Context: an optimization exercise on an open-source flow, tuned for small area and a short achievable clock period. The choices shown serve that exercise and are no tape-out recipe.
Where RTL was checked, it was by simulation tests only, not by an equivalence proof against the original.
Some runs may be left out. An edit can pass the tests and still lose a function that they never use.
Only the layout flow was run in runs 2 to 7; the RTL was not checked for function there.
No activity file was given, so power comes from the tool's default toggle rates.

### flow/run.sh
#!/bin/bash
# synth_recipe.tcl (not shown) runs the flow's synth.tcl, then flattens the netlist and writes it again
# the make line also repeats each setting of config.mk as NAME=value (left out here)
make -C /OpenROAD-flow-scripts/flow DESIGN_CONFIG=/design/flow/config.mk WORK_HOME=/design/flow/orfs CLKGATE_MAP_FILE= SYNTH_SCRIPT=/design/flow/synth_recipe.tcl finish
### flow/config.mk
export PLATFORM = sky130hd
export DESIGN_NAME = RF_ALU
export DESIGN_NICKNAME = RF_ALU
export VERILOG_FILES = /design/flow/design.v
export SDC_FILE = /design/flow/constraint.sdc
export NUM_CORES = 8
export LEC_CHECK = 0
export CAP_MARGIN = 20
export CORE_MARGIN = 2
export CORE_UTILIZATION = 40
export SLEW_MARGIN = 20
### flow/constraint.sdc
create_clock -name core_clock -period 9.0 [get_ports {clk}]
set_input_delay 1.8000 -clock core_clock [delete_from_list [all_inputs] [get_ports {clk}]]
set_output_delay 1.8000 -clock core_clock [all_outputs]
set_load 0.01 [all_outputs]
### flow/design.v
module RF_ALU (input clk,
						input RegSet,	 
						input RegWrite,	 
						input [3:0] ALU_control,	 
						input [31:0] instr,	 
						input [31:0] Writedata,	 
						output reg[31:0] rd1,	 
						output reg[31:0] rd2,	 
						output reg[31:0] ALU_result,	 
						output reg  Zero);	 
reg [31:0] registers [31:0];
integer i;
reg [4:0] rs1;
reg [4:0] rs2;
reg [4:0] rd;
always @ (posedge clk) begin
	registers[0] = 0;	 
	rs1 = instr[19:15];	 
	rs2 = instr[24:20];	 
	rd = instr[11:7];		 
	rd1 = registers[rs1];	 
	rd2 = registers[rs2];	 
	if (RegSet)		 
		registers[rd] = Writedata;	 
	registers[0] = 0;	 
	if (ALU_control == 4'b0000)  
		ALU_result = rd1 & rd2;
	if (ALU_control == 4'b0001)	 
		ALU_result = rd1 | rd2;
	if (ALU_control == 4'b0010)	 
		ALU_result = rd1 + rd2;
	if (ALU_control == 4'b0110)	 
		ALU_result = rd1 - rd2;
	if ((rd1 - rd2) == 0)		 
		Zero = 1;
	else
		Zero = 0;
	if (RegWrite)	 
		registers[rd] = ALU_result;
end  
endmodule
==> results_dict.tcl, run 1 <==
set metrics [dict create \
    die_height_um 391.8 \
    syn-mean-instance-area_um2 8.403 \
    drtIter0Drc 14010 \
    clock_latency_ns 0.80 \
    setup_violations 0 \
    worstMarginPinSlew_ns 1.346 \
    yosysMostFrequentCell "dfxtp_1" \
    synth_top_area_share_pct 36.25 \
    cp.arrival_ns 8.61 \
    coreArea_um2 149600 \
    area_growth_pct 16.87 \
    fin_cells 9215 \
    synth_nets 7325 \
    synthSimpleGateAreaFrac_pct 13.35 \
    cap_viol_max_count 0 \
    synthTopCellsByCount "dfxtp_1 (1,089), clkbuf_1 (617), a22oi_1 (612)" \
    synth_area_leader_cell "dfxtp_1" \
    ir_worst_vdd_mv 0.1789 \
    yosys_warnings 2 \
    clkPwrFrac_pct 25.3 \
    relSlewSlack_pct 10.21 \
    hold_viol 0 \
    grt_pass1_vias 58950 \
    antenna_left 0 \
    start_kind "input pin" \
    synth_area_leaders "dfxtp_1 (36%), mux2i_1 (9.5%), a22oi_1 (7.6%), mux2_2 (6.0%), a21oi_1 (4.8%)" \
    intPower_mw 12.65 \
    grt_overflow 0 \
    finClkSkew_ns 0.04595 \
    die_w_um 391.8 \
    die_area_um2 153500 \
    synth_compound_area_share_pct 26.43 \
    fmax_ghz 0.1252 \
    endpoint_kind "flip-flop" \
    ios 168 \
    final_nets 7228 \
    crit_required_ns 9.62 \
    rows 142 \
    synth_top_family_by_area "compound AO/OA/AOI/OAI gates" \
    p_sw_mw 8.570 \
    cpMostUsedCell "buf_4" \
    cts_root_buf "clkbuf_16" \
    drt-total-wl_um 364800 \
    period_share_pct 88.78 \
    cp_cell_sequence "clkdlybuf4s50_1 > or3b_2 > nor2_4 > buf_4 > a22o_1 > a221oi_1 > nand3_1 > nor4_1 > buf_4 > ha_1 > clkinv_1 > a21oi_1 > nand2_1 > nor3_2 > buf_4 > o31a_1 > a21oi_1 > mux2i_1 > xnor2_1 > a21oi_2 > buf_12 > o21ai_0" \
    synthAdderAreaFrac_pct 2.043 \
    ys.flop_type "dfxtp_1" \
    final_util_pct 46.98 \
    synth_xor_area_share_pct 0.6117 \
    synth-seq-area-share_pct 36.25 \
    placedCellCount 8947 \
    drcViolationCount 0 \
    dr.pass1.iters 14 \
    clkTransAtPathRegs_ns 0.07 \
    register_area_um2 21800 \
    cts_buffers 121 \
    worst_path_max_delay_cell "nor2_4" \
    synth_edf_count 0 \
    cts_setup_buffers 0 \
    ctsHoldBuffers 0 \
    multi_input_area_um2 36110 \
    grt_max_degree 64 \
    dp_slack_ns 0.2784 \
    h-tree-depth 3 \
    status "finished clean" \
]
run 1: per-stage QoR:
step | hold slack, ns | cell area, µm²
2_1_floorplan | 0.5127 | 60140
3_3_place_gp | 0.5389 | 65850
3_5_place_dp | 0.5449 | 65920
4_1_cts | 0.5540 | 70140
5_1_grt | 0.5703 | 70210
6_report | 0.5579 | 70290
run 1: power by group through the flow:
stage	Clock, mW	Combinational (mW)	Sequential [mW]
finish	5.36	7.70	8.16
global route	5.51	8.18	8.23
CTS	5.31	7.45	8.01
detailed placement	0	7.41	8.09
global placement	0	7.33	8.06
floorplan	0	4.60	7.58
run 1: layout by cell type (no fill, tap or decap), types with 45 or more instances in the layout:
cell type	synthesis	final
a211oi_1	191	191
a21oi_1	578	562
a221oi_1	146	146
a222oi_1	64	64
a22o_1	144	144
a22oi_1	612	612
buf_12	0	58
buf_4	2	322
clkbuf_16	0	125
clkdlybuf4s50_1	0	126
dfxtp_1	1089	1089
ha_1	95	95
inv_1	124	124
mux2_2	320	320
mux2i_1	573	573
nand2_1	584	545
nand3_1	229	227
nand4_1	59	59
nor2_1	483	401
nor2_4	0	82
nor2b_1	178	176
nor3_1	49	45
nor4_1	72	54
o21ai_0	500	498
run 1: flip-flops by register name, summed over array words and instances, names as in the netlist:
signal and cells:
rd1 32, Zero 1, ALU_result 32, registers 992
rd2 32
run 1: layer usage:
metal	wire, µm	vias to the layer above	global-route usage, %	share of wire [%]
met5	275	-	0.1914	0.075
met2	141100	6573	62.40	39
met4	35080	38	34.89	9.6
met3	62600	2100	23.01	17
met1	125700	31070	53.98	34
li1	-	26290	-	-
run 1: final timing paths:
kind	from	endpoint	slack, ns	depth (start not counted)
setup / recovery	instr[18]	registers[4][27]	1.01	22
hold / removal	registers[7][20]	registers[7][20]	0.56	2
setup reg to reg	registers[16][1]	registers[6][28]	3.35	17
hold reg to reg	registers[7][20]	registers[7][20]	0.56	2
run 1: final cells by class:
class	instances	share of cell area, %
Antenna cell	35	0.1246
Inverter	131	0.7067
Tap cell	2016	3.589
Timing Repair Buffer	536	7.195
Clock buffer	166	5.111
Sequential cell	1089	31.02
Clock inverter	61	0.8900
Multi-Input combinational cell	5181	51.37
run 1: worst max-delay path, delay by kind of cell:
kind                     cells  cell delay [ns]
AO/OA/AOI/OAI                7             1.44
XOR/XNOR                     1             0.16
adder cells (fa/ha/maj)      1             0.44
buffers and inverters        6             2.06
multiplexers                 1             0.24
AND/OR/NAND/NOR              6             2.40
run 1: logic make-up after synthesis:
group                    count (synthesis)
AO/OA/AOI/OAI                         2402
AND/OR/NAND/NOR                       1747
flip-flops                            1089
multiplexers                           893
buffers and inverters                  887
adder cells (fa/ha/maj)                 97
XOR/XNOR                                42
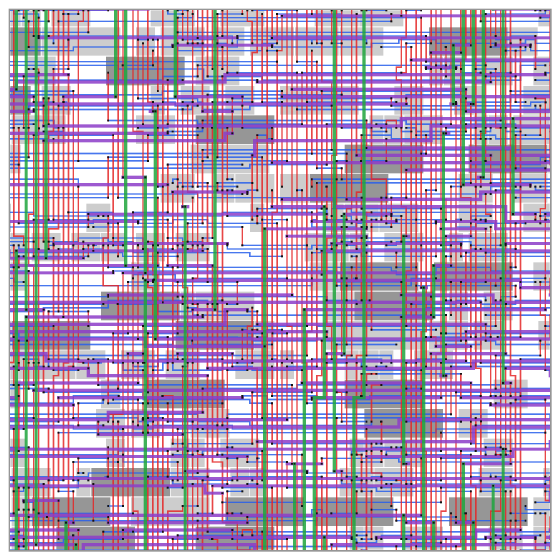
Fig. 1. Zoomed window (run 1).
Region (171, 93) to (221, 143) µm. Cells in gray, sequential cells in the stronger gray; small squares are vias.
metal 4: marked green. metal 3: marked purple. metal 1: marked blue. metal 2: marked red.
Sequential cells in the window: 22. Netlist names of flops here include `registers` (22). 146 logic cells have their middle in the window. Most frequent: dfxtp_1 (22), mux2i_1 (21), a22oi_1 (16).

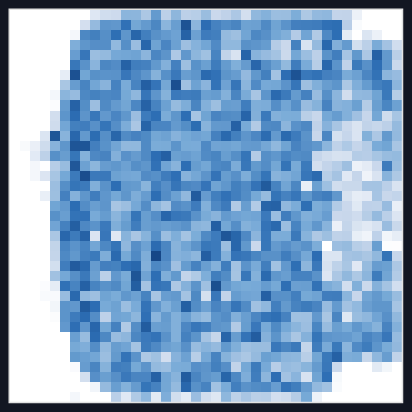
Fig. 2. Cell density map (run 1).
Scale: 1 px per µm. 39 x 39 tiles, from white (low) to dark blue (high), 0 to 100% covered.
15% of the tiles are nearly empty. 5.7% of the tiles are over 75% full. The fullest tile reaches 91%.

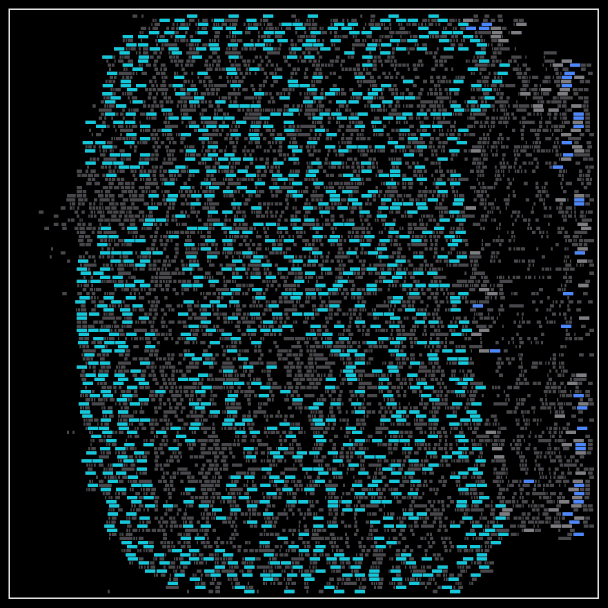
Fig. 3. Where the registers sit (run 1).
Scale: 1.5 px per µm. Other sequential cells in the stronger gray, the rest of the logic in the fainter gray.
`registers`: marked cyan, flops 992. `rd1`: marked blue, flops 32, where a column on the right.
Another 65 sequential cells are not colored.

Fig. 4: run 1, wires after detailed routing
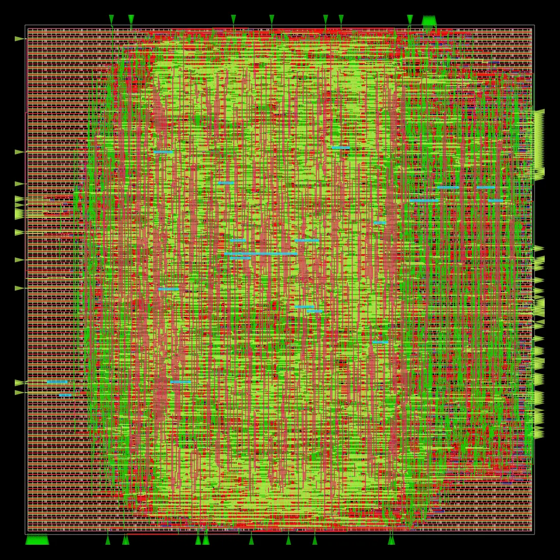

## Run 2: files that changed since run 1, shown whole
==> flow/design.v <==
module RF_ALU (input clk,
               input RegSet,
               input RegWrite,
               input [3:0] ALU_control,
               input [31:0] instr,
               input [31:0] Writedata,
               output reg [31:0] rd1,
               output reg [31:0] rd2,
               output [31:0] ALU_result,
               output reg Zero);
localparam CUT = 3;    
wire [4:0] rs1 = instr[19:15];
wire [4:0] rs2 = instr[24:20];
wire [4:0] rd  = instr[11:7];
reg        pend_v, pend_vn;
reg        pend_alu;
reg [4:0]  pend_rd, pend_rdn;
reg [31:0] pend_wd;
reg [31:0] regs [1:31];
wire [31:0] wdata = pend_alu ? ALU_result : pend_wd;
wire [31:0] stale;         
assign stale[0] = 1'b0;
wire [32*32-1:0] rows;     
assign rows[31:0] = wdata;
genvar r, k;
generate
    for (r = 1; r < 32; r = r + 1) begin : row
        wire we   = pend_v && (pend_rd == r);
        wire hold = pend_vn || (pend_rdn != ~r[4:0]);
        wire [31:0] d;
        assign stale[r] = we;
        assign rows[32*r +: 32] = regs[r];
        for (k = 0; k < 32; k = k + 1) begin : bt
            g_ao22 wc (.a1(regs[r][k]), .a2(hold), .b1(wdata[k]), .b2(we), .y(d[k]));
        end
        always @(posedge clk) regs[r] <= d;
    end
endgenerate
function [31:0] selects(input [4:0] rs, input [31:0] stl, input pv, input [4:0] prd);
    integer j;
    begin
        selects[0] = pv && (rs == prd) && (rs != 5'd0);
        for (j = 1; j < 32; j = j + 1)
            selects[j] = (rs == j) && !stl[j];
    end
endfunction
wire [31:0] sel1 = selects(rs1, stale, pend_v, pend_rd);
wire [31:0] sel2 = selects(rs2, stale, pend_v, pend_rd);
wire [31:0] a, b;
generate
    for (k = 0; k < 32; k = k + 1) begin : rdbit
        wire [31:0] col;
        for (r = 0; r < 32; r = r + 1) begin : c
            assign col[r] = rows[32*r + k];
        end
        rf_mux32 m1 (.sel(sel1), .d(col), .q(a[k]));
        rf_mux32 m2 (.sel(sel2), .d(col), .q(b[k]));
    end
endgenerate
wire op_and   = (ALU_control == 4'b0000);
wire op_or    = (ALU_control == 4'b0001);
wire op_sub   = (ALU_control == 4'b0110);
wire op_arith = (ALU_control == 4'b0010) || op_sub;
wire [31:0] bb, g0, p0;
generate
    for (k = 0; k < 32; k = k + 1) begin : pg
        g_xor2 x1 (.a(b[k]), .b(op_sub), .y(bb[k]));
        g_and2 ga (.a(a[k]), .b(bb[k]), .y(g0[k]));
        g_xor2 x2 (.a(a[k]), .b(bb[k]), .y(p0[k]));
    end
endgenerate
wire g0c;
g_ao21 cin0 (.a1(p0[0]), .a2(op_sub), .b1(g0[0]), .y(g0c));
wire [32*6-1:0] gv, tv;
assign gv[31:0] = {g0[31:1], g0c};
assign tv[31:0] = p0;
reg [31:0] alu_p;            
reg [31:0] alu_gn, alu_tn;   
genvar l;
generate
    for (l = 0; l < 5; l = l + 1) begin : lvl
        wire [31:0] gi = (l == CUT) ? ~alu_gn : gv[32*l +: 32];
        wire [31:0] ti = (l == CUT) ? ~alu_tn : tv[32*l +: 32];
        wire [31:0] giv = (l == CUT) ? alu_gn : gv[32*l +: 32];
        wire [31:0] tiv = (l == CUT) ? alu_tn : tv[32*l +: 32];
        ks_level #(.L(l), .INV_IN(l % 2)) u (.gi(giv), .ti(tiv),
            .go(gv[32*(l+1) +: 32]), .to(tv[32*(l+1) +: 32]));
    end
endgenerate
wire [31:0] cn = {gv[32*5 +: 31], 1'b1};    
generate
    for (k = 0; k < 32; k = k + 1) begin : sm
        g_xnor2 s (.a(alu_p[k]), .b(cn[k]), .y(ALU_result[k]));
    end
endgenerate
always @(posedge clk) begin
    rd1 <= a;
    rd2 <= b;
    Zero <= (a == b);
    if (op_arith) begin
        alu_p  <= {p0[31:1], p0[0] ^ op_sub};    
        alu_gn <= gv[32*CUT +: 32];
        alu_tn <= tv[32*CUT +: 32];
    end else begin
        alu_p  <= op_and ? (a & b) : op_or ? (a | b) : ALU_result;
        alu_gn <= 32'hffffffff;    
        alu_tn <= 32'hffffffff;
    end
    pend_v   <= (RegWrite || RegSet) && (rd != 5'd0);
    pend_vn  <= !((RegWrite || RegSet) && (rd != 5'd0));
    pend_alu <= RegWrite;
    pend_rd  <= rd;
    pend_rdn <= ~rd;
    pend_wd  <= Writedata;
end
endmodule
module rf_mux32 (input [31:0] sel, input [31:0] d, output q);
wire [15:0] t;
wire [3:0] u;
wire [1:0] v;
genvar j;
generate
    for (j = 0; j < 16; j = j + 1) begin : l1
        g_aoi22 x (.a1(sel[2*j]), .a2(d[2*j]), .b1(sel[2*j+1]), .b2(d[2*j+1]), .y(t[j]));
    end
    for (j = 0; j < 4; j = j + 1) begin : l2
        g_nand4 x (.a(t[4*j]), .b(t[4*j+1]), .c(t[4*j+2]), .d(t[4*j+3]), .y(u[j]));
    end
endgenerate
g_nor2 v0 (.a(u[0]), .b(u[1]), .y(v[0]));
g_nor2 v1 (.a(u[2]), .b(u[3]), .y(v[1]));
g_nand2 o (.a(v[0]), .b(v[1]), .y(q));
endmodule
module ks_level #(parameter L = 0, parameter INV_IN = 0)
                 (input [31:0] gi, input [31:0] ti, output [31:0] go, output [31:0] to);
genvar k;
generate
    for (k = 0; k < 32; k = k + 1) begin : bt
        if (k >= (1 << L)) begin : m
            if (INV_IN == 0) begin : p
                g_aoi21 g (.a1(ti[k]), .a2(gi[k-(1<<L)]), .b1(gi[k]), .y(go[k]));
                g_nand2 t (.a(ti[k]), .b(ti[k-(1<<L)]), .y(to[k]));
            end else begin : n
                g_oai21 g (.a1(ti[k]), .a2(gi[k-(1<<L)]), .b1(gi[k]), .y(go[k]));
                g_nor2 t (.a(ti[k]), .b(ti[k-(1<<L)]), .y(to[k]));
            end
        end else begin : t
            g_inv g (.a(gi[k]), .y(go[k]));
            g_inv t (.a(ti[k]), .y(to[k]));
        end
    end
endgenerate
endmodule
module g_aoi22 (input a1, input a2, input b1, input b2, output y);
assign y = ~((a1 & a2) | (b1 & b2));
endmodule
module g_ao22 (input a1, input a2, input b1, input b2, output y);
assign y = (a1 & a2) | (b1 & b2);
endmodule
module g_aoi21 (input a1, input a2, input b1, output y);
assign y = ~((a1 & a2) | b1);
endmodule
module g_oai21 (input a1, input a2, input b1, output y);
assign y = ~((a1 | a2) & b1);
endmodule
module g_ao21 (input a1, input a2, input b1, output y);
assign y = (a1 & a2) | b1;
endmodule
module g_nand4 (input a, input b, input c, input d, output y);
assign y = ~(a & b & c & d);
endmodule
module g_nand2 (input a, input b, output y);
assign y = ~(a & b);
endmodule
module g_nor2 (input a, input b, output y);
assign y = ~(a | b);
endmodule
module g_and2 (input a, input b, output y);
assign y = a & b;
endmodule
module g_xor2 (input a, input b, output y);
assign y = a ^ b;
endmodule
module g_xnor2 (input a, input b, output y);
assign y = ~(a ^ b);
endmodule
module g_inv (input a, output y);
assign y = ~a;
endmodule
==> flow/config.mk <==
export PLATFORM = sky130hd
export DESIGN_NAME = RF_ALU
export DESIGN_NICKNAME = RF_ALU
export VERILOG_FILES = /design/flow/design.v
export SDC_FILE = /design/flow/constraint.sdc
export NUM_CORES = 8
export LEC_CHECK = 0
export CAP_MARGIN = 20
export CORE_MARGIN = 2
export CORE_UTILIZATION = 40
export SETUP_SLACK_MARGIN = 5
export SLEW_MARGIN = 20
export SYNTH_HIERARCHICAL = 1
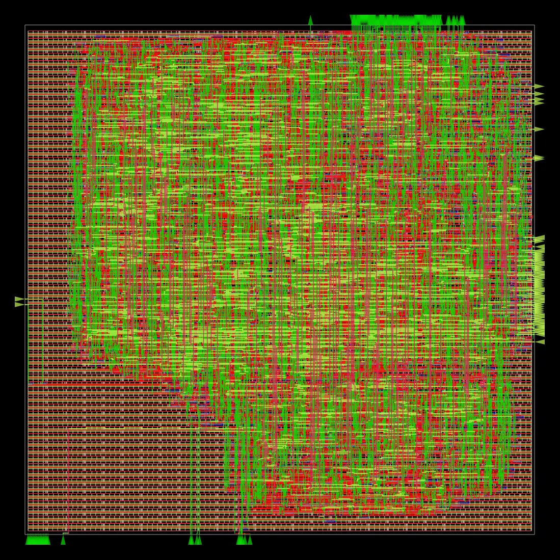
Fig. 5. Wires after detailed routing (run 2).
DR WL met3: 25,430 µm
DR WL/cell: 33.84 µm
met2 WL: 104,300 µm

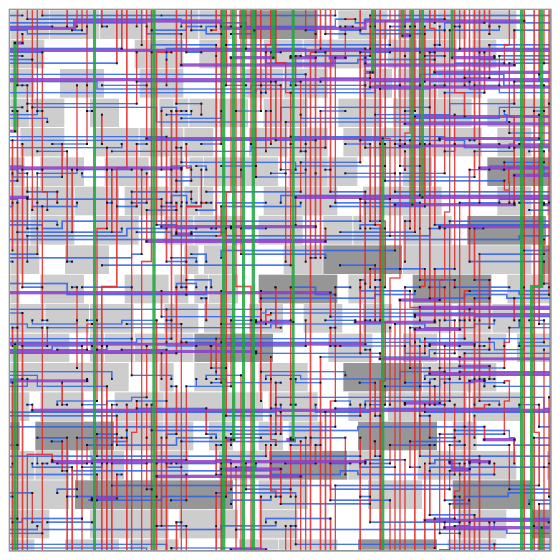
Fig. 6. Zoomed window (run 2).
Region (161, 86) to (211, 136) µm. Cells in gray, sequential cells in the stronger gray; small squares are vias.
metal 1: marked blue. metal 3: marked purple. metal 4: marked green. metal 2: marked red.
Sequential cells in the window: 14. 157 logic cells have their middle in the window. Netlist names of flops here include `regs` (14). Most frequent: buf_4 (25), buf_6 (17), nor3_2 (16).

==> run 2 against run 1 <==
Compared with the run above: still clean on timing, DRC and antenna; non-clock buffer count grew 15; routed wire length fell by 34%; cell area rose by 0.30%; sequential share of layout area grew 2.7 points; global-route usage down 12 points; critical path depth decreased by 3.
==> results_dict.tcl, run 2 <==
set metrics [dict create \
    status "finished clean" \
    max_stage_delay_ns 0.35 \
    worst_path_max_delay_cell "nand4_1" \
    setup_tns_ns 0 \
    grt_overflow 0 \
    ios 168 \
    hold_viol 0 \
    powerDensity_nw_per_um2 276.8 \
    io_buffers 150 \
    largest_register_ffs 992 \
    p_comb_share_pct 28.5 \
    syn-mean-instance-area_um2 11.61 \
    cap_viol_max_count 0 \
    antenna_found_initial 1 \
    start_kind "input pin" \
    grt_util_met1_pct 43.40 \
    met2_usage_pct 49.37 \
    yosys_warnings 9 \
    worstMarginPinSlew_ns 1.148 \
    place.gp.congestion 0.9195 \
    cts_sinks 1188 \
    drt-total-wl_um 242200 \
    clk_path_buf_depth 3 \
    coreArea_um2 133800 \
    layout_commonest_cell "dfxtp_1" \
    p_sw_share_pct 34.81 \
    seq_power_share_pct 42.5 \
    clock_latency_ns 0.79 \
    num_vias 48570 \
    fin_crit_ns 4.256 \
    rows 134 \
    final_nets 5425 \
    cts_tree "done" \
    top_usage_layer "met2" \
    setup_violations 0 \
    dr.pass1.iters 6 \
    r2r_setup_slack_ns 4.82 \
    ctsHoldBuffers 0 \
    drcViolationCount 0 \
    path_max_fanout 8 \
    grt_max_degree 74 \
    cts_buffers 132 \
    period_share_pct 47.29 \
    p_sw_mw 6.794 \
    crit_required_ns 9.62 \
    die_height_um 371.5 \
    p_leak_nw 24.54 \
    dp_slack_ns 1.986 \
    rsz0062_at_grt "yes" \
    h-tree-depth 4 \
    synthCells 4651 \
    antenna_left 0 \
    clkTransAtPathRegs_ns 0.06 \
    cts_root_buf "clkbuf_16" \
    endpoint_kind "flip-flop" \
    cp.arrival_ns 4.87 \
    drive_gt1_share_pct 41.56 \
    fmax_ghz 0.2350 \
    ir_worst_vdd_mv 0.2016 \
    intPower_mw 12.72 \
    cp_cell_sequence "buf_16 > nand2b_4 > or2_4 > nor4_4 > buf_6 > buf_8 > buf_12 > buf_16 > a22oi_2 > nand4_1 > nor2_2 > nand2_2 > xor2_2 > xor2_2 > buf_6 > a21oi_4 > o21ai_4 > a21oi_2 > nand2b_1" \
    syn-cell-area_um2 54010 \
    area_growth_pct 30.53 \
    grt_pass1_wl_um 337000 \
    finClkSkew_ns 0.04223 \
    slew_viol_final 0 \
    drtIter0Drc 6059 \
    die_area_um2 138000 \
    grt_pass1_vias 45880 \
    clkPwrFrac_pct 29.0 \
    synth_nets 4786 \
    dp_hpwl_um 138500 \
    min_path_type "flip-flop to flip-flop" \
    start_util_pct 40.37 \
    via_per_inst 6.786 \
    die_w_um 371.5 \
    relSlewSlack_pct 23.48 \
    crit_type "input pin to flip-flop" \
    fin_ws_ns 4.744 \
    final_cell_mix "dfxtp_1 (1,181), a22oi_2 (1,024), a22o_1 (992), nand4_1 (260), buf_4 (251)" \
    grtUsageMet3_pct 8.754 \
    grt_usage_pct 33.48 \
]
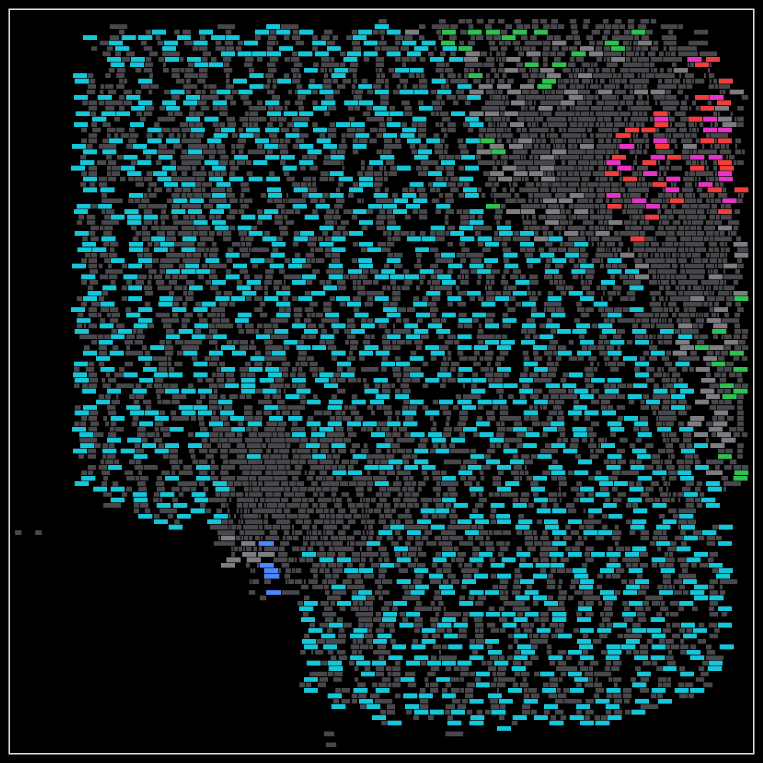
Fig. 7. Where the registers sit (run 2).
Scale: 2 px per µm. Other sequential cells in the stronger gray, the rest of the logic in the fainter gray.
`alu_tn`: marked magenta, flops 23, where top right. `pend_rd`: marked blue, flops 5. `pend_wd`: marked green, flops 32. `regs`: marked cyan, flops 992, where all over the die. `alu_gn`: marked red, flops 31, where top right.

[run 2: cell type report]
type | count | area [µm²]
fillers | 11310 | 63290
multi-input cells | 3316 | 33540
flip-flops and latches | 1188 | 23800
repair buffers | 551 | 6103
clock buffers | 192 | 3906
well taps | 1768 | 2212
clock inverters | 39 | 559.3
inverters | 101 | 379.1
diodes | 2 | 5.005
[run 2: worst paths after layout]
| path | startpoint | to | cells past startpoint |
|---|---|---|---|
| setup reg to reg | pend_rd[4] | Zero | 15 |
| setup / recovery | instr[21] | alu_gn[13] | 19 |
| hold / removal | regs[23][22] | regs[23][22] | 1 |
| hold reg to reg | regs[23][22] | regs[23][22] | 1 |
[run 2: power groups by stage]
stage / logic (mW) / clock network, mW / registers [mW]
after CTS: 5.08 / 5.69 / 8.24
final: 5.57 / 5.66 / 8.30
after floorplan: 2.75 / 0 / 8.07
after global routing: 5.78 / 5.90 / 8.45
after detailed placement: 4.28 / 0 / 8.30
after global placement: 4.22 / 0 / 8.23
[run 2: what timing repair did]
| item | 4_1_cts | 5_1_grt |
|---|---|---|
| pin swaps | 223 | 92 |
| endpoints found under the setup margin | 182 | 76 |
| gates cloned | 19 | 3 |
| endpoints found under the hold margin | 0 | 0 |
| gates resized for setup | 781 | 147 |
| setup buffers | 172 | 38 |
[run 2: metrics by stage]
step,utilization (%),total power [mW],cell area (µm²),std cells,hold WS (ns)
detailed placement,44.62,12.58,59700,6692,0.5330
global route,52.69,20.13,70500,7156,0.5565
finish,52.70,19.52,70500,7157,0.5470
global placement,44.60,12.45,59670,6690,0.5242
floorplan,-,10.82,54320,4651,0.5143
CTS,51.82,19.00,69330,7114,0.5480
[run 2: worst max-delay path, delay by kind of cell]
kind | cells | cell delay (ns)
xor gates and xnor gates | 2 | 0.38
buffers and inverters | 6 | 0.83
and+or+nand+nor | 7 | 1.32
AOI/OAI and AO/OA | 4 | 0.49
[run 2: per-layer routing]
metal | wire (µm) | vias up
li1 | - | 20340
met1 | 96300 | 24620
met2 | 104300 | 2984
met3 | 25430 | 632
met4 | 16200 | 0
met5 | 0 | -
## Run 3: what changed since run 2
--- a/flow/config.mk
+++ b/flow/config.mk
@@ -8,6 +8,6 @@
 export CAP_MARGIN = 20
 export CORE_MARGIN = 2
 export CORE_UTILIZATION = 40
-export SETUP_SLACK_MARGIN = 5
+export SETUP_SLACK_MARGIN = 4.6
 export SLEW_MARGIN = 20
 export SYNTH_HIERARCHICAL = 1
==> run 3 against run 2 <==
Compared with the run above: sequential share of layout area up 1.8 points; still clean; non-clock buffer count fell by 146; critical endpoint unchanged; die area is the same; critical path type unchanged; synthesized cell count unchanged; global-route usage is 1.3 points lower.
==> results_dict.tcl, run 3 <==
set metrics [dict create \
    status "finished clean" \
    die_height_um 371.5 \
    final_util_pct 49.99 \
    path_max_fanout 16 \
    hold_viol 0 \
    area_growth_pct 23.84 \
    clock_latency_ns 0.79 \
    clkTransAtPathRegs_ns 0.06 \
    ios 168 \
    cp.arrival_ns 5.11 \
    h-tree-depth 4 \
    drtIter0Drc 5930 \
    yosys_warnings 9 \
    grt_max_degree 74 \
    cts_tree "done" \
    cts_root_buf "clkbuf_16" \
    cts_sinks 1188 \
    synthCells 4651 \
    start_kind "input pin" \
    setup_violations 0 \
    syn-mean-instance-area_um2 11.61 \
    dp_slack_ns 1.986 \
    io_buffers 150 \
    slew_viol_final 0 \
    relSlewSlack_pct 24.26 \
    multi_input_area_um2 31820 \
    hold_path_end "regs[21][20]" \
    reg2reg_to "alu_gn[13]" \
    synth_nets 4786 \
    worstMarginPinSlew_ns 1.136 \
    grt_overflow 0 \
    reg2reg_from "pend_rd[3]" \
    largest_register_ffs 992 \
    place.gp.congestion 0.9195 \
    rows 134 \
    antenna_found_initial 6 \
    final_cell_mix "dfxtp_1 (1,185), a22oi_2 (1,024), a22o_1 (992), nand4_1 (260), buf_4 (164)" \
    cap_viol_max_count 0 \
    period_share_pct 49.78 \
    crit_required_ns 9.62 \
    ir_worst_vdd_mv 0.2068 \
    die_w_um 371.5 \
    grt_pass1_vias 44260 \
    num_vias 47500 \
    syn-cell-area_um2 54010 \
    finClkSkew_ns 0.03451 \
    final.fill_count 11850 \
    hold_start "regs[21][20]" \
    die_area_um2 138000 \
    grt_pass1_wl_um 324900 \
    cts_buffers 132 \
    antenna_left 0 \
    layout_commonest_cell "dfxtp_1" \
    clk_path_buf_depth 3 \
    crit_type "input pin to flip-flop" \
    final_nets 5279 \
    dp_hpwl_um 138500 \
    r2r_setup_slack_ns 4.58 \
    drcViolationCount 0 \
    rr_worst_depth 15 \
    p_leak_nw 22.89 \
    rsz0062_at_grt "no" \
    dr.pass1.iters 11 \
]
[run 3: worst max-delay path by stage]
stage          slack, ns        from          to  depth (start not counted)
6_report            4.52   instr[16]  alu_gn[13]                         16
5_1_grt             4.56   instr[16]  alu_gn[11]                         16
4_1_cts             4.58  pend_rd[4]  alu_tn[25]                         15
3_5_place_dp        1.99   instr[17]  alu_gn[15]                         15
3_3_place_gp        2.01   instr[16]        Zero                         14
2_1_floorplan       0.85   instr[20]  alu_gn[28]                         14
[run 3: per-layer routing]
metal / track usage, % / vias to the layer above / routed length (µm) / share of wire [%]
li1: - / 20020 / - / -
met1: 42.86 / 24150 / 95570 / 41
met2: 47.68 / 2771 / 100000 / 43
met3: 7.456 / 557 / 22880 / 9.8
met4: 18.70 / 6 / 14410 / 6.2
met5: 0 / - / 31 / 0.013
[run 3: area by class of cell]
cell class                 instances  share of cell area [%]
antenna                            4                 0.01496
clock buffer                     192                   5.840
clock inverter                    39                  0.8361
inverter                         101                  0.5668
multi-input combinational       3316                   47.57
sequential                      1188                   35.56
tap                             1768                   3.307
timing repair buffer             405                   6.308
[run 3: timing repair]
action,4_1_cts,5_1_grt
cloned,6,5
resized for setup,328,176
setup endpoints to repair,147,63
setup buffers,39,36
pin swaps,49,54
hold buffers,0,0
[run 3: worst max-delay path: stages]
cell and delay, ns:
buf_4 0.19, nand2b_2 0.30, or2_4 0.32, nor4_4 0.32, buf_4 0.27, buf_12 0.23, a22oi_2 0.07, nand4_1 0.25
nor2_1 0.15, nand2_2 0.20, xor2_2 0.30, buf_4 0.19, nand2_2 0.10, nor2_2 0.20, a21oi_2 0.07, nand2b_1 0.14
[run 3: metrics by stage]
stage,power [mW],cell area (µm²),cells,hold WS [ns]
2_1_floorplan,10.82,54320,4651,0.5143
3_3_place_gp,12.45,59670,6690,0.5242
3_5_place_dp,12.58,59700,6692,0.5330
4_1_cts,18.39,65770,6968,0.5480
5_1_grt,19.32,66880,7010,0.5565
6_report,18.71,66890,7013,0.5462
[run 3: power breakdown]
group	switching (mW)	leakage [nW]	total [mW]	internal (mW)
Clock	2.31	2.19	5.65	3.33
Sequential	1.51	9.88	8.26	6.75
Combinational	2.57	10.8	4.80	2.23
Total	6.39	22.9	18.7	12.3
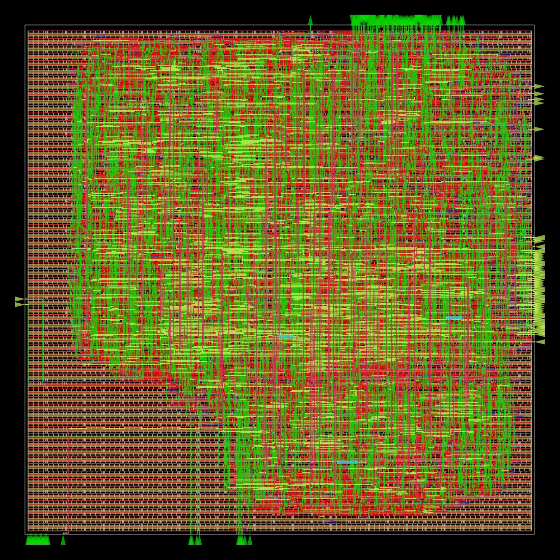
Fig. 8. Wires after detailed routing (run 3).
Routed WL: 232,900 µm
DR WL/cell: 33.21 µm
DR top layer: met5

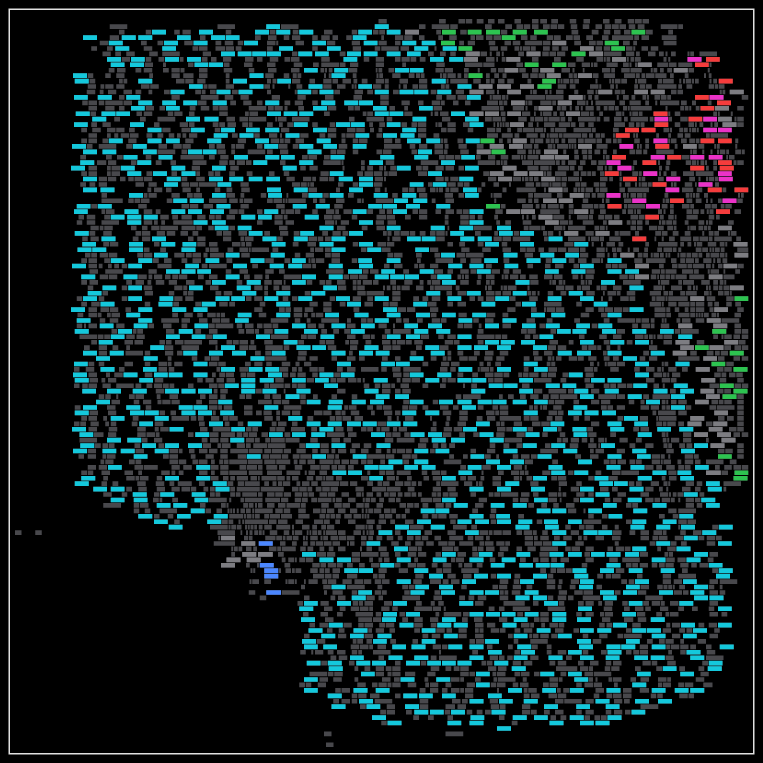
Fig. 9. Where the registers sit (run 3).
Scale: 2 px per µm. Other sequential cells in the stronger gray, the rest of the logic in the fainter gray.
`pend_rd`: marked blue, flops 5. `alu_tn`: marked magenta, flops 23, where top right. `pend_wd`: marked green, flops 32. `regs`: marked cyan, flops 992, where all over the die. `alu_gn`: marked red, flops 31, where top right.
Another 105 sequential cells are not colored.

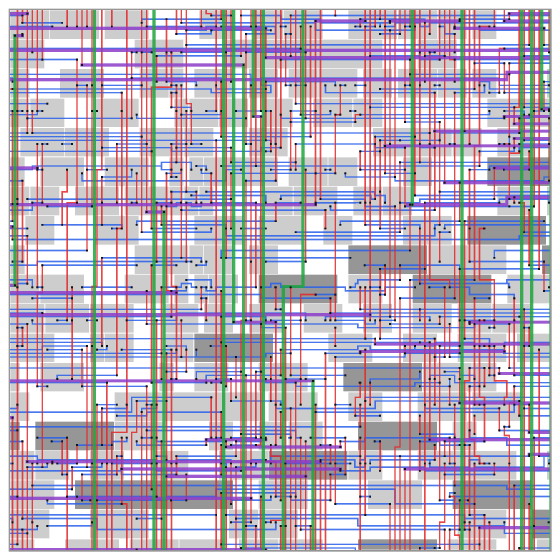
Fig. 10. Zoomed window (run 3).
Region (161, 86) to (211, 136) µm. Cells in gray, sequential cells in the stronger gray; small squares are vias.
metal 3: marked purple. metal 2: marked red. metal 4: marked green. metal 1: marked blue.
Netlist names of flops here include `regs` (13). Sequential cells in the window: 13. Most frequent: buf_4 (28), nor3_2 (16), a22oi_2 (15). 148 logic cells have their middle in the window.

## Run 4: what changed since run 3
--- a/flow/config.mk
+++ b/flow/config.mk
@@ -8,6 +8,6 @@
 export CAP_MARGIN = 20
 export CORE_MARGIN = 2
 export CORE_UTILIZATION = 40
-export SETUP_SLACK_MARGIN = 4.6
+export SETUP_SLACK_MARGIN = 4.0
 export SLEW_MARGIN = 20
 export SYNTH_HIERARCHICAL = 1
==> run 4 against run 3 <==
Compared with the run above: flip-flop and latch count unchanged; critical path depth decreased by 3; setup slack worse by 0.52 ns; utilization down 1.5 points; register-to-register slack got worse by 0.45 ns; critical path type unchanged; via count decreased by 1.5%; still clean on timing, DRC and antenna; clock-buffer cell count did not move.
==> results_dict.tcl, run 4 <==
set metrics [dict create \
    status "finished clean" \
    area_growth_pct 20.20 \
    ios 168 \
    wl_met1_um 95360 \
    drtIter0Drc 5650 \
    drt-total-wl_um 228800 \
    drive_gt1_share_pct 34.04 \
    grt_max_degree 74 \
    start_util_pct 40.37 \
    p_comb_share_pct 24.3 \
    cap_viol_max_count 0 \
    die_w_um 371.5 \
    setup_violations 0 \
    slew_viol_final 0 \
    maxUsedRoutingLayer "met5" \
    num_vias 46800 \
    io_buffers 150 \
    final_cell_mix "dfxtp_1 (1,187), a22oi_2 (1,024), a22o_1 (992), nand4_1 (260), nand2_1 (149)" \
    coreArea_um2 133800 \
    cts_sinks 1188 \
    crit_required_ns 9.70 \
    grt_pass1_vias 44130 \
    place.gp.congestion 0.9195 \
    yosys_warnings 9 \
    start_kind "input pin" \
    syn-cell-area_um2 54010 \
    powerDensity_nw_per_um2 282.8 \
    rows 134 \
    intPower_mw 12.13 \
    antenna_found_initial 8 \
    placedCellCount 6692 \
    cts_tree "done" \
    fmax_ghz 0.2000 \
    dp_slack_ns 1.986 \
    path_max_fanout 32 \
    ir_worst_vdd_mv 0.2035 \
    grt_pass1_wl_um 321500 \
    die_area_um2 138000 \
    fin_ws_ns 4.000 \
    min_path_type "flip-flop to flip-flop" \
    cts_root_buf "clkbuf_16" \
    cp_top_family "simple AND/OR/NAND/NOR gates" \
    clkTransAtPathRegs_ns 0.06 \
    layout_commonest_cell "dfxtp_1" \
    max_stage_delay_ns 0.55 \
    seq_power_share_pct 44.9 \
    via_per_inst 6.738 \
    cp.arrival_ns 5.70 \
    p_sw_mw 6.230 \
    endpoint_kind "flip-flop" \
    hold_viol 0 \
    worst_path_max_delay_cell "or2_2" \
    period_share_pct 55.55 \
    p_sw_share_pct 33.93 \
    p_leak_nw 22.22 \
    clock_latency_ns 0.79 \
    h-tree-depth 4 \
    cts_buffers 132 \
    die_height_um 371.5 \
    rsz0062_at_grt "yes" \
    worstMarginPinSlew_ns 1.125 \
    dp_hpwl_um 138500 \
    dr.pass1.iters 9 \
    ctsHoldBuffers 0 \
    cp_cell_sequence "clkdlybuf4s15_1 > or2_2 > nor4_2 > bufbuf_16 > a22oi_2 > nand4_1 > nor2_1 > nand2_1 > inv_1 > ha_1 > nor4_1 > nand4_1 > nor2_1" \
    finalPower_mw 18.36 \
    setup_tns_ns 0 \
    worst-path-buf-inv 3 \
    final_nets 5211 \
    drcViolationCount 0 \
    largest_register_ffs 992 \
    synthCells 4651 \
    antenna_left 0 \
    fin_cells 6945 \
    clk_path_buf_depth 3 \
    clkPwrFrac_pct 30.8 \
    fin_crit_ns 5.000 \
    crit_type "input pin to flip-flop" \
    grt_overflow 0 \
    relSlewSlack_pct 25.03 \
    final.fill_count 12080 \
    synth_nets 4786 \
    syn-mean-instance-area_um2 11.61 \
    finClkSkew_ns 0.03451 \
]
-- run 4: cell types whose count changed in the layout (fill, tap and decap cells not counted), moves of 9 or more --
cell / delta
buf_12: -16
buf_4: -25
buf_6: -19
nand2_1: +63
nand2_2: -54
nand2_4: -9
nor2_1: +30
nor2_4: -23
o21ai_1: +9
xnor2_1: +10
xnor2_2: -9
xor2_1: +29
xor2_2: -21
-- run 4: stage by stage --
step	area [µm²]	util (%)	hold WS, ns
6_report	64920	48.52	0.5452
5_1_grt	64920	48.52	0.5565
4_1_cts	64590	48.28	0.5480
3_5_place_dp	59700	44.62	0.5330
3_3_place_gp	59670	44.60	0.5242
2_1_floorplan	54320	-	0.5143
-- run 4: final timing paths --
kind | startpoint | to | slack [ns] | depth (start not counted)
max | instr[19] | Zero | 4.00 | 13
min | regs[13][2] | regs[13][2] | 0.55 | 1
max reg2reg | pend_v | Zero | 4.13 | 14
min reg2reg | regs[13][2] | regs[13][2] | 0.55 | 1
-- run 4: cell type report --
class / count / area, µm² / share of cell area, %
clock buffer: 192 / 3906 / 6.017
timing repair buffer: 337 / 3213 / 4.949
tap: 1768 / 2212 / 3.407
clock inverter: 39 / 559.3 / 0.8615
multi-input combinational: 3316 / 30860 / 47.53
inverter: 101 / 379.1 / 0.5840
antenna: 4 / 10.01 / 0.01542
sequential: 1188 / 23780 / 36.64
-- run 4: what timing repair did --
item	CTS	global route
endpoints found under the setup margin	91	55
pin swaps	8	7
setup buffers	13	4
gates cloned	0	1
gates resized for setup	100	91
-- run 4: per-layer routing --
metal	global-route usage [%]	up-vias
met4	17.97	4
li1	-	19900
met2	46.94	2589
met5	0	-
met1	42.28	23800
met3	7.994	510
-- run 4: power groups by stage --
stage | registers, mW | logic [mW] | clock network [mW]
after floorplan | 8.07 | 2.75 | 0
after global placement | 8.23 | 4.22 | 0
after detailed placement | 8.30 | 4.28 | 0
after CTS | 8.20 | 4.31 | 5.69
after global routing | 8.41 | 4.67 | 5.89
final | 8.25 | 4.46 | 5.65
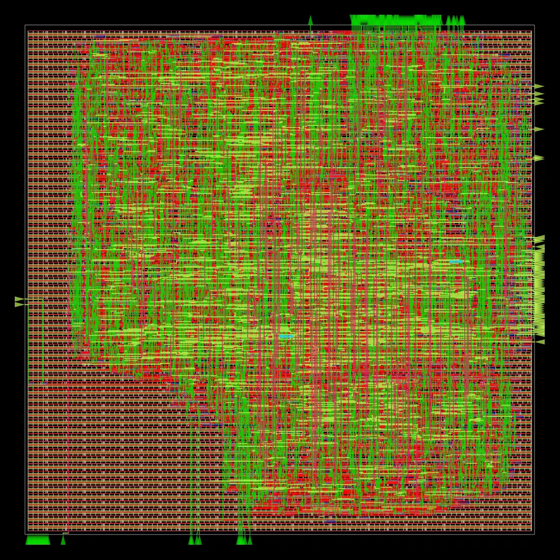
Fig. 11. Wires after detailed routing (run 4).
met2 WL: 97,800 µm
DR WL/cell: 32.95 µm
Tot GR Track Use: 31.84%
DR WL met3: 22,400 µm

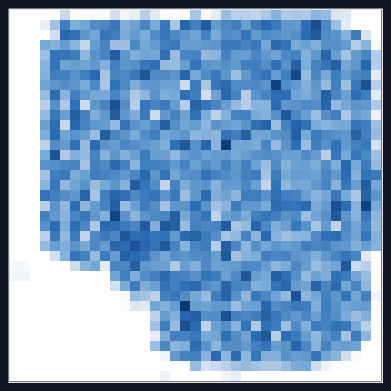
Fig. 12. Cell density map (run 4).
Scale: 1 px per µm. 37 x 37 tiles, from white (low) to dark blue (high), 0 to 100% covered.
8.7% of the tiles are over 75% full. 20% of the tiles are nearly empty. The emptiest ninth of the die: bottom left. The mean over all tiles is 45%.

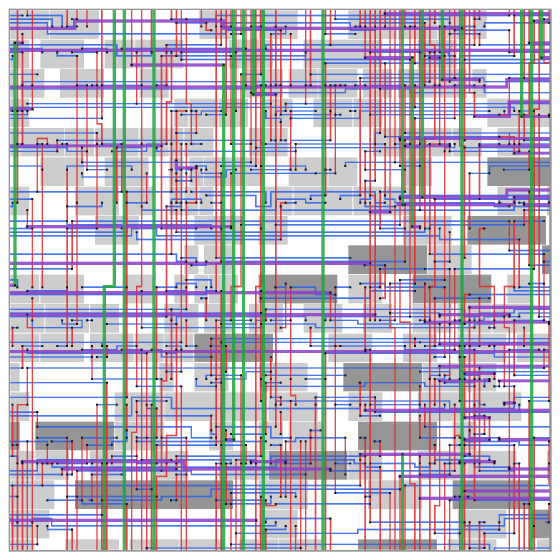
Fig. 13. Zoomed window (run 4).
Region (161, 86) to (211, 136) µm. Cells in gray, sequential cells in the stronger gray; small squares are vias.
metal 2: marked red. metal 4: marked green. metal 1: marked blue. metal 3: marked purple.
Most frequent: buf_4 (34), nor3_2 (16), a22oi_2 (15). Sequential cells in the window: 13. Netlist names of flops here include `regs` (13). 142 logic cells have their middle in the window.

Fig. 14: run 4, where the registers sit
Scale: 2 px per µm. Other sequential cells in the stronger gray, the rest of the logic in the fainter gray.
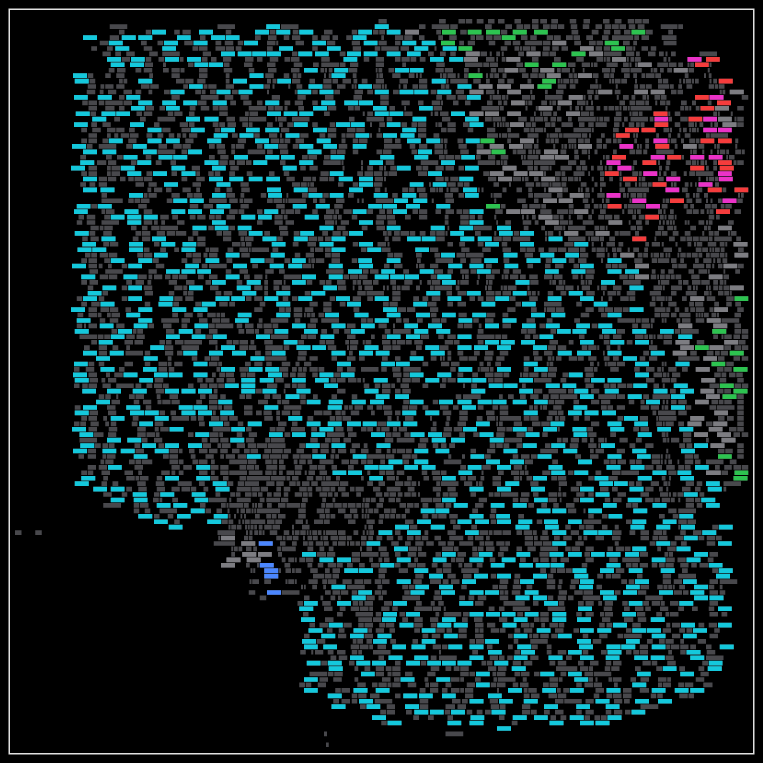

## Run 5: files that changed since run 4, shown whole
==> flow/design.v <==
module RF_ALU (input clk,
               input RegSet,
               input RegWrite,
               input [3:0] ALU_control,
               input [31:0] instr,
               input [31:0] Writedata,
               output reg [31:0] rd1,
               output reg [31:0] rd2,
               output [31:0] ALU_result,
               output reg Zero);
wire [4:0] rs1 = instr[19:15];
wire [4:0] rs2 = instr[24:20];
wire [4:0] rd  = instr[11:7];
reg        pend_v;
reg        pend_alu;
reg [4:0]  pend_rd;
reg [31:0] pend_wd;
reg [31:0] regs [1:31];
wire [31:0] wdata = pend_alu ? ALU_result : pend_wd;
wire [31:0] stale;         
assign stale[0] = 1'b0;
wire [32*32-1:0] rows;     
assign rows[31:0] = wdata;
genvar r, k;
generate
    for (r = 1; r < 32; r = r + 1) begin : row
        wire we   = pend_v && (pend_rd == r);
        wire hold = !we;
        wire [31:0] d;
        assign stale[r] = we;
        assign rows[32*r +: 32] = regs[r];
        for (k = 0; k < 32; k = k + 1) begin : bt
            g_ao22 wc (.a1(regs[r][k]), .a2(hold), .b1(wdata[k]), .b2(we), .y(d[k]));
        end
        always @(posedge clk) regs[r] <= d;
    end
endgenerate
function [31:0] selects(input [4:0] rs, input [31:0] stl, input pv, input [4:0] prd);
    integer j;
    begin
        selects[0] = pv && (rs == prd) && (rs != 5'd0);
        for (j = 1; j < 32; j = j + 1)
            selects[j] = (rs == j) && !stl[j];
    end
endfunction
wire [31:0] sel1 = selects(rs1, stale, pend_v, pend_rd);
wire [31:0] sel2 = selects(rs2, stale, pend_v, pend_rd);
wire [31:0] a, b;
generate
    for (k = 0; k < 32; k = k + 1) begin : rdbit
        wire [31:0] col;
        for (r = 0; r < 32; r = r + 1) begin : c
            assign col[r] = rows[32*r + k];
        end
        rf_mux32 m1 (.sel(sel1), .d(col), .q(a[k]));
        rf_mux32 m2 (.sel(sel2), .d(col), .q(b[k]));
    end
endgenerate
wire op_and   = (ALU_control == 4'b0000);
wire op_or    = (ALU_control == 4'b0001);
wire op_sub   = (ALU_control == 4'b0110);
wire op_arith = (ALU_control == 4'b0010) || op_sub;
wire [31:0] aa, g0n, t0n;
generate
    for (k = 0; k < 32; k = k + 1) begin : pg
        g_xor2  x (.a(a[k]), .b(op_sub), .y(aa[k]));
        g_nand3 g (.a(aa[k]), .b(b[k]), .c(op_arith), .y(g0n[k]));
        g_nor2  t (.a(aa[k]), .b(b[k]), .y(t0n[k]));
    end
endgenerate
reg [31:0] alu_p;    
reg [31:0] alu_g;    
reg [31:8] alu_t;    
wire l1g_1;
wire l1g_2;
wire l1t_2;
wire l1g_3;
wire l1t_3;
wire l1g_4;
wire l1t_4;
wire l1g_5;
wire l1t_5;
wire l1g_6;
wire l1t_6;
wire l1g_7;
wire l1t_7;
wire l1g_8;
wire l1t_8;
wire l1g_9;
wire l1t_9;
wire l1g_10;
wire l1t_10;
wire l1g_11;
wire l1t_11;
wire l1g_12;
wire l1t_12;
wire l1g_13;
wire l1t_13;
wire l1g_14;
wire l1t_14;
wire l1g_15;
wire l1t_15;
wire l1g_16;
wire l1t_16;
wire l1g_17;
wire l1t_17;
wire l1g_18;
wire l1t_18;
wire l1g_19;
wire l1t_19;
wire l1g_20;
wire l1t_20;
wire l1g_21;
wire l1t_21;
wire l1g_22;
wire l1t_22;
wire l1g_23;
wire l1t_23;
wire l1g_24;
wire l1t_24;
wire l1g_25;
wire l1t_25;
wire l1g_26;
wire l1t_26;
wire l1g_27;
wire l1t_27;
wire l1g_28;
wire l1t_28;
wire l1g_29;
wire l1t_29;
wire l1g_30;
wire l1t_30;
wire l1g_31;
wire l1t_31;
wire n_g0n_0;
wire l2g_2;
wire l2g_3;
wire l2g_4;
wire l2t_4;
wire l2g_5;
wire l2t_5;
wire l2g_6;
wire l2t_6;
wire l2g_7;
wire l2t_7;
wire l2g_8;
wire l2t_8;
wire l2g_9;
wire l2t_9;
wire l2g_10;
wire l2t_10;
wire l2g_11;
wire l2t_11;
wire l2g_12;
wire l2t_12;
wire l2g_13;
wire l2t_13;
wire l2g_14;
wire l2t_14;
wire l2g_15;
wire l2t_15;
wire l2g_16;
wire l2t_16;
wire l2g_17;
wire l2t_17;
wire l2g_18;
wire l2t_18;
wire l2g_19;
wire l2t_19;
wire l2g_20;
wire l2t_20;
wire l2g_21;
wire l2t_21;
wire l2g_22;
wire l2t_22;
wire l2g_23;
wire l2t_23;
wire l2g_24;
wire l2t_24;
wire l2g_25;
wire l2t_25;
wire l2g_26;
wire l2t_26;
wire l2g_27;
wire l2t_27;
wire l2g_28;
wire l2t_28;
wire l2g_29;
wire l2t_29;
wire l2g_30;
wire l2t_30;
wire l2g_31;
wire l2t_31;
wire l3g_4;
wire n_l1g_1;
wire l3g_5;
wire l3g_6;
wire l3g_7;
wire l3g_8;
wire l3t_8;
wire l3g_9;
wire l3t_9;
wire l3g_10;
wire l3t_10;
wire l3g_11;
wire l3t_11;
wire l3g_12;
wire l3t_12;
wire l3g_13;
wire l3t_13;
wire l3g_14;
wire l3t_14;
wire l3g_15;
wire l3t_15;
wire l3g_16;
wire l3t_16;
wire l3g_17;
wire l3t_17;
wire l3g_18;
wire l3t_18;
wire l3g_19;
wire l3t_19;
wire l3g_20;
wire l3t_20;
wire l3g_21;
wire l3t_21;
wire l3g_22;
wire l3t_22;
wire l3g_23;
wire l3t_23;
wire l3g_24;
wire l3t_24;
wire l3g_25;
wire l3t_25;
wire l3g_26;
wire l3t_26;
wire l3g_27;
wire l3t_27;
wire l3g_28;
wire l3t_28;
wire l3g_29;
wire l3t_29;
wire l3g_30;
wire l3t_30;
wire l3g_31;
wire l3t_31;
wire n_alu_g_0;
wire l4g_8;
wire l4g_9;
wire n_alu_g_2;
wire l4g_10;
wire n_alu_g_3;
wire l4g_11;
wire l4g_12;
wire l4g_13;
wire l4g_14;
wire l4g_15;
wire l4g_16;
wire l4t_16;
wire l4g_17;
wire l4t_17;
wire l4g_18;
wire l4t_18;
wire l4g_19;
wire l4t_19;
wire l4g_20;
wire l4t_20;
wire l4g_21;
wire l4t_21;
wire l4g_22;
wire l4t_22;
wire l4g_23;
wire l4t_23;
wire l4g_24;
wire l4t_24;
wire l4g_25;
wire l4t_25;
wire l4g_26;
wire l4t_26;
wire l4g_27;
wire l4t_27;
wire l4g_28;
wire l4t_28;
wire l4g_29;
wire l4t_29;
wire l4g_30;
wire l4t_30;
wire l4g_31;
wire l4t_31;
wire l5g_16;
wire n_alu_g_1;
wire l5g_17;
wire l5g_18;
wire l5g_19;
wire n_alu_g_4;
wire l5g_20;
wire n_alu_g_5;
wire l5g_21;
wire n_alu_g_6;
wire l5g_22;
wire n_alu_g_7;
wire l5g_23;
wire l5g_24;
wire l5g_25;
wire l5g_26;
wire l5g_27;
wire l5g_28;
wire l5g_29;
wire l5g_30;
wire l5g_31;
g_oai21 p0g1 (.a1(t0n[1]), .a2(g0n[0]), .b1(g0n[1]), .y(l1g_1));
g_oai21 p0g2 (.a1(t0n[2]), .a2(g0n[1]), .b1(g0n[2]), .y(l1g_2));
g_nor2 p0t2 (.a(t0n[2]), .b(t0n[1]), .y(l1t_2));
g_oai21 p0g3 (.a1(t0n[3]), .a2(g0n[2]), .b1(g0n[3]), .y(l1g_3));
g_nor2 p0t3 (.a(t0n[3]), .b(t0n[2]), .y(l1t_3));
g_oai21 p0g4 (.a1(t0n[4]), .a2(g0n[3]), .b1(g0n[4]), .y(l1g_4));
g_nor2 p0t4 (.a(t0n[4]), .b(t0n[3]), .y(l1t_4));
g_oai21 p0g5 (.a1(t0n[5]), .a2(g0n[4]), .b1(g0n[5]), .y(l1g_5));
g_nor2 p0t5 (.a(t0n[5]), .b(t0n[4]), .y(l1t_5));
g_oai21 p0g6 (.a1(t0n[6]), .a2(g0n[5]), .b1(g0n[6]), .y(l1g_6));
g_nor2 p0t6 (.a(t0n[6]), .b(t0n[5]), .y(l1t_6));
g_oai21 p0g7 (.a1(t0n[7]), .a2(g0n[6]), .b1(g0n[7]), .y(l1g_7));
g_nor2 p0t7 (.a(t0n[7]), .b(t0n[6]), .y(l1t_7));
g_oai21 p0g8 (.a1(t0n[8]), .a2(g0n[7]), .b1(g0n[8]), .y(l1g_8));
g_nor2 p0t8 (.a(t0n[8]), .b(t0n[7]), .y(l1t_8));
g_oai21 p0g9 (.a1(t0n[9]), .a2(g0n[8]), .b1(g0n[9]), .y(l1g_9));
g_nor2 p0t9 (.a(t0n[9]), .b(t0n[8]), .y(l1t_9));
g_oai21 p0g10 (.a1(t0n[10]), .a2(g0n[9]), .b1(g0n[10]), .y(l1g_10));
g_nor2 p0t10 (.a(t0n[10]), .b(t0n[9]), .y(l1t_10));
g_oai21 p0g11 (.a1(t0n[11]), .a2(g0n[10]), .b1(g0n[11]), .y(l1g_11));
g_nor2 p0t11 (.a(t0n[11]), .b(t0n[10]), .y(l1t_11));
g_oai21 p0g12 (.a1(t0n[12]), .a2(g0n[11]), .b1(g0n[12]), .y(l1g_12));
g_nor2 p0t12 (.a(t0n[12]), .b(t0n[11]), .y(l1t_12));
g_oai21 p0g13 (.a1(t0n[13]), .a2(g0n[12]), .b1(g0n[13]), .y(l1g_13));
g_nor2 p0t13 (.a(t0n[13]), .b(t0n[12]), .y(l1t_13));
g_oai21 p0g14 (.a1(t0n[14]), .a2(g0n[13]), .b1(g0n[14]), .y(l1g_14));
g_nor2 p0t14 (.a(t0n[14]), .b(t0n[13]), .y(l1t_14));
g_oai21 p0g15 (.a1(t0n[15]), .a2(g0n[14]), .b1(g0n[15]), .y(l1g_15));
g_nor2 p0t15 (.a(t0n[15]), .b(t0n[14]), .y(l1t_15));
g_oai21 p0g16 (.a1(t0n[16]), .a2(g0n[15]), .b1(g0n[16]), .y(l1g_16));
g_nor2 p0t16 (.a(t0n[16]), .b(t0n[15]), .y(l1t_16));
g_oai21 p0g17 (.a1(t0n[17]), .a2(g0n[16]), .b1(g0n[17]), .y(l1g_17));
g_nor2 p0t17 (.a(t0n[17]), .b(t0n[16]), .y(l1t_17));
g_oai21 p0g18 (.a1(t0n[18]), .a2(g0n[17]), .b1(g0n[18]), .y(l1g_18));
g_nor2 p0t18 (.a(t0n[18]), .b(t0n[17]), .y(l1t_18));
g_oai21 p0g19 (.a1(t0n[19]), .a2(g0n[18]), .b1(g0n[19]), .y(l1g_19));
g_nor2 p0t19 (.a(t0n[19]), .b(t0n[18]), .y(l1t_19));
g_oai21 p0g20 (.a1(t0n[20]), .a2(g0n[19]), .b1(g0n[20]), .y(l1g_20));
g_nor2 p0t20 (.a(t0n[20]), .b(t0n[19]), .y(l1t_20));
g_oai21 p0g21 (.a1(t0n[21]), .a2(g0n[20]), .b1(g0n[21]), .y(l1g_21));
g_nor2 p0t21 (.a(t0n[21]), .b(t0n[20]), .y(l1t_21));
g_oai21 p0g22 (.a1(t0n[22]), .a2(g0n[21]), .b1(g0n[22]), .y(l1g_22));
g_nor2 p0t22 (.a(t0n[22]), .b(t0n[21]), .y(l1t_22));
g_oai21 p0g23 (.a1(t0n[23]), .a2(g0n[22]), .b1(g0n[23]), .y(l1g_23));
g_nor2 p0t23 (.a(t0n[23]), .b(t0n[22]), .y(l1t_23));
g_oai21 p0g24 (.a1(t0n[24]), .a2(g0n[23]), .b1(g0n[24]), .y(l1g_24));
g_nor2 p0t24 (.a(t0n[24]), .b(t0n[23]), .y(l1t_24));
g_oai21 p0g25 (.a1(t0n[25]), .a2(g0n[24]), .b1(g0n[25]), .y(l1g_25));
g_nor2 p0t25 (.a(t0n[25]), .b(t0n[24]), .y(l1t_25));
g_oai21 p0g26 (.a1(t0n[26]), .a2(g0n[25]), .b1(g0n[26]), .y(l1g_26));
g_nor2 p0t26 (.a(t0n[26]), .b(t0n[25]), .y(l1t_26));
g_oai21 p0g27 (.a1(t0n[27]), .a2(g0n[26]), .b1(g0n[27]), .y(l1g_27));
g_nor2 p0t27 (.a(t0n[27]), .b(t0n[26]), .y(l1t_27));
g_oai21 p0g28 (.a1(t0n[28]), .a2(g0n[27]), .b1(g0n[28]), .y(l1g_28));
g_nor2 p0t28 (.a(t0n[28]), .b(t0n[27]), .y(l1t_28));
g_oai21 p0g29 (.a1(t0n[29]), .a2(g0n[28]), .b1(g0n[29]), .y(l1g_29));
g_nor2 p0t29 (.a(t0n[29]), .b(t0n[28]), .y(l1t_29));
g_oai21 p0g30 (.a1(t0n[30]), .a2(g0n[29]), .b1(g0n[30]), .y(l1g_30));
g_nor2 p0t30 (.a(t0n[30]), .b(t0n[29]), .y(l1t_30));
g_oai21 p0g31 (.a1(t0n[31]), .a2(g0n[30]), .b1(g0n[31]), .y(l1g_31));
g_nor2 p0t31 (.a(t0n[31]), .b(t0n[30]), .y(l1t_31));
g_inv i_n_g0n_0 (.a(g0n[0]), .y(n_g0n_0));
g_aoi21 p1g2 (.a1(l1t_2), .a2(n_g0n_0), .b1(l1g_2), .y(l2g_2));
g_aoi21 p1g3 (.a1(l1t_3), .a2(l1g_1), .b1(l1g_3), .y(l2g_3));
g_aoi21 p1g4 (.a1(l1t_4), .a2(l1g_2), .b1(l1g_4), .y(l2g_4));
g_nand2 p1t4 (.a(l1t_4), .b(l1t_2), .y(l2t_4));
g_aoi21 p1g5 (.a1(l1t_5), .a2(l1g_3), .b1(l1g_5), .y(l2g_5));
g_nand2 p1t5 (.a(l1t_5), .b(l1t_3), .y(l2t_5));
g_aoi21 p1g6 (.a1(l1t_6), .a2(l1g_4), .b1(l1g_6), .y(l2g_6));
g_nand2 p1t6 (.a(l1t_6), .b(l1t_4), .y(l2t_6));
g_aoi21 p1g7 (.a1(l1t_7), .a2(l1g_5), .b1(l1g_7), .y(l2g_7));
g_nand2 p1t7 (.a(l1t_7), .b(l1t_5), .y(l2t_7));
g_aoi21 p1g8 (.a1(l1t_8), .a2(l1g_6), .b1(l1g_8), .y(l2g_8));
g_nand2 p1t8 (.a(l1t_8), .b(l1t_6), .y(l2t_8));
g_aoi21 p1g9 (.a1(l1t_9), .a2(l1g_7), .b1(l1g_9), .y(l2g_9));
g_nand2 p1t9 (.a(l1t_9), .b(l1t_7), .y(l2t_9));
g_aoi21 p1g10 (.a1(l1t_10), .a2(l1g_8), .b1(l1g_10), .y(l2g_10));
g_nand2 p1t10 (.a(l1t_10), .b(l1t_8), .y(l2t_10));
g_aoi21 p1g11 (.a1(l1t_11), .a2(l1g_9), .b1(l1g_11), .y(l2g_11));
g_nand2 p1t11 (.a(l1t_11), .b(l1t_9), .y(l2t_11));
g_aoi21 p1g12 (.a1(l1t_12), .a2(l1g_10), .b1(l1g_12), .y(l2g_12));
g_nand2 p1t12 (.a(l1t_12), .b(l1t_10), .y(l2t_12));
g_aoi21 p1g13 (.a1(l1t_13), .a2(l1g_11), .b1(l1g_13), .y(l2g_13));
g_nand2 p1t13 (.a(l1t_13), .b(l1t_11), .y(l2t_13));
g_aoi21 p1g14 (.a1(l1t_14), .a2(l1g_12), .b1(l1g_14), .y(l2g_14));
g_nand2 p1t14 (.a(l1t_14), .b(l1t_12), .y(l2t_14));
g_aoi21 p1g15 (.a1(l1t_15), .a2(l1g_13), .b1(l1g_15), .y(l2g_15));
g_nand2 p1t15 (.a(l1t_15), .b(l1t_13), .y(l2t_15));
g_aoi21 p1g16 (.a1(l1t_16), .a2(l1g_14), .b1(l1g_16), .y(l2g_16));
g_nand2 p1t16 (.a(l1t_16), .b(l1t_14), .y(l2t_16));
g_aoi21 p1g17 (.a1(l1t_17), .a2(l1g_15), .b1(l1g_17), .y(l2g_17));
g_nand2 p1t17 (.a(l1t_17), .b(l1t_15), .y(l2t_17));
g_aoi21 p1g18 (.a1(l1t_18), .a2(l1g_16), .b1(l1g_18), .y(l2g_18));
g_nand2 p1t18 (.a(l1t_18), .b(l1t_16), .y(l2t_18));
g_aoi21 p1g19 (.a1(l1t_19), .a2(l1g_17), .b1(l1g_19), .y(l2g_19));
g_nand2 p1t19 (.a(l1t_19), .b(l1t_17), .y(l2t_19));
g_aoi21 p1g20 (.a1(l1t_20), .a2(l1g_18), .b1(l1g_20), .y(l2g_20));
g_nand2 p1t20 (.a(l1t_20), .b(l1t_18), .y(l2t_20));
g_aoi21 p1g21 (.a1(l1t_21), .a2(l1g_19), .b1(l1g_21), .y(l2g_21));
g_nand2 p1t21 (.a(l1t_21), .b(l1t_19), .y(l2t_21));
g_aoi21 p1g22 (.a1(l1t_22), .a2(l1g_20), .b1(l1g_22), .y(l2g_22));
g_nand2 p1t22 (.a(l1t_22), .b(l1t_20), .y(l2t_22));
g_aoi21 p1g23 (.a1(l1t_23), .a2(l1g_21), .b1(l1g_23), .y(l2g_23));
g_nand2 p1t23 (.a(l1t_23), .b(l1t_21), .y(l2t_23));
g_aoi21 p1g24 (.a1(l1t_24), .a2(l1g_22), .b1(l1g_24), .y(l2g_24));
g_nand2 p1t24 (.a(l1t_24), .b(l1t_22), .y(l2t_24));
g_aoi21 p1g25 (.a1(l1t_25), .a2(l1g_23), .b1(l1g_25), .y(l2g_25));
g_nand2 p1t25 (.a(l1t_25), .b(l1t_23), .y(l2t_25));
g_aoi21 p1g26 (.a1(l1t_26), .a2(l1g_24), .b1(l1g_26), .y(l2g_26));
g_nand2 p1t26 (.a(l1t_26), .b(l1t_24), .y(l2t_26));
g_aoi21 p1g27 (.a1(l1t_27), .a2(l1g_25), .b1(l1g_27), .y(l2g_27));
g_nand2 p1t27 (.a(l1t_27), .b(l1t_25), .y(l2t_27));
g_aoi21 p1g28 (.a1(l1t_28), .a2(l1g_26), .b1(l1g_28), .y(l2g_28));
g_nand2 p1t28 (.a(l1t_28), .b(l1t_26), .y(l2t_28));
g_aoi21 p1g29 (.a1(l1t_29), .a2(l1g_27), .b1(l1g_29), .y(l2g_29));
g_nand2 p1t29 (.a(l1t_29), .b(l1t_27), .y(l2t_29));
g_aoi21 p1g30 (.a1(l1t_30), .a2(l1g_28), .b1(l1g_30), .y(l2g_30));
g_nand2 p1t30 (.a(l1t_30), .b(l1t_28), .y(l2t_30));
g_aoi21 p1g31 (.a1(l1t_31), .a2(l1g_29), .b1(l1g_31), .y(l2g_31));
g_nand2 p1t31 (.a(l1t_31), .b(l1t_29), .y(l2t_31));
g_oai21 p2g4 (.a1(l2t_4), .a2(g0n[0]), .b1(l2g_4), .y(l3g_4));
g_inv i_n_l1g_1 (.a(l1g_1), .y(n_l1g_1));
g_oai21 p2g5 (.a1(l2t_5), .a2(n_l1g_1), .b1(l2g_5), .y(l3g_5));
g_oai21 p2g6 (.a1(l2t_6), .a2(l2g_2), .b1(l2g_6), .y(l3g_6));
g_oai21 p2g7 (.a1(l2t_7), .a2(l2g_3), .b1(l2g_7), .y(l3g_7));
g_oai21 p2g8 (.a1(l2t_8), .a2(l2g_4), .b1(l2g_8), .y(l3g_8));
g_nor2 p2t8 (.a(l2t_8), .b(l2t_4), .y(l3t_8));
g_oai21 p2g9 (.a1(l2t_9), .a2(l2g_5), .b1(l2g_9), .y(l3g_9));
g_nor2 p2t9 (.a(l2t_9), .b(l2t_5), .y(l3t_9));
g_oai21 p2g10 (.a1(l2t_10), .a2(l2g_6), .b1(l2g_10), .y(l3g_10));
g_nor2 p2t10 (.a(l2t_10), .b(l2t_6), .y(l3t_10));
g_oai21 p2g11 (.a1(l2t_11), .a2(l2g_7), .b1(l2g_11), .y(l3g_11));
g_nor2 p2t11 (.a(l2t_11), .b(l2t_7), .y(l3t_11));
g_oai21 p2g12 (.a1(l2t_12), .a2(l2g_8), .b1(l2g_12), .y(l3g_12));
g_nor2 p2t12 (.a(l2t_12), .b(l2t_8), .y(l3t_12));
g_oai21 p2g13 (.a1(l2t_13), .a2(l2g_9), .b1(l2g_13), .y(l3g_13));
g_nor2 p2t13 (.a(l2t_13), .b(l2t_9), .y(l3t_13));
g_oai21 p2g14 (.a1(l2t_14), .a2(l2g_10), .b1(l2g_14), .y(l3g_14));
g_nor2 p2t14 (.a(l2t_14), .b(l2t_10), .y(l3t_14));
g_oai21 p2g15 (.a1(l2t_15), .a2(l2g_11), .b1(l2g_15), .y(l3g_15));
g_nor2 p2t15 (.a(l2t_15), .b(l2t_11), .y(l3t_15));
g_oai21 p2g16 (.a1(l2t_16), .a2(l2g_12), .b1(l2g_16), .y(l3g_16));
g_nor2 p2t16 (.a(l2t_16), .b(l2t_12), .y(l3t_16));
g_oai21 p2g17 (.a1(l2t_17), .a2(l2g_13), .b1(l2g_17), .y(l3g_17));
g_nor2 p2t17 (.a(l2t_17), .b(l2t_13), .y(l3t_17));
g_oai21 p2g18 (.a1(l2t_18), .a2(l2g_14), .b1(l2g_18), .y(l3g_18));
g_nor2 p2t18 (.a(l2t_18), .b(l2t_14), .y(l3t_18));
g_oai21 p2g19 (.a1(l2t_19), .a2(l2g_15), .b1(l2g_19), .y(l3g_19));
g_nor2 p2t19 (.a(l2t_19), .b(l2t_15), .y(l3t_19));
g_oai21 p2g20 (.a1(l2t_20), .a2(l2g_16), .b1(l2g_20), .y(l3g_20));
g_nor2 p2t20 (.a(l2t_20), .b(l2t_16), .y(l3t_20));
g_oai21 p2g21 (.a1(l2t_21), .a2(l2g_17), .b1(l2g_21), .y(l3g_21));
g_nor2 p2t21 (.a(l2t_21), .b(l2t_17), .y(l3t_21));
g_oai21 p2g22 (.a1(l2t_22), .a2(l2g_18), .b1(l2g_22), .y(l3g_22));
g_nor2 p2t22 (.a(l2t_22), .b(l2t_18), .y(l3t_22));
g_oai21 p2g23 (.a1(l2t_23), .a2(l2g_19), .b1(l2g_23), .y(l3g_23));
g_nor2 p2t23 (.a(l2t_23), .b(l2t_19), .y(l3t_23));
g_oai21 p2g24 (.a1(l2t_24), .a2(l2g_20), .b1(l2g_24), .y(l3g_24));
g_nor2 p2t24 (.a(l2t_24), .b(l2t_20), .y(l3t_24));
g_oai21 p2g25 (.a1(l2t_25), .a2(l2g_21), .b1(l2g_25), .y(l3g_25));
g_nor2 p2t25 (.a(l2t_25), .b(l2t_21), .y(l3t_25));
g_oai21 p2g26 (.a1(l2t_26), .a2(l2g_22), .b1(l2g_26), .y(l3g_26));
g_nor2 p2t26 (.a(l2t_26), .b(l2t_22), .y(l3t_26));
g_oai21 p2g27 (.a1(l2t_27), .a2(l2g_23), .b1(l2g_27), .y(l3g_27));
g_nor2 p2t27 (.a(l2t_27), .b(l2t_23), .y(l3t_27));
g_oai21 p2g28 (.a1(l2t_28), .a2(l2g_24), .b1(l2g_28), .y(l3g_28));
g_nor2 p2t28 (.a(l2t_28), .b(l2t_24), .y(l3t_28));
g_oai21 p2g29 (.a1(l2t_29), .a2(l2g_25), .b1(l2g_29), .y(l3g_29));
g_nor2 p2t29 (.a(l2t_29), .b(l2t_25), .y(l3t_29));
g_oai21 p2g30 (.a1(l2t_30), .a2(l2g_26), .b1(l2g_30), .y(l3g_30));
g_nor2 p2t30 (.a(l2t_30), .b(l2t_26), .y(l3t_30));
g_oai21 p2g31 (.a1(l2t_31), .a2(l2g_27), .b1(l2g_31), .y(l3g_31));
g_nor2 p2t31 (.a(l2t_31), .b(l2t_27), .y(l3t_31));
g_inv i_n_alu_g_0 (.a(alu_g[0]), .y(n_alu_g_0));
g_aoi21 p3g8 (.a1(alu_t[8]), .a2(n_alu_g_0), .b1(alu_g[8]), .y(l4g_8));
g_aoi21 p3g9 (.a1(alu_t[9]), .a2(alu_g[1]), .b1(alu_g[9]), .y(l4g_9));
g_inv i_n_alu_g_2 (.a(alu_g[2]), .y(n_alu_g_2));
g_aoi21 p3g10 (.a1(alu_t[10]), .a2(n_alu_g_2), .b1(alu_g[10]), .y(l4g_10));
g_inv i_n_alu_g_3 (.a(alu_g[3]), .y(n_alu_g_3));
g_aoi21 p3g11 (.a1(alu_t[11]), .a2(n_alu_g_3), .b1(alu_g[11]), .y(l4g_11));
g_aoi21 p3g12 (.a1(alu_t[12]), .a2(alu_g[4]), .b1(alu_g[12]), .y(l4g_12));
g_aoi21 p3g13 (.a1(alu_t[13]), .a2(alu_g[5]), .b1(alu_g[13]), .y(l4g_13));
g_aoi21 p3g14 (.a1(alu_t[14]), .a2(alu_g[6]), .b1(alu_g[14]), .y(l4g_14));
g_aoi21 p3g15 (.a1(alu_t[15]), .a2(alu_g[7]), .b1(alu_g[15]), .y(l4g_15));
g_aoi21 p3g16 (.a1(alu_t[16]), .a2(alu_g[8]), .b1(alu_g[16]), .y(l4g_16));
g_nand2 p3t16 (.a(alu_t[16]), .b(alu_t[8]), .y(l4t_16));
g_aoi21 p3g17 (.a1(alu_t[17]), .a2(alu_g[9]), .b1(alu_g[17]), .y(l4g_17));
g_nand2 p3t17 (.a(alu_t[17]), .b(alu_t[9]), .y(l4t_17));
g_aoi21 p3g18 (.a1(alu_t[18]), .a2(alu_g[10]), .b1(alu_g[18]), .y(l4g_18));
g_nand2 p3t18 (.a(alu_t[18]), .b(alu_t[10]), .y(l4t_18));
g_aoi21 p3g19 (.a1(alu_t[19]), .a2(alu_g[11]), .b1(alu_g[19]), .y(l4g_19));
g_nand2 p3t19 (.a(alu_t[19]), .b(alu_t[11]), .y(l4t_19));
g_aoi21 p3g20 (.a1(alu_t[20]), .a2(alu_g[12]), .b1(alu_g[20]), .y(l4g_20));
g_nand2 p3t20 (.a(alu_t[20]), .b(alu_t[12]), .y(l4t_20));
g_aoi21 p3g21 (.a1(alu_t[21]), .a2(alu_g[13]), .b1(alu_g[21]), .y(l4g_21));
g_nand2 p3t21 (.a(alu_t[21]), .b(alu_t[13]), .y(l4t_21));
g_aoi21 p3g22 (.a1(alu_t[22]), .a2(alu_g[14]), .b1(alu_g[22]), .y(l4g_22));
g_nand2 p3t22 (.a(alu_t[22]), .b(alu_t[14]), .y(l4t_22));
g_aoi21 p3g23 (.a1(alu_t[23]), .a2(alu_g[15]), .b1(alu_g[23]), .y(l4g_23));
g_nand2 p3t23 (.a(alu_t[23]), .b(alu_t[15]), .y(l4t_23));
g_aoi21 p3g24 (.a1(alu_t[24]), .a2(alu_g[16]), .b1(alu_g[24]), .y(l4g_24));
g_nand2 p3t24 (.a(alu_t[24]), .b(alu_t[16]), .y(l4t_24));
g_aoi21 p3g25 (.a1(alu_t[25]), .a2(alu_g[17]), .b1(alu_g[25]), .y(l4g_25));
g_nand2 p3t25 (.a(alu_t[25]), .b(alu_t[17]), .y(l4t_25));
g_aoi21 p3g26 (.a1(alu_t[26]), .a2(alu_g[18]), .b1(alu_g[26]), .y(l4g_26));
g_nand2 p3t26 (.a(alu_t[26]), .b(alu_t[18]), .y(l4t_26));
g_aoi21 p3g27 (.a1(alu_t[27]), .a2(alu_g[19]), .b1(alu_g[27]), .y(l4g_27));
g_nand2 p3t27 (.a(alu_t[27]), .b(alu_t[19]), .y(l4t_27));
g_aoi21 p3g28 (.a1(alu_t[28]), .a2(alu_g[20]), .b1(alu_g[28]), .y(l4g_28));
g_nand2 p3t28 (.a(alu_t[28]), .b(alu_t[20]), .y(l4t_28));
g_aoi21 p3g29 (.a1(alu_t[29]), .a2(alu_g[21]), .b1(alu_g[29]), .y(l4g_29));
g_nand2 p3t29 (.a(alu_t[29]), .b(alu_t[21]), .y(l4t_29));
g_aoi21 p3g30 (.a1(alu_t[30]), .a2(alu_g[22]), .b1(alu_g[30]), .y(l4g_30));
g_nand2 p3t30 (.a(alu_t[30]), .b(alu_t[22]), .y(l4t_30));
g_aoi21 p3g31 (.a1(alu_t[31]), .a2(alu_g[23]), .b1(alu_g[31]), .y(l4g_31));
g_nand2 p3t31 (.a(alu_t[31]), .b(alu_t[23]), .y(l4t_31));
g_oai21 p4g16 (.a1(l4t_16), .a2(alu_g[0]), .b1(l4g_16), .y(l5g_16));
g_inv i_n_alu_g_1 (.a(alu_g[1]), .y(n_alu_g_1));
g_oai21 p4g17 (.a1(l4t_17), .a2(n_alu_g_1), .b1(l4g_17), .y(l5g_17));
g_oai21 p4g18 (.a1(l4t_18), .a2(alu_g[2]), .b1(l4g_18), .y(l5g_18));
g_oai21 p4g19 (.a1(l4t_19), .a2(alu_g[3]), .b1(l4g_19), .y(l5g_19));
g_inv i_n_alu_g_4 (.a(alu_g[4]), .y(n_alu_g_4));
g_oai21 p4g20 (.a1(l4t_20), .a2(n_alu_g_4), .b1(l4g_20), .y(l5g_20));
g_inv i_n_alu_g_5 (.a(alu_g[5]), .y(n_alu_g_5));
g_oai21 p4g21 (.a1(l4t_21), .a2(n_alu_g_5), .b1(l4g_21), .y(l5g_21));
g_inv i_n_alu_g_6 (.a(alu_g[6]), .y(n_alu_g_6));
g_oai21 p4g22 (.a1(l4t_22), .a2(n_alu_g_6), .b1(l4g_22), .y(l5g_22));
g_inv i_n_alu_g_7 (.a(alu_g[7]), .y(n_alu_g_7));
g_oai21 p4g23 (.a1(l4t_23), .a2(n_alu_g_7), .b1(l4g_23), .y(l5g_23));
g_oai21 p4g24 (.a1(l4t_24), .a2(l4g_8), .b1(l4g_24), .y(l5g_24));
g_oai21 p4g25 (.a1(l4t_25), .a2(l4g_9), .b1(l4g_25), .y(l5g_25));
g_oai21 p4g26 (.a1(l4t_26), .a2(l4g_10), .b1(l4g_26), .y(l5g_26));
g_oai21 p4g27 (.a1(l4t_27), .a2(l4g_11), .b1(l4g_27), .y(l5g_27));
g_oai21 p4g28 (.a1(l4t_28), .a2(l4g_12), .b1(l4g_28), .y(l5g_28));
g_oai21 p4g29 (.a1(l4t_29), .a2(l4g_13), .b1(l4g_29), .y(l5g_29));
g_oai21 p4g30 (.a1(l4t_30), .a2(l4g_14), .b1(l4g_30), .y(l5g_30));
g_oai21 p4g31 (.a1(l4t_31), .a2(l4g_15), .b1(l4g_31), .y(l5g_31));
assign ALU_result[0] = alu_p[0];
g_xnor2 s1 (.a(alu_p[1]), .b(alu_g[0]), .y(ALU_result[1]));
g_xor2 s2 (.a(alu_p[2]), .b(alu_g[1]), .y(ALU_result[2]));
g_xnor2 s3 (.a(alu_p[3]), .b(alu_g[2]), .y(ALU_result[3]));
g_xnor2 s4 (.a(alu_p[4]), .b(alu_g[3]), .y(ALU_result[4]));
g_xor2 s5 (.a(alu_p[5]), .b(alu_g[4]), .y(ALU_result[5]));
g_xor2 s6 (.a(alu_p[6]), .b(alu_g[5]), .y(ALU_result[6]));
g_xor2 s7 (.a(alu_p[7]), .b(alu_g[6]), .y(ALU_result[7]));
g_xor2 s8 (.a(alu_p[8]), .b(alu_g[7]), .y(ALU_result[8]));
g_xnor2 s9 (.a(alu_p[9]), .b(l4g_8), .y(ALU_result[9]));
g_xnor2 s10 (.a(alu_p[10]), .b(l4g_9), .y(ALU_result[10]));
g_xnor2 s11 (.a(alu_p[11]), .b(l4g_10), .y(ALU_result[11]));
g_xnor2 s12 (.a(alu_p[12]), .b(l4g_11), .y(ALU_result[12]));
g_xnor2 s13 (.a(alu_p[13]), .b(l4g_12), .y(ALU_result[13]));
g_xnor2 s14 (.a(alu_p[14]), .b(l4g_13), .y(ALU_result[14]));
g_xnor2 s15 (.a(alu_p[15]), .b(l4g_14), .y(ALU_result[15]));
g_xnor2 s16 (.a(alu_p[16]), .b(l4g_15), .y(ALU_result[16]));
g_xor2 s17 (.a(alu_p[17]), .b(l5g_16), .y(ALU_result[17]));
g_xor2 s18 (.a(alu_p[18]), .b(l5g_17), .y(ALU_result[18]));
g_xor2 s19 (.a(alu_p[19]), .b(l5g_18), .y(ALU_result[19]));
g_xor2 s20 (.a(alu_p[20]), .b(l5g_19), .y(ALU_result[20]));
g_xor2 s21 (.a(alu_p[21]), .b(l5g_20), .y(ALU_result[21]));
g_xor2 s22 (.a(alu_p[22]), .b(l5g_21), .y(ALU_result[22]));
g_xor2 s23 (.a(alu_p[23]), .b(l5g_22), .y(ALU_result[23]));
g_xor2 s24 (.a(alu_p[24]), .b(l5g_23), .y(ALU_result[24]));
g_xor2 s25 (.a(alu_p[25]), .b(l5g_24), .y(ALU_result[25]));
g_xor2 s26 (.a(alu_p[26]), .b(l5g_25), .y(ALU_result[26]));
g_xor2 s27 (.a(alu_p[27]), .b(l5g_26), .y(ALU_result[27]));
g_xor2 s28 (.a(alu_p[28]), .b(l5g_27), .y(ALU_result[28]));
g_xor2 s29 (.a(alu_p[29]), .b(l5g_28), .y(ALU_result[29]));
g_xor2 s30 (.a(alu_p[30]), .b(l5g_29), .y(ALU_result[30]));
g_xor2 s31 (.a(alu_p[31]), .b(l5g_30), .y(ALU_result[31]));
always @(posedge clk) begin
    rd1 <= a;
    rd2 <= b;
    Zero <= (a == b);
    alu_p <= op_arith ? (a ^ b) : op_and ? (a & b) : op_or ? (a | b) : ALU_result;
    alu_g[0] <= g0n[0];
    alu_g[1] <= l1g_1;
    alu_g[2] <= l2g_2;
    alu_g[3] <= l2g_3;
    alu_g[4] <= l3g_4;
    alu_g[5] <= l3g_5;
    alu_g[6] <= l3g_6;
    alu_g[7] <= l3g_7;
    alu_g[8] <= l3g_8;
    alu_g[9] <= l3g_9;
    alu_g[10] <= l3g_10;
    alu_g[11] <= l3g_11;
    alu_g[12] <= l3g_12;
    alu_g[13] <= l3g_13;
    alu_g[14] <= l3g_14;
    alu_g[15] <= l3g_15;
    alu_g[16] <= l3g_16;
    alu_g[17] <= l3g_17;
    alu_g[18] <= l3g_18;
    alu_g[19] <= l3g_19;
    alu_g[20] <= l3g_20;
    alu_g[21] <= l3g_21;
    alu_g[22] <= l3g_22;
    alu_g[23] <= l3g_23;
    alu_g[24] <= l3g_24;
    alu_g[25] <= l3g_25;
    alu_g[26] <= l3g_26;
    alu_g[27] <= l3g_27;
    alu_g[28] <= l3g_28;
    alu_g[29] <= l3g_29;
    alu_g[30] <= l3g_30;
    alu_g[31] <= l3g_31;
    alu_t[8] <= l3t_8;
    alu_t[9] <= l3t_9;
    alu_t[10] <= l3t_10;
    alu_t[11] <= l3t_11;
    alu_t[12] <= l3t_12;
    alu_t[13] <= l3t_13;
    alu_t[14] <= l3t_14;
    alu_t[15] <= l3t_15;
    alu_t[16] <= l3t_16;
    alu_t[17] <= l3t_17;
    alu_t[18] <= l3t_18;
    alu_t[19] <= l3t_19;
    alu_t[20] <= l3t_20;
    alu_t[21] <= l3t_21;
    alu_t[22] <= l3t_22;
    alu_t[23] <= l3t_23;
    alu_t[24] <= l3t_24;
    alu_t[25] <= l3t_25;
    alu_t[26] <= l3t_26;
    alu_t[27] <= l3t_27;
    alu_t[28] <= l3t_28;
    alu_t[29] <= l3t_29;
    alu_t[30] <= l3t_30;
    alu_t[31] <= l3t_31;
    pend_v   <= (RegWrite || RegSet) && (rd != 5'd0);
    pend_alu <= RegWrite;
    pend_rd  <= rd;
    pend_wd  <= Writedata;
end
endmodule
module rf_mux32 (input [31:0] sel, input [31:0] d, output q);
wire [15:0] t;
wire [3:0] u;
wire [1:0] v;
genvar j;
generate
    for (j = 0; j < 16; j = j + 1) begin : l1
        g_aoi22 x (.a1(sel[2*j]), .a2(d[2*j]), .b1(sel[2*j+1]), .b2(d[2*j+1]), .y(t[j]));
    end
    for (j = 0; j < 4; j = j + 1) begin : l2
        g_nand4 x (.a(t[4*j]), .b(t[4*j+1]), .c(t[4*j+2]), .d(t[4*j+3]), .y(u[j]));
    end
endgenerate
g_nor2 v0 (.a(u[0]), .b(u[1]), .y(v[0]));
g_nor2 v1 (.a(u[2]), .b(u[3]), .y(v[1]));
g_nand2 o (.a(v[0]), .b(v[1]), .y(q));
endmodule
module g_aoi22 (input a1, input a2, input b1, input b2, output y);
assign y = ~((a1 & a2) | (b1 & b2));
endmodule
module g_ao22 (input a1, input a2, input b1, input b2, output y);
assign y = (a1 & a2) | (b1 & b2);
endmodule
module g_aoi21 (input a1, input a2, input b1, output y);
assign y = ~((a1 & a2) | b1);
endmodule
module g_oai21 (input a1, input a2, input b1, output y);
assign y = ~((a1 | a2) & b1);
endmodule
module g_nand4 (input a, input b, input c, input d, output y);
assign y = ~(a & b & c & d);
endmodule
module g_nand3 (input a, input b, input c, output y);
assign y = ~(a & b & c);
endmodule
module g_nand2 (input a, input b, output y);
assign y = ~(a & b);
endmodule
module g_nor2 (input a, input b, output y);
assign y = ~(a | b);
endmodule
module g_xor2 (input a, input b, output y);
assign y = a ^ b;
endmodule
module g_inv (input a, output y);
assign y = ~a;
endmodule
module g_xnor2 (input a, input b, output y);
assign y = ~(a ^ b);
endmodule
==> flow/config.mk <==
export PLATFORM = sky130hd
export DESIGN_NAME = RF_ALU
export DESIGN_NICKNAME = RF_ALU
export VERILOG_FILES = /design/flow/design.v
export SDC_FILE = /design/flow/constraint.sdc
export NUM_CORES = 8
export LEC_CHECK = 0
export CAP_MARGIN = 20
export CORE_MARGIN = 2
export CORE_UTILIZATION = 40
export SETUP_SLACK_MARGIN = 4.6
export SLEW_MARGIN = 20
export SYNTH_HIERARCHICAL = 1
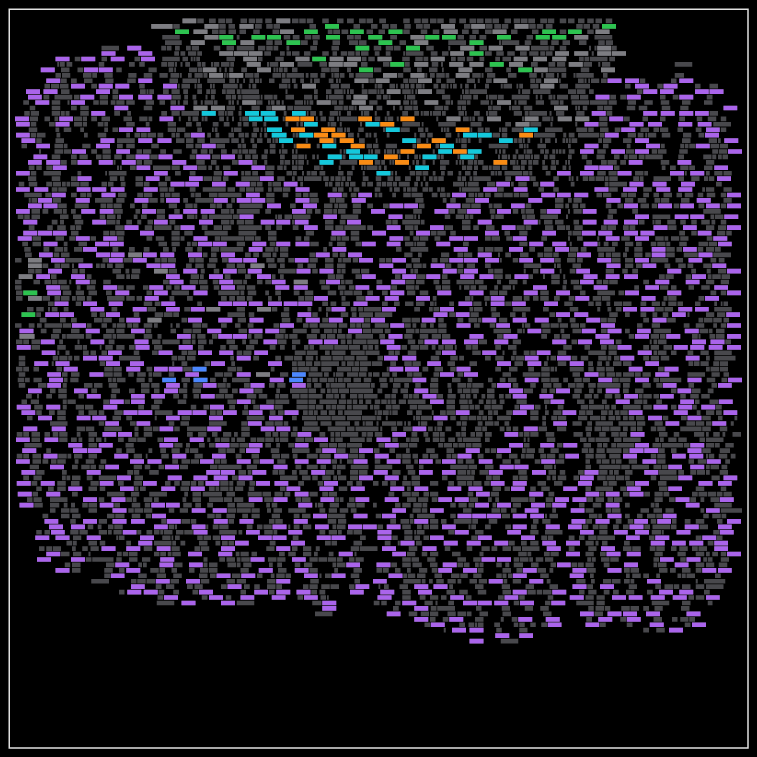
Fig. 15. Where the registers sit (run 5).
Scale: 2 px per µm. Other sequential cells in the stronger gray, the rest of the logic in the fainter gray.
`regs`: marked purple, flops 992. `pend_wd`: marked green, flops 32, where top middle. `alu_t`: marked orange, flops 23, where top middle. `pend_rd`: marked blue, flops 5, where left middle. `alu_g`: marked cyan, flops 31, where top middle.
Another 99 sequential cells are not colored.

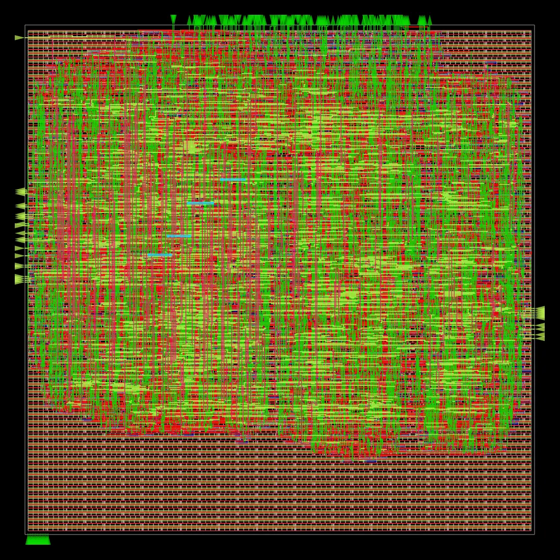
Fig. 16. Wires after detailed routing (run 5).
Tot GR Track Use: 33.21%
met2 WL: 100,900 µm
DR WL met3: 28,180 µm
met1 wire length: 94,700 µm

==> run 5 against run 4 <==
Compared with the run above: non-clock buffer count increased by 153; setup slack better by 0.25 ns; routed wire length is 4.3% higher; register-to-register slack improved by 0.25 ns; cell count rose by 0.27%; clock skew shrank 0.0067 ns; utilization increased by 2.2 points; critical path type unchanged; highest routed layer unchanged.
==> results_dict.tcl, run 5 <==
set metrics [dict create \
    status "finished clean" \
    clkTransAtPathRegs_ns 0.06 \
    min_path_type "flip-flop to flip-flop" \
    num_vias 47670 \
    dp_hpwl_um 143600 \
    grt_pass1_vias 44730 \
    grt_max_degree 41 \
    ir_worst_vdd_mv 0.1980 \
    ys_async_sr_fraction_pct 0 \
    drtIter0Drc 5917 \
    largest_register_ffs 992 \
    fin_cells 6964 \
    area_growth_pct 25.46 \
    ys.flop_type "dfxtp_1" \
    cts_buffers 121 \
    synth_nets 4668 \
    io_buffers 150 \
    ios 168 \
    finClkSkew_ns 0.02783 \
    p_leak_nw 23.04 \
    h-tree-depth 3 \
    drive_gt1_share_pct 39.38 \
    ctsHoldBuffers 0 \
    placedCellCount 6595 \
    clock_latency_ns 0.75 \
    syn-cell-area_um2 53170 \
    cts_tree "done" \
    final_nets 5246 \
    slew_viol_final 0 \
    final_cell_mix "dfxtp_1 (1,177), a22oi_2 (1,024), a22o_1 (992), nand4_1 (259), buf_4 (234)" \
    crit_type "input pin to flip-flop" \
    yosysMostFrequentCell "dfxtp_1" \
    hold_viol 0 \
    die_w_um 368.6 \
    wl_per_cell_um 34.28 \
    cp.arrival_ns 5.42 \
    start_kind "input pin" \
    die_area_um2 135800 \
    period_share_pct 52.79 \
    grt_overflow 0 \
    cp_top_family "simple AND/OR/NAND/NOR gates" \
    setup_tns_ns 0 \
    coreArea_um2 131600 \
    cap_viol_max_count 0 \
    max_stage_delay_ns 0.50 \
    setup_violations 0 \
    rows 133 \
    layout_commonest_cell "dfxtp_1" \
    powerDensity_nw_per_um2 273.9 \
    antenna_found_initial 5 \
    cp_cell_sequence "clkdlybuf4s50_1 > buf_8 > nand2b_4 > or2_4 > nor4_4 > buf_4 > clkbuf_16 > a22oi_2 > nand4_1 > nor2_4 > nand2_4 > inv_2 > ha_4 > nor4_4 > nand4_1 > nor2_1" \
    worst_path_max_delay_cell "clkdlybuf4s50_1" \
    worstMarginPinSlew_ns 1.081 \
    fin_crit_ns 4.751 \
    drcViolationCount 0 \
    synthCells 4533 \
    via_per_inst 6.845 \
    grt_pass1_wl_um 331000 \
    yosys_warnings 9 \
    crit_required_ns 9.67 \
    die_height_um 368.6 \
    synth_edf_count 1 \
    clk_path_buf_depth 3 \
    fmax_ghz 0.2105 \
    cts_sinks 1182 \
    synthTopCellsByCount "dfxtp_1 (1,181), a22oi_2 (1,024), a22o_1 (992)" \
    cts_root_buf "clkbuf_16" \
    syn-mean-instance-area_um2 11.73 \
    antenna_left 0 \
    synth_area_leaders "dfxtp_1 (44%), a22oi_2 (24%), a22o_1 (16%), nand4_1 (3.0%), nor2_1 (1.8%)" \
    start_util_pct 40.39 \
    synth-seq-area-share_pct 44.53 \
    synth_area_leader_cell "dfxtp_1" \
    rsz0062_at_grt "yes" \
    synth_top_area_share_pct 44.47 \
    relSlewSlack_pct 27.96 \
    place.gp.congestion 0.9682 \
    synth-seq-cells 1182 \
    dr.pass1.iters 13 \
    drt-total-wl_um 238700 \
    path_max_fanout 8 \
    ys_types 50 \
    worst-path-buf-inv 5 \
    endpoint_kind "flip-flop" \
]
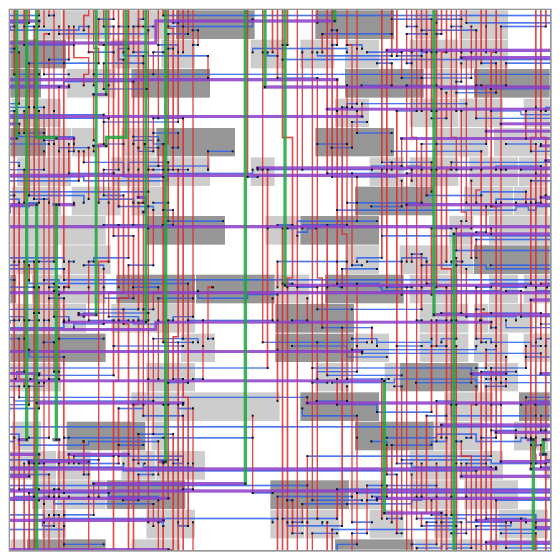
Fig. 17. Zoomed window (run 5).
Region (159, 86) to (209, 136) µm. Cells in gray, sequential cells in the stronger gray; small squares are vias.
metal 1: marked blue. metal 2: marked red. metal 4: marked green. metal 3: marked purple.
Sequential cells in the window: 24. 118 logic cells have their middle in the window. Netlist names of flops here include `regs` (24). Most frequent: a22oi_2 (35), a22o_1 (30), dfxtp_1 (24).

-- run 5: cell count changes in the layout (fill, tap and decap cells not counted), sizes merged, moves of 12 or more --
cell | previous run | this run
buf | 192 | 319
nand2b | 80 | 29
and2 | 51 | 9
nand3 | 4 | 35
nand2 | 172 | 142
nor2 | 231 | 258
xnor2 | 40 | 19
a21oi | 72 | 52
o21ai | 53 | 72
xor2 | 65 | 51
bufbuf | 2 | 14
-- run 5: logic make-up after synthesis --
| logic type | after synthesis | synth area share, % |
|---|---|---|
| AOI/OAI and AO/OA | 2209 | 43.10 |
| adders and majority gates | 64 | 1.506 |
| and+or+nand+nor | 830 | 7.848 |
| muxes | 33 | 0.6966 |
| DFF | 1182 | 44.53 |
| buffers and inverters | 145 | 1.172 |
| xor gates and xnor gates | 70 | 1.153 |
-- run 5: routing by layer --
metal  wire (µm)  share of wire, %  vias to the layer above  GRT usage (%)
li1            -                 -                    19940              -
met1       94700                40                    24000          43.47
met2      100900                42                     3051          48.84
met3       28180                12                      673          10.57
met4       14870               6.2                        8          16.95
met5          65             0.027                        -              0
-- run 5: final timing paths --
kind,start,to,slack (ns),cells past startpoint
max,instr[21],Zero,4.25,16
min reg2reg,regs[6][6],regs[6][6],0.55,1
min,regs[6][6],regs[6][6],0.55,1
max reg2reg,pend_rd[4],Zero,4.38,13
-- run 5: area by class of cell --
class,count,area (µm²)
clock inverter,37,531.8
sequential,1182,23680
tap,1755,2196
timing repair buffer,490,5226
inverter,107,402.9
fill,11660,64930
clock buffer,183,3645
antenna,1,2.502
multi-input combinational,3209,31020
-- run 5: power by group --
part | internal [mW] | switching [mW]
registers | 6.74 | 1.52
logic | 2.17 | 2.46
clock network | 3.14 | 2.22
-- run 5: repair_timing --
| action | in CTS | in global routing |
|---|---|---|
| pin swaps | 61 | 72 |
| resized for setup | 329 | 187 |
| setup endpoints to repair | 134 | 69 |
| hold endpoints to repair | 0 | 0 |
| gates cloned | 23 | 9 |
| buffers inserted | 53 | 62 |
-- run 5: per-module statistics from Yosys (local to each module, per instance), excerpt --
module	copies in the design	area, µm²
g_oai21	72	5.005
g_nor2	210	3.754
g_inv	10	3.754
g_aoi22	1024	12.51
g_xnor2	11	8.758
g_nand4	256	6.256
g_aoi21	52	8.758
g_ao22	992	8.758
g_nand2	106	3.754
g_xor2	51	8.758
-- run 5: through the flow --
stage | cell area (µm²) | worst slack [ns] | power [mW] | hold slack, ns | utilization [%]
floorplan | 53530 | 1.103 | 10.72 | 0.5143 | -
global placement | 59030 | 2.314 | 12.35 | 0.5247 | 44.85
detailed placement | 59030 | 2.258 | 12.48 | 0.5326 | 44.85
CTS | 65430 | 4.444 | 17.94 | 0.5486 | 49.71
global route | 66700 | 4.257 | 18.85 | 0.5589 | 50.67
finish | 66700 | 4.249 | 18.27 | 0.5467 | 50.68
## Run 6: what changed since run 5
--- a/flow/config.mk
+++ b/flow/config.mk
@@ -8,6 +8,6 @@
 export CAP_MARGIN = 20
 export CORE_MARGIN = 2
 export CORE_UTILIZATION = 40
-export SETUP_SLACK_MARGIN = 4.6
+export SETUP_SLACK_MARGIN = 5
 export SLEW_MARGIN = 20
 export SYNTH_HIERARCHICAL = 1
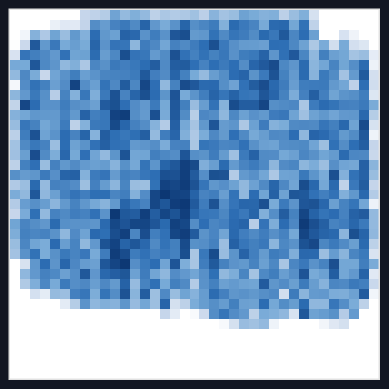
Fig. 18. Cell density map (run 6).
Scale: 1 px per µm. 37 x 37 tiles, from white (low) to dark blue (high), 0 to 100% covered.
20% of the tiles are nearly empty. The emptiest ninth of the die: bottom left. 18% of the tiles are over 75% full.
Initial Util: 40.39%
Util after Layout: 52.47%
core box area: 131,600 µm²

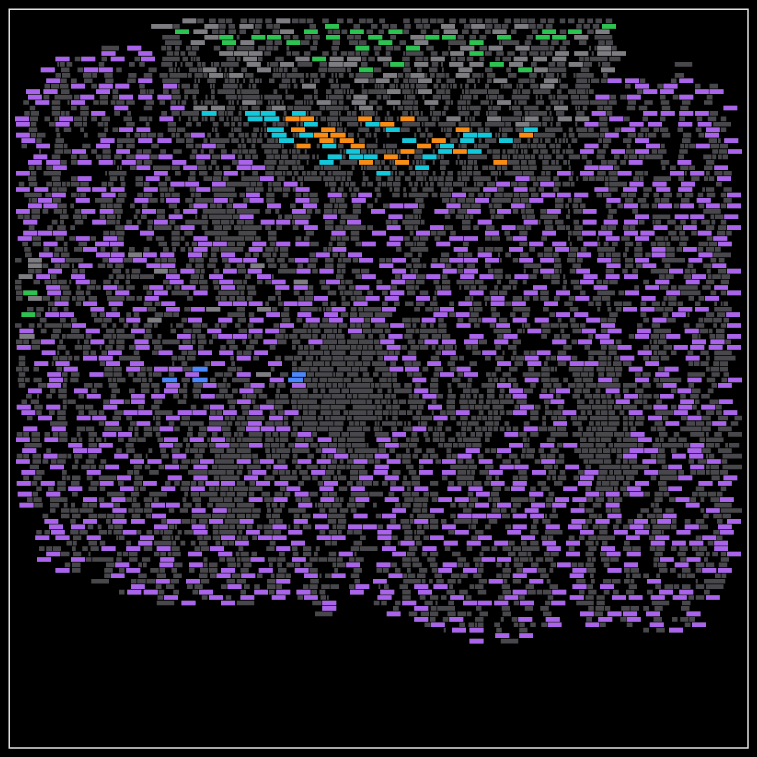
Fig. 19. Where the registers sit (run 6).
Scale: 2 px per µm. Other sequential cells in the stronger gray, the rest of the logic in the fainter gray.
`alu_g`: marked cyan, flops 31, where top middle. `regs`: marked purple, flops 992. `pend_wd`: marked green, flops 32, where top middle. `pend_rd`: marked blue, flops 5, where left middle. `alu_t`: marked orange, flops 23, where top middle.
Seq. cell area: 23,690 µm²
sequential power: 8.29 mW

==> run 6 against run 5 <==
Compared with the run above: still clean; routed wire length up 3.4%; non-clock buffer count up 98; clock power about the same; synthesized cell count unchanged; flip-flop and latch count unchanged; die area unchanged; critical path type unchanged.
==> results_dict.tcl, run 6 <==
set metrics [dict create \
    status "finished clean" \
    rows 133 \
    area_growth_pct 29.91 \
    synth-seq-cells 1182 \
    synthSimpleGateAreaFrac_pct 7.849 \
    clk_path_buf_depth 3 \
    synth-seq-area-share_pct 44.53 \
    muxShareOfSynthArea_pct 0.6966 \
    synthCells 4533 \
    yosysMostFrequentCell "dfxtp_1" \
    grt_pass1_vias 45850 \
    grt_overflow 0 \
    drtIter0Drc 6612 \
    rsz0062_at_grt "yes" \
    ys_async_sr_fraction_pct 0 \
    p_leak_nw 23.96 \
    largest_register_ffs 992 \
    slew_viol_final 0 \
    synth_area_leader_cell "dfxtp_1" \
    drcViolationCount 0 \
    dr.pass1.iters 6 \
    start_kind "input pin" \
    clkTransAtPathRegs_ns 0.06 \
    ys.flop_type "dfxtp_1" \
    cts_root_buf "clkbuf_16" \
    io_buffers 150 \
    cts_sinks 1182 \
    synth_xor_area_share_pct 1.153 \
    setup_tns_ns 0 \
    syn-cell-area_um2 53170 \
    synthTopCellsByCount "dfxtp_1 (1,181), a22oi_2 (1,024), a22o_1 (992)" \
    antenna_found_initial 1 \
    synth_top_area_share_pct 44.47 \
    powerDensity_nw_per_um2 269.0 \
    synth_nets 4668 \
    finClkSkew_ns 0.03637 \
    setup_violations 0 \
    min_path_type "flip-flop to flip-flop" \
    die_height_um 368.6 \
    drt-total-wl_um 246900 \
    syn-mean-instance-area_um2 11.73 \
    grt_pass1_wl_um 341500 \
    fmax_ghz 0.2270 \
    layout_commonest_cell "dfxtp_1" \
    endpoint_kind "flip-flop" \
    worstMarginPinSlew_ns 1.230 \
    final_cell_mix "dfxtp_1 (1,166), a22oi_2 (1,024), a22o_1 (992), buf_4 (281), nand4_1 (259)" \
    synthAdderAreaFrac_pct 1.506 \
    ios 168 \
    ys_types 50 \
    relSlewSlack_pct 17.97 \
    drive_gt1_share_pct 42.21 \
    fin_crit_ns 4.405 \
    die_w_um 368.6 \
    wl_per_cell_um 34.96 \
    die_area_um2 135800 \
    h-tree-depth 3 \
    holdWs_ns 0.5457 \
    hold_viol 0 \
    path_max_fanout 16 \
    clock_latency_ns 0.77 \
    final_nets 5345 \
    dp_hpwl_um 143600 \
    grt_max_degree 41 \
    crit_required_ns 9.67 \
    synth_area_leaders "dfxtp_1 (44%), a22oi_2 (24%), a22o_1 (16%), nand4_1 (3.0%), nor2_1 (1.8%)" \
    ir_worst_vdd_mv 0.1987 \
    yosys_warnings 9 \
    period_share_pct 48.95 \
    cts_buffers 121 \
    cp.arrival_ns 5.08 \
    grt_usage_pct 34.39 \
    num_vias 48770 \
    antenna_left 0 \
    synth_compound_area_share_pct 43.10 \
    crit_type "input pin to flip-flop" \
    place.gp.congestion 0.9682 \
    synth_top_family_by_area "compound AO/OA/AOI/OAI gates" \
    via_per_inst 6.905 \
    cts_tree "done" \
    cap_viol_max_count 0 \
    synth_edf_count 1 \
]
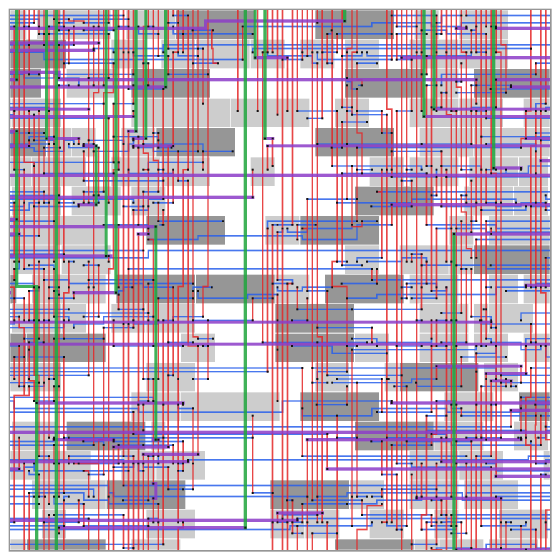
Fig. 20. Zoomed window (run 6).
Region (159, 86) to (209, 136) µm. Cells in gray, sequential cells in the stronger gray; small squares are vias.
metal 1: marked blue. metal 2: marked red. metal 3: marked purple. metal 4: marked green.
Netlist names of flops here include `regs` (24). Sequential cells in the window: 24. 121 logic cells have their middle in the window. Most frequent: a22oi_2 (35), a22o_1 (30), dfxtp_1 (24).

-- run 6: worst max-delay path, cell delays in order --
cell	delay, ns
buf_6	0.10
buf_12	0.14
buf_4	0.14
xnor2_1	0.13
nand3_1	0.24
a211oi_4	0.08
buf_4	0.17
buf_8	0.19
a22oi_2	0.21
nand4_1	0.42
nor2_4	0.36
nand2_2	0.18
inv_2	0.10
ha_4	0.21
nor4_4	0.34
nand4_1	0.13
nor2_1	0.12
-- run 6: layout make-up --
| cell class | instances | area [µm²] |
|---|---|---|
| antenna | 1 | 2.502 |
| clock buffer | 183 | 3645 |
| clock inverter | 37 | 531.8 |
| fill | 11290 | 62560 |
| inverter | 107 | 402.9 |
| multi-input combinational | 3210 | 31930 |
| sequential | 1182 | 23690 |
| tap | 1755 | 2196 |
| timing repair buffer | 588 | 6668 |
-- run 6: repair_timing --
action / in CTS / in global routing
endpoints found under the setup margin: 179 / 83
resized for setup: 614 / 191
buffers inserted: 128 / 72
gates cloned: 39 / 8
pin swaps: 145 / 122
endpoints found under the hold margin: 0 / 0
hold buffers: 0 / 0
-- run 6: cell families after synthesis --
group                      count (synthesis)
muxes                                     33
xor gates and xnor gates                  70
adders and majority gates                 64
and+or+nand+nor                          830
buffers and inverters                    145
DFF                                     1182
AOI/OAI and AO/OA                       2209
-- run 6: final timing paths --
| path | from | endpoint | slack (ns) | cells after the start |
|---|---|---|---|---|
| setup reg to reg | pend_rd[1] | Zero | 4.73 | 16 |
| setup / recovery | instr[21] | Zero | 4.59 | 17 |
| hold / removal | regs[17][28] | regs[17][28] | 0.55 | 1 |
| hold reg to reg | regs[17][28] | regs[17][28] | 0.55 | 1 |
-- run 6: routing by layer --
| layer | up-vias | wire length [µm] | GRT usage (%) | part of all wire, % |
|---|---|---|---|---|
| met2 | 3371 | 104900 | 50.97 | 42 |
| met1 | 24520 | 96420 | 44.48 | 39 |
| met5 | - | 0 | 0 | 0 |
| li1 | 20130 | - | - | - |
| met4 | 0 | 15720 | 18.07 | 6.4 |
| met3 | 752 | 29880 | 10.96 | 12 |
-- run 6: modules after synthesis (local to each module, per instance), a selection --
module   copies in the design  cells  area (µm²)
RF_ALU                      1   1718       27330
g_aoi22                  1024      1       12.51
g_ao22                    992      1       8.758
g_aoi21                    52      1       8.758
g_xnor2                    11      1       8.758
g_xor2                     51      1       8.758
g_nand4                   256      1       6.256
g_nand3                    31      1       5.005
g_oai21                    72      1       5.005
g_inv                      10      1       3.754
g_nand2                   106      1       3.754
g_nor2                    210      1       3.754
-- run 6: metrics by stage --
| stage | power, mW | std cells | utilization [%] | worst slack (ns) | instance area, µm² |
|---|---|---|---|---|---|
| global route | 19.12 | 7062 | 52.47 | 4.641 | 69070 |
| global placement | 12.35 | 6595 | 44.85 | 2.314 | 59030 |
| floorplan | 10.72 | 4533 | - | 1.103 | 53530 |
| detailed placement | 12.48 | 6595 | 44.85 | 2.258 | 59030 |
| CTS | 18.18 | 6982 | 51.26 | 4.777 | 67480 |
| finish | 18.58 | 7063 | 52.47 | 4.595 | 69070 |
-- run 6: power breakdown --
group | switching [mW] | total, mW | internal [mW]
logic | 2.62 | 4.91 | 2.29
clock network | 2.24 | 5.38 | 3.14
registers | 1.54 | 8.29 | 6.74
## Run 7: what changed since run 6
--- a/flow/design.v
+++ b/flow/design.v
@@ -645,24 +645,20 @@
 end
 endmodule
 module rf_mux32 (input [31:0] sel, input [31:0] d, output q);
-wire [15:0] t;
 wire [3:0] u;
 wire [1:0] v;
 genvar j;
 generate
-    for (j = 0; j < 16; j = j + 1) begin : l1
-        g_aoi22 x (.a1(sel[2*j]), .a2(d[2*j]), .b1(sel[2*j+1]), .b2(d[2*j+1]), .y(t[j]));
-    end
-    for (j = 0; j < 4; j = j + 1) begin : l2
-        g_nand4 x (.a(t[4*j]), .b(t[4*j+1]), .c(t[4*j+2]), .d(t[4*j+3]), .y(u[j]));
+    for (j = 0; j < 4; j = j + 1) begin : l1
+        rf_mux8 x (.sel(sel[8*j +: 8]), .d(d[8*j +: 8]), .y(u[j]));
     end
 endgenerate
 g_nor2 v0 (.a(u[0]), .b(u[1]), .y(v[0]));
 g_nor2 v1 (.a(u[2]), .b(u[3]), .y(v[1]));
 g_nand2 o (.a(v[0]), .b(v[1]), .y(q));
 endmodule
-module g_aoi22 (input a1, input a2, input b1, input b2, output y);
-assign y = ~((a1 & a2) | (b1 & b2));
+module rf_mux8 (input [7:0] sel, input [7:0] d, output y);
+assign y = |(sel & d);
 endmodule
 module g_ao22 (input a1, input a2, input b1, input b2, output y);
 assign y = (a1 & a2) | (b1 & b2);
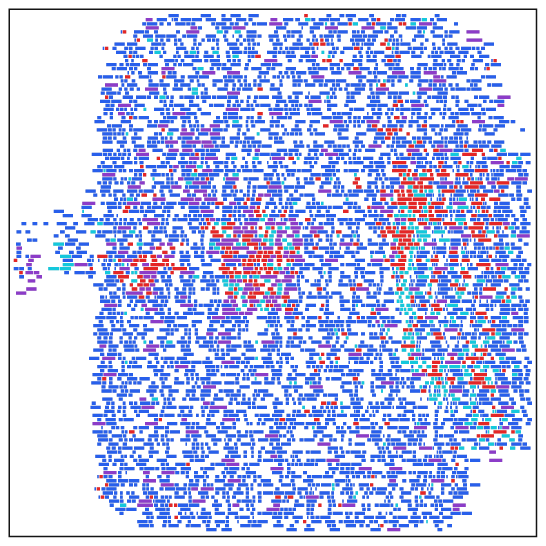
Fig. 21. Drive-strength map (run 7).
Scale: 1.5 px per µm.
_2 cells: marked cyan, cells 383. _0 and _1 cells: marked blue, cells 4,034. _3 and _4 cells: marked red, cells 459. _6 and larger: marked purple, cells 320.
final instance area: 62,730 µm²
count of non-CTS buffers in the layout: 468
Area Growth Syn to Fin: 30.58%
final worst setup slack: 4.732 ns

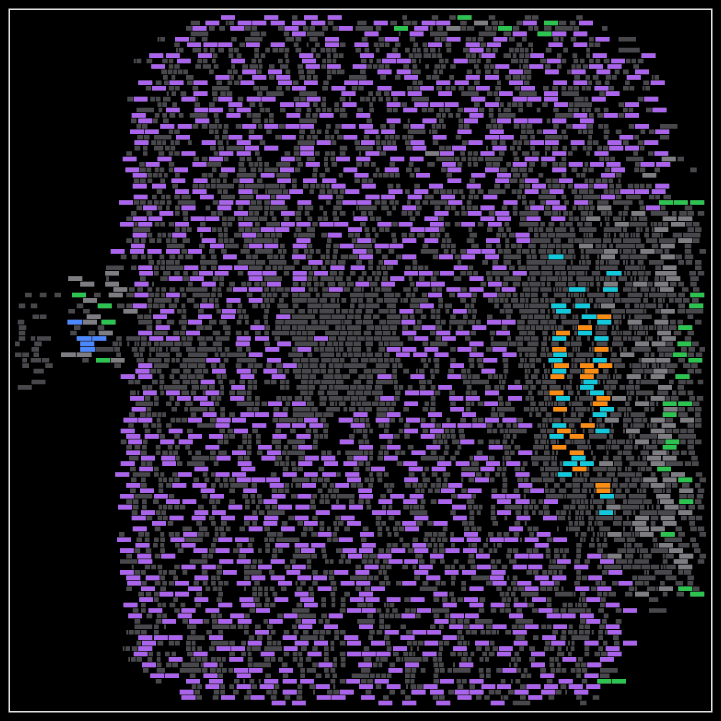
Fig. 22. Where the registers sit (run 7).
Scale: 2 px per µm. Other sequential cells in the stronger gray, the rest of the logic in the fainter gray.
`pend_rd`: marked blue, flops 5, where left middle. `pend_wd`: marked green, flops 32, where all over the die. `alu_g`: marked cyan, flops 31, where right middle. `regs`: marked purple, flops 992. `alu_t`: marked orange, flops 23, where right middle.
Another 99 sequential cells are not colored.

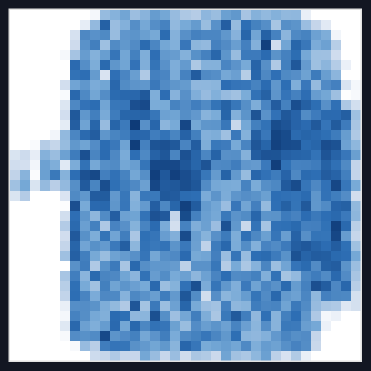
Fig. 23. Cell density map (run 7).
Scale: 1 px per µm. 35 x 35 tiles, from white (low) to dark blue (high), 0 to 100% covered.
16% of the tiles are nearly empty. The mean over all tiles is 49%. 17% of the tiles are over 75% full. The fullest tile reaches 96%.
Initial Util: 40.20%
Util after Layout: 52.50%
core box area: 119,500 µm²

==> run 7 against run 6 <==
Compared with the run above: total power down 2.0%; non-clock buffer count down 120; first-iteration DRC count up 14%; flip-flop and latch count unchanged; via count down 2.3%; critical path depth down 2; die area down 9.5%; cell area down 9.2%; synthesized area down 9.6%; routed wire length down 6.2%; hold slack worse by 0.035 ns; fmax up 3.2%; critical path type unchanged; highest routed layer is now met5.
==> results_dict.tcl, run 7 <==
set metrics [dict create \
    intPower_mw 12.17 \
    ir_worst_vdd_mv 0.1796 \
    ios 168 \
    final_cell_mix "dfxtp_1 (1,165), a22oi_1 (1,004), a22o_1 (992), nand4_1 (259), buf_4 (188)" \
    endpoint_kind "flip-flop" \
    synth_nets 4668 \
    yosys_warnings 9 \
    cp_cell_sequence "buf_6 > nor2_2 > a211o_1 > a211oi_4 > buf_4 > clkbuf_16 > a22oi_1 > nand4_1 > nor2_1 > nand2_2 > inv_1 > ha_1 > nor4_4 > nand4_1 > nor2_1" \
    synthCells 4533 \
    cts_sinks 1182 \
    fin_crit_ns 4.268 \
    synth-seq-cells 1182 \
    setup_violations 0 \
    ys_async_sr_fraction_pct 0 \
    cts_tree "done" \
    ys_types 49 \
    syn-cell-area_um2 48040 \
    die_w_um 350.6 \
    syn-mean-instance-area_um2 10.60 \
    cp.arrival_ns 4.96 \
    max_stage_delay_ns 0.52 \
    period_share_pct 47.42 \
    path_max_fanout 16 \
    place.gp.congestion 0.9709 \
    grt_pass1_vias 43510 \
    die_height_um 350.6 \
    p_sw_mw 6.041 \
    rsz0062_at_grt "yes" \
    synth_edf_count 1 \
    cap_viol_max_count 0 \
    clk_path_buf_depth 3 \
    die_area_um2 122900 \
    final.fill_count 10500 \
    setup_tns_ns 0 \
    finClkSkew_ns 0.01941 \
    fin_cells 6809 \
    grt_usage_pct 35.48 \
    p_comb_share_pct 26.4 \
    p_sw_share_pct 33.17 \
    status "finished clean" \
    hold_viol 0 \
    grt_max_degree 44 \
    seq_power_share_pct 43.4 \
    synth-seq-area-share_pct 49.28 \
    final_nets 5231 \
    drive_gt1_share_pct 22.36 \
    synth_area_leader_cell "dfxtp_1" \
    cts_buffers 130 \
    relSlewSlack_pct 27.17 \
    crit_type "input pin to flip-flop" \
    grt_pass1_wl_um 317600 \
    dp_slack_ns 2.285 \
    crit_required_ns 9.69 \
    cts_root_buf "clkbuf_16" \
    powerDensity_nw_per_um2 290.3 \
    clock_latency_ns 0.77 \
    antenna_left 0 \
    drtIter0Drc 7544 \
    h-tree-depth 4 \
    holdWs_ns 0.5110 \
    worst-path-buf-inv 4 \
    fmax_ghz 0.2343 \
    wl_per_cell_um 34.00 \
    min_path_type "flip-flop to flip-flop" \
    layout_commonest_cell "dfxtp_1" \
    ys.flop_type "dfxtp_1" \
    dr.pass1.iters 7 \
    grt_overflow 0 \
    clkPwrFrac_pct 30.1 \
    worst_path_max_delay_cell "nor2_1" \
    via_per_inst 6.995 \
    synth_area_leaders "dfxtp_1 (49%), a22o_1 (18%), a22oi_1 (16%), nand4_1 (3.4%), nor2_1 (2.0%)" \
    finalPower_mw 18.21 \
    clkTransAtPathRegs_ns 0.06 \
    cp_top_family "simple AND/OR/NAND/NOR gates" \
    rows 127 \
    p_leak_nw 22.99 \
    placedCellCount 6424 \
    dpl_cell_area_um2 53530 \
    r2r_setup_slack_ns 4.78 \
    synth_top_area_share_pct 49.21 \
    ctsHoldBuffers 0 \
    dp_hpwl_um 132900 \
    drcViolationCount 0 \
    drt-total-wl_um 231500 \
    slew_viol_final 0 \
    num_vias 47630 \
    synthTopCellsByCount "dfxtp_1 (1,181), a22oi_1 (1,032), a22o_1 (992)" \
    antenna_found_initial 4 \
    largest_register_ffs 992 \
    io_buffers 150 \
    yosysMostFrequentCell "dfxtp_1" \
    worstMarginPinSlew_ns 1.093 \
    start_kind "input pin" \
]
run 7: cell families (layout without fill, tap and decap cells):
group / Yosys count / count (layout) / share of synthesized area [%]
xor gates and xnor gates: 70 / 70 / 1.276
AOI/OAI and AO/OA: 2209 / 2209 / 37.03
other: 0 / 1 / 0
buffers and inverters: 145 / 807 / 1.297
DFF: 1182 / 1182 / 49.28
muxes: 33 / 33 / 0.7709
and+or+nand+nor: 830 / 831 / 8.686
adders and majority gates: 64 / 64 / 1.667
run 7: what timing repair did:
action | in CTS | in global routing
gates cloned | 11 | 7
pin swaps | 128 | 137
buffers inserted | 86 | 48
endpoints found under the setup margin | 177 | 92
resized for setup | 509 | 310
run 7: power groups by stage:
stage          combinational (mW)  sequential (mW)  clock [mW]
3_5_place_dp                 3.99             7.89           0
4_1_cts                      4.33             7.82        5.49
2_1_floorplan                2.44             7.68           0
3_3_place_gp                 3.92             7.84           0
6_report                     4.81             7.91        5.49
5_1_grt                      4.98             8.06        5.71
run 7: area by class of cell:
| type | count | area (µm²) | area share [%] |
|---|---|---|---|
| Sequential cell | 1182 | 23700 | 37.77 |
| Inverter | 107 | 421.7 | 0.6721 |
| Tap cell | 1612 | 2017 | 3.215 |
| Antenna cell | 1 | 2.502 | 0.003989 |
| Timing Repair Buffer | 468 | 5076 | 8.092 |
| Multi-Input combinational cell | 3207 | 27170 | 43.30 |
| Clock buffer | 203 | 4059 | 6.470 |
| Clock inverter | 29 | 295.3 | 0.4707 |
run 7: path summary, 6_finish.rpt:
kind | from | to | depth (start not counted)
worst min-delay path | regs[19][6] | regs[19][6] | 1
worst max register to register | pend_v | Zero | 15
worst min register to register | regs[19][6] | regs[19][6] | 1
worst max-delay path | instr[22] | Zero | 15
run 7: routing by layer:
metal / up-vias / track usage [%] / part of all wire [%]
met3: 650 / 14.14 / 14
met4: 12 / 18.38 / 6.1
li1: 19840 / - / -
met5: - / 0 / 0.13
met2: 3498 / 49.95 / 41
met1: 23620 / 46.43 / 39
run 7: Yosys stat by module, one instance, submodules excluded, a selection:
module	times used	flip-flops and latches	area (µm²)
g_xor2	51	0	8.758
g_inv	10	0	3.754
g_aoi21	52	0	8.758
RF_ALU	1	1182	27330
g_nor2	210	0	3.754
g_xnor2	11	0	8.758
g_nand2	106	0	3.754
rf_mux8	256	0	36.28
g_oai21	72	0	5.005
g_ao22	992	0	8.758
g_nand3	31	0	5.005
run 7: worst reg2reg max path: stages (launching register included):
cell,delay (ns)
dfxtp_2,0.53
or4b_4,0.60
nor2_4,0.13
buf_12,0.26
nor4_4,0.07
buf_4,0.16
buf_6,0.18
a22oi_1,0.18
nand4_1,0.28
nor2_1,0.53
nand2_2,0.30
inv_1,0.13
ha_1,0.28
nor4_4,0.20
nand4_1,0.16
nor2_1,0.15

[re-timing with driven ports]
The flow's constraints put no driver on any port. The routed layouts listed below were extracted and timed again, unchanged, in two steps.
Step 1 (the two cells are an assumption about what drives the block):
set clk [get_ports {clk}]
set_driving_cell -lib_cell sky130_fd_sc_hd__clkbuf_16 $clk
set_driving_cell -lib_cell sky130_fd_sc_hd__buf_2 [delete_from_list [all_inputs] $clk]
Step 2, shift: input delay + t, output delay - t, t = (earliest + latest rising clock arrival at the registers) / 2. This alone moves slack from input paths to output paths.
Three values: ideal, step 1, step 2; two values: the first two.
run	shift t [ns]	setup WS [ns]	worst slew at a driven data input, ns
run 1	0.864	1.010 / 1.057 / 0.193	0.22
run 2	0.843	4.744 / 4.570 / 3.727	0.26
run 3	0.847	4.520 / 4.429 / 3.582	0.23
run 4	0.851	4.000 / 3.911 / 3.059	0.21
run 5	0.819	4.249 / 4.292 / 3.474	0.06
run 6	0.829	4.595 / 4.632 / 3.803	0.21
run 7	0.839	4.732 / 4.763 / 3.924	0.08
After both steps setup and hold are still met in every run listed. For run 2, which loses most, drivers alone change the setup slack by -0.174 ns; drivers and shift together by -1.017 ns.
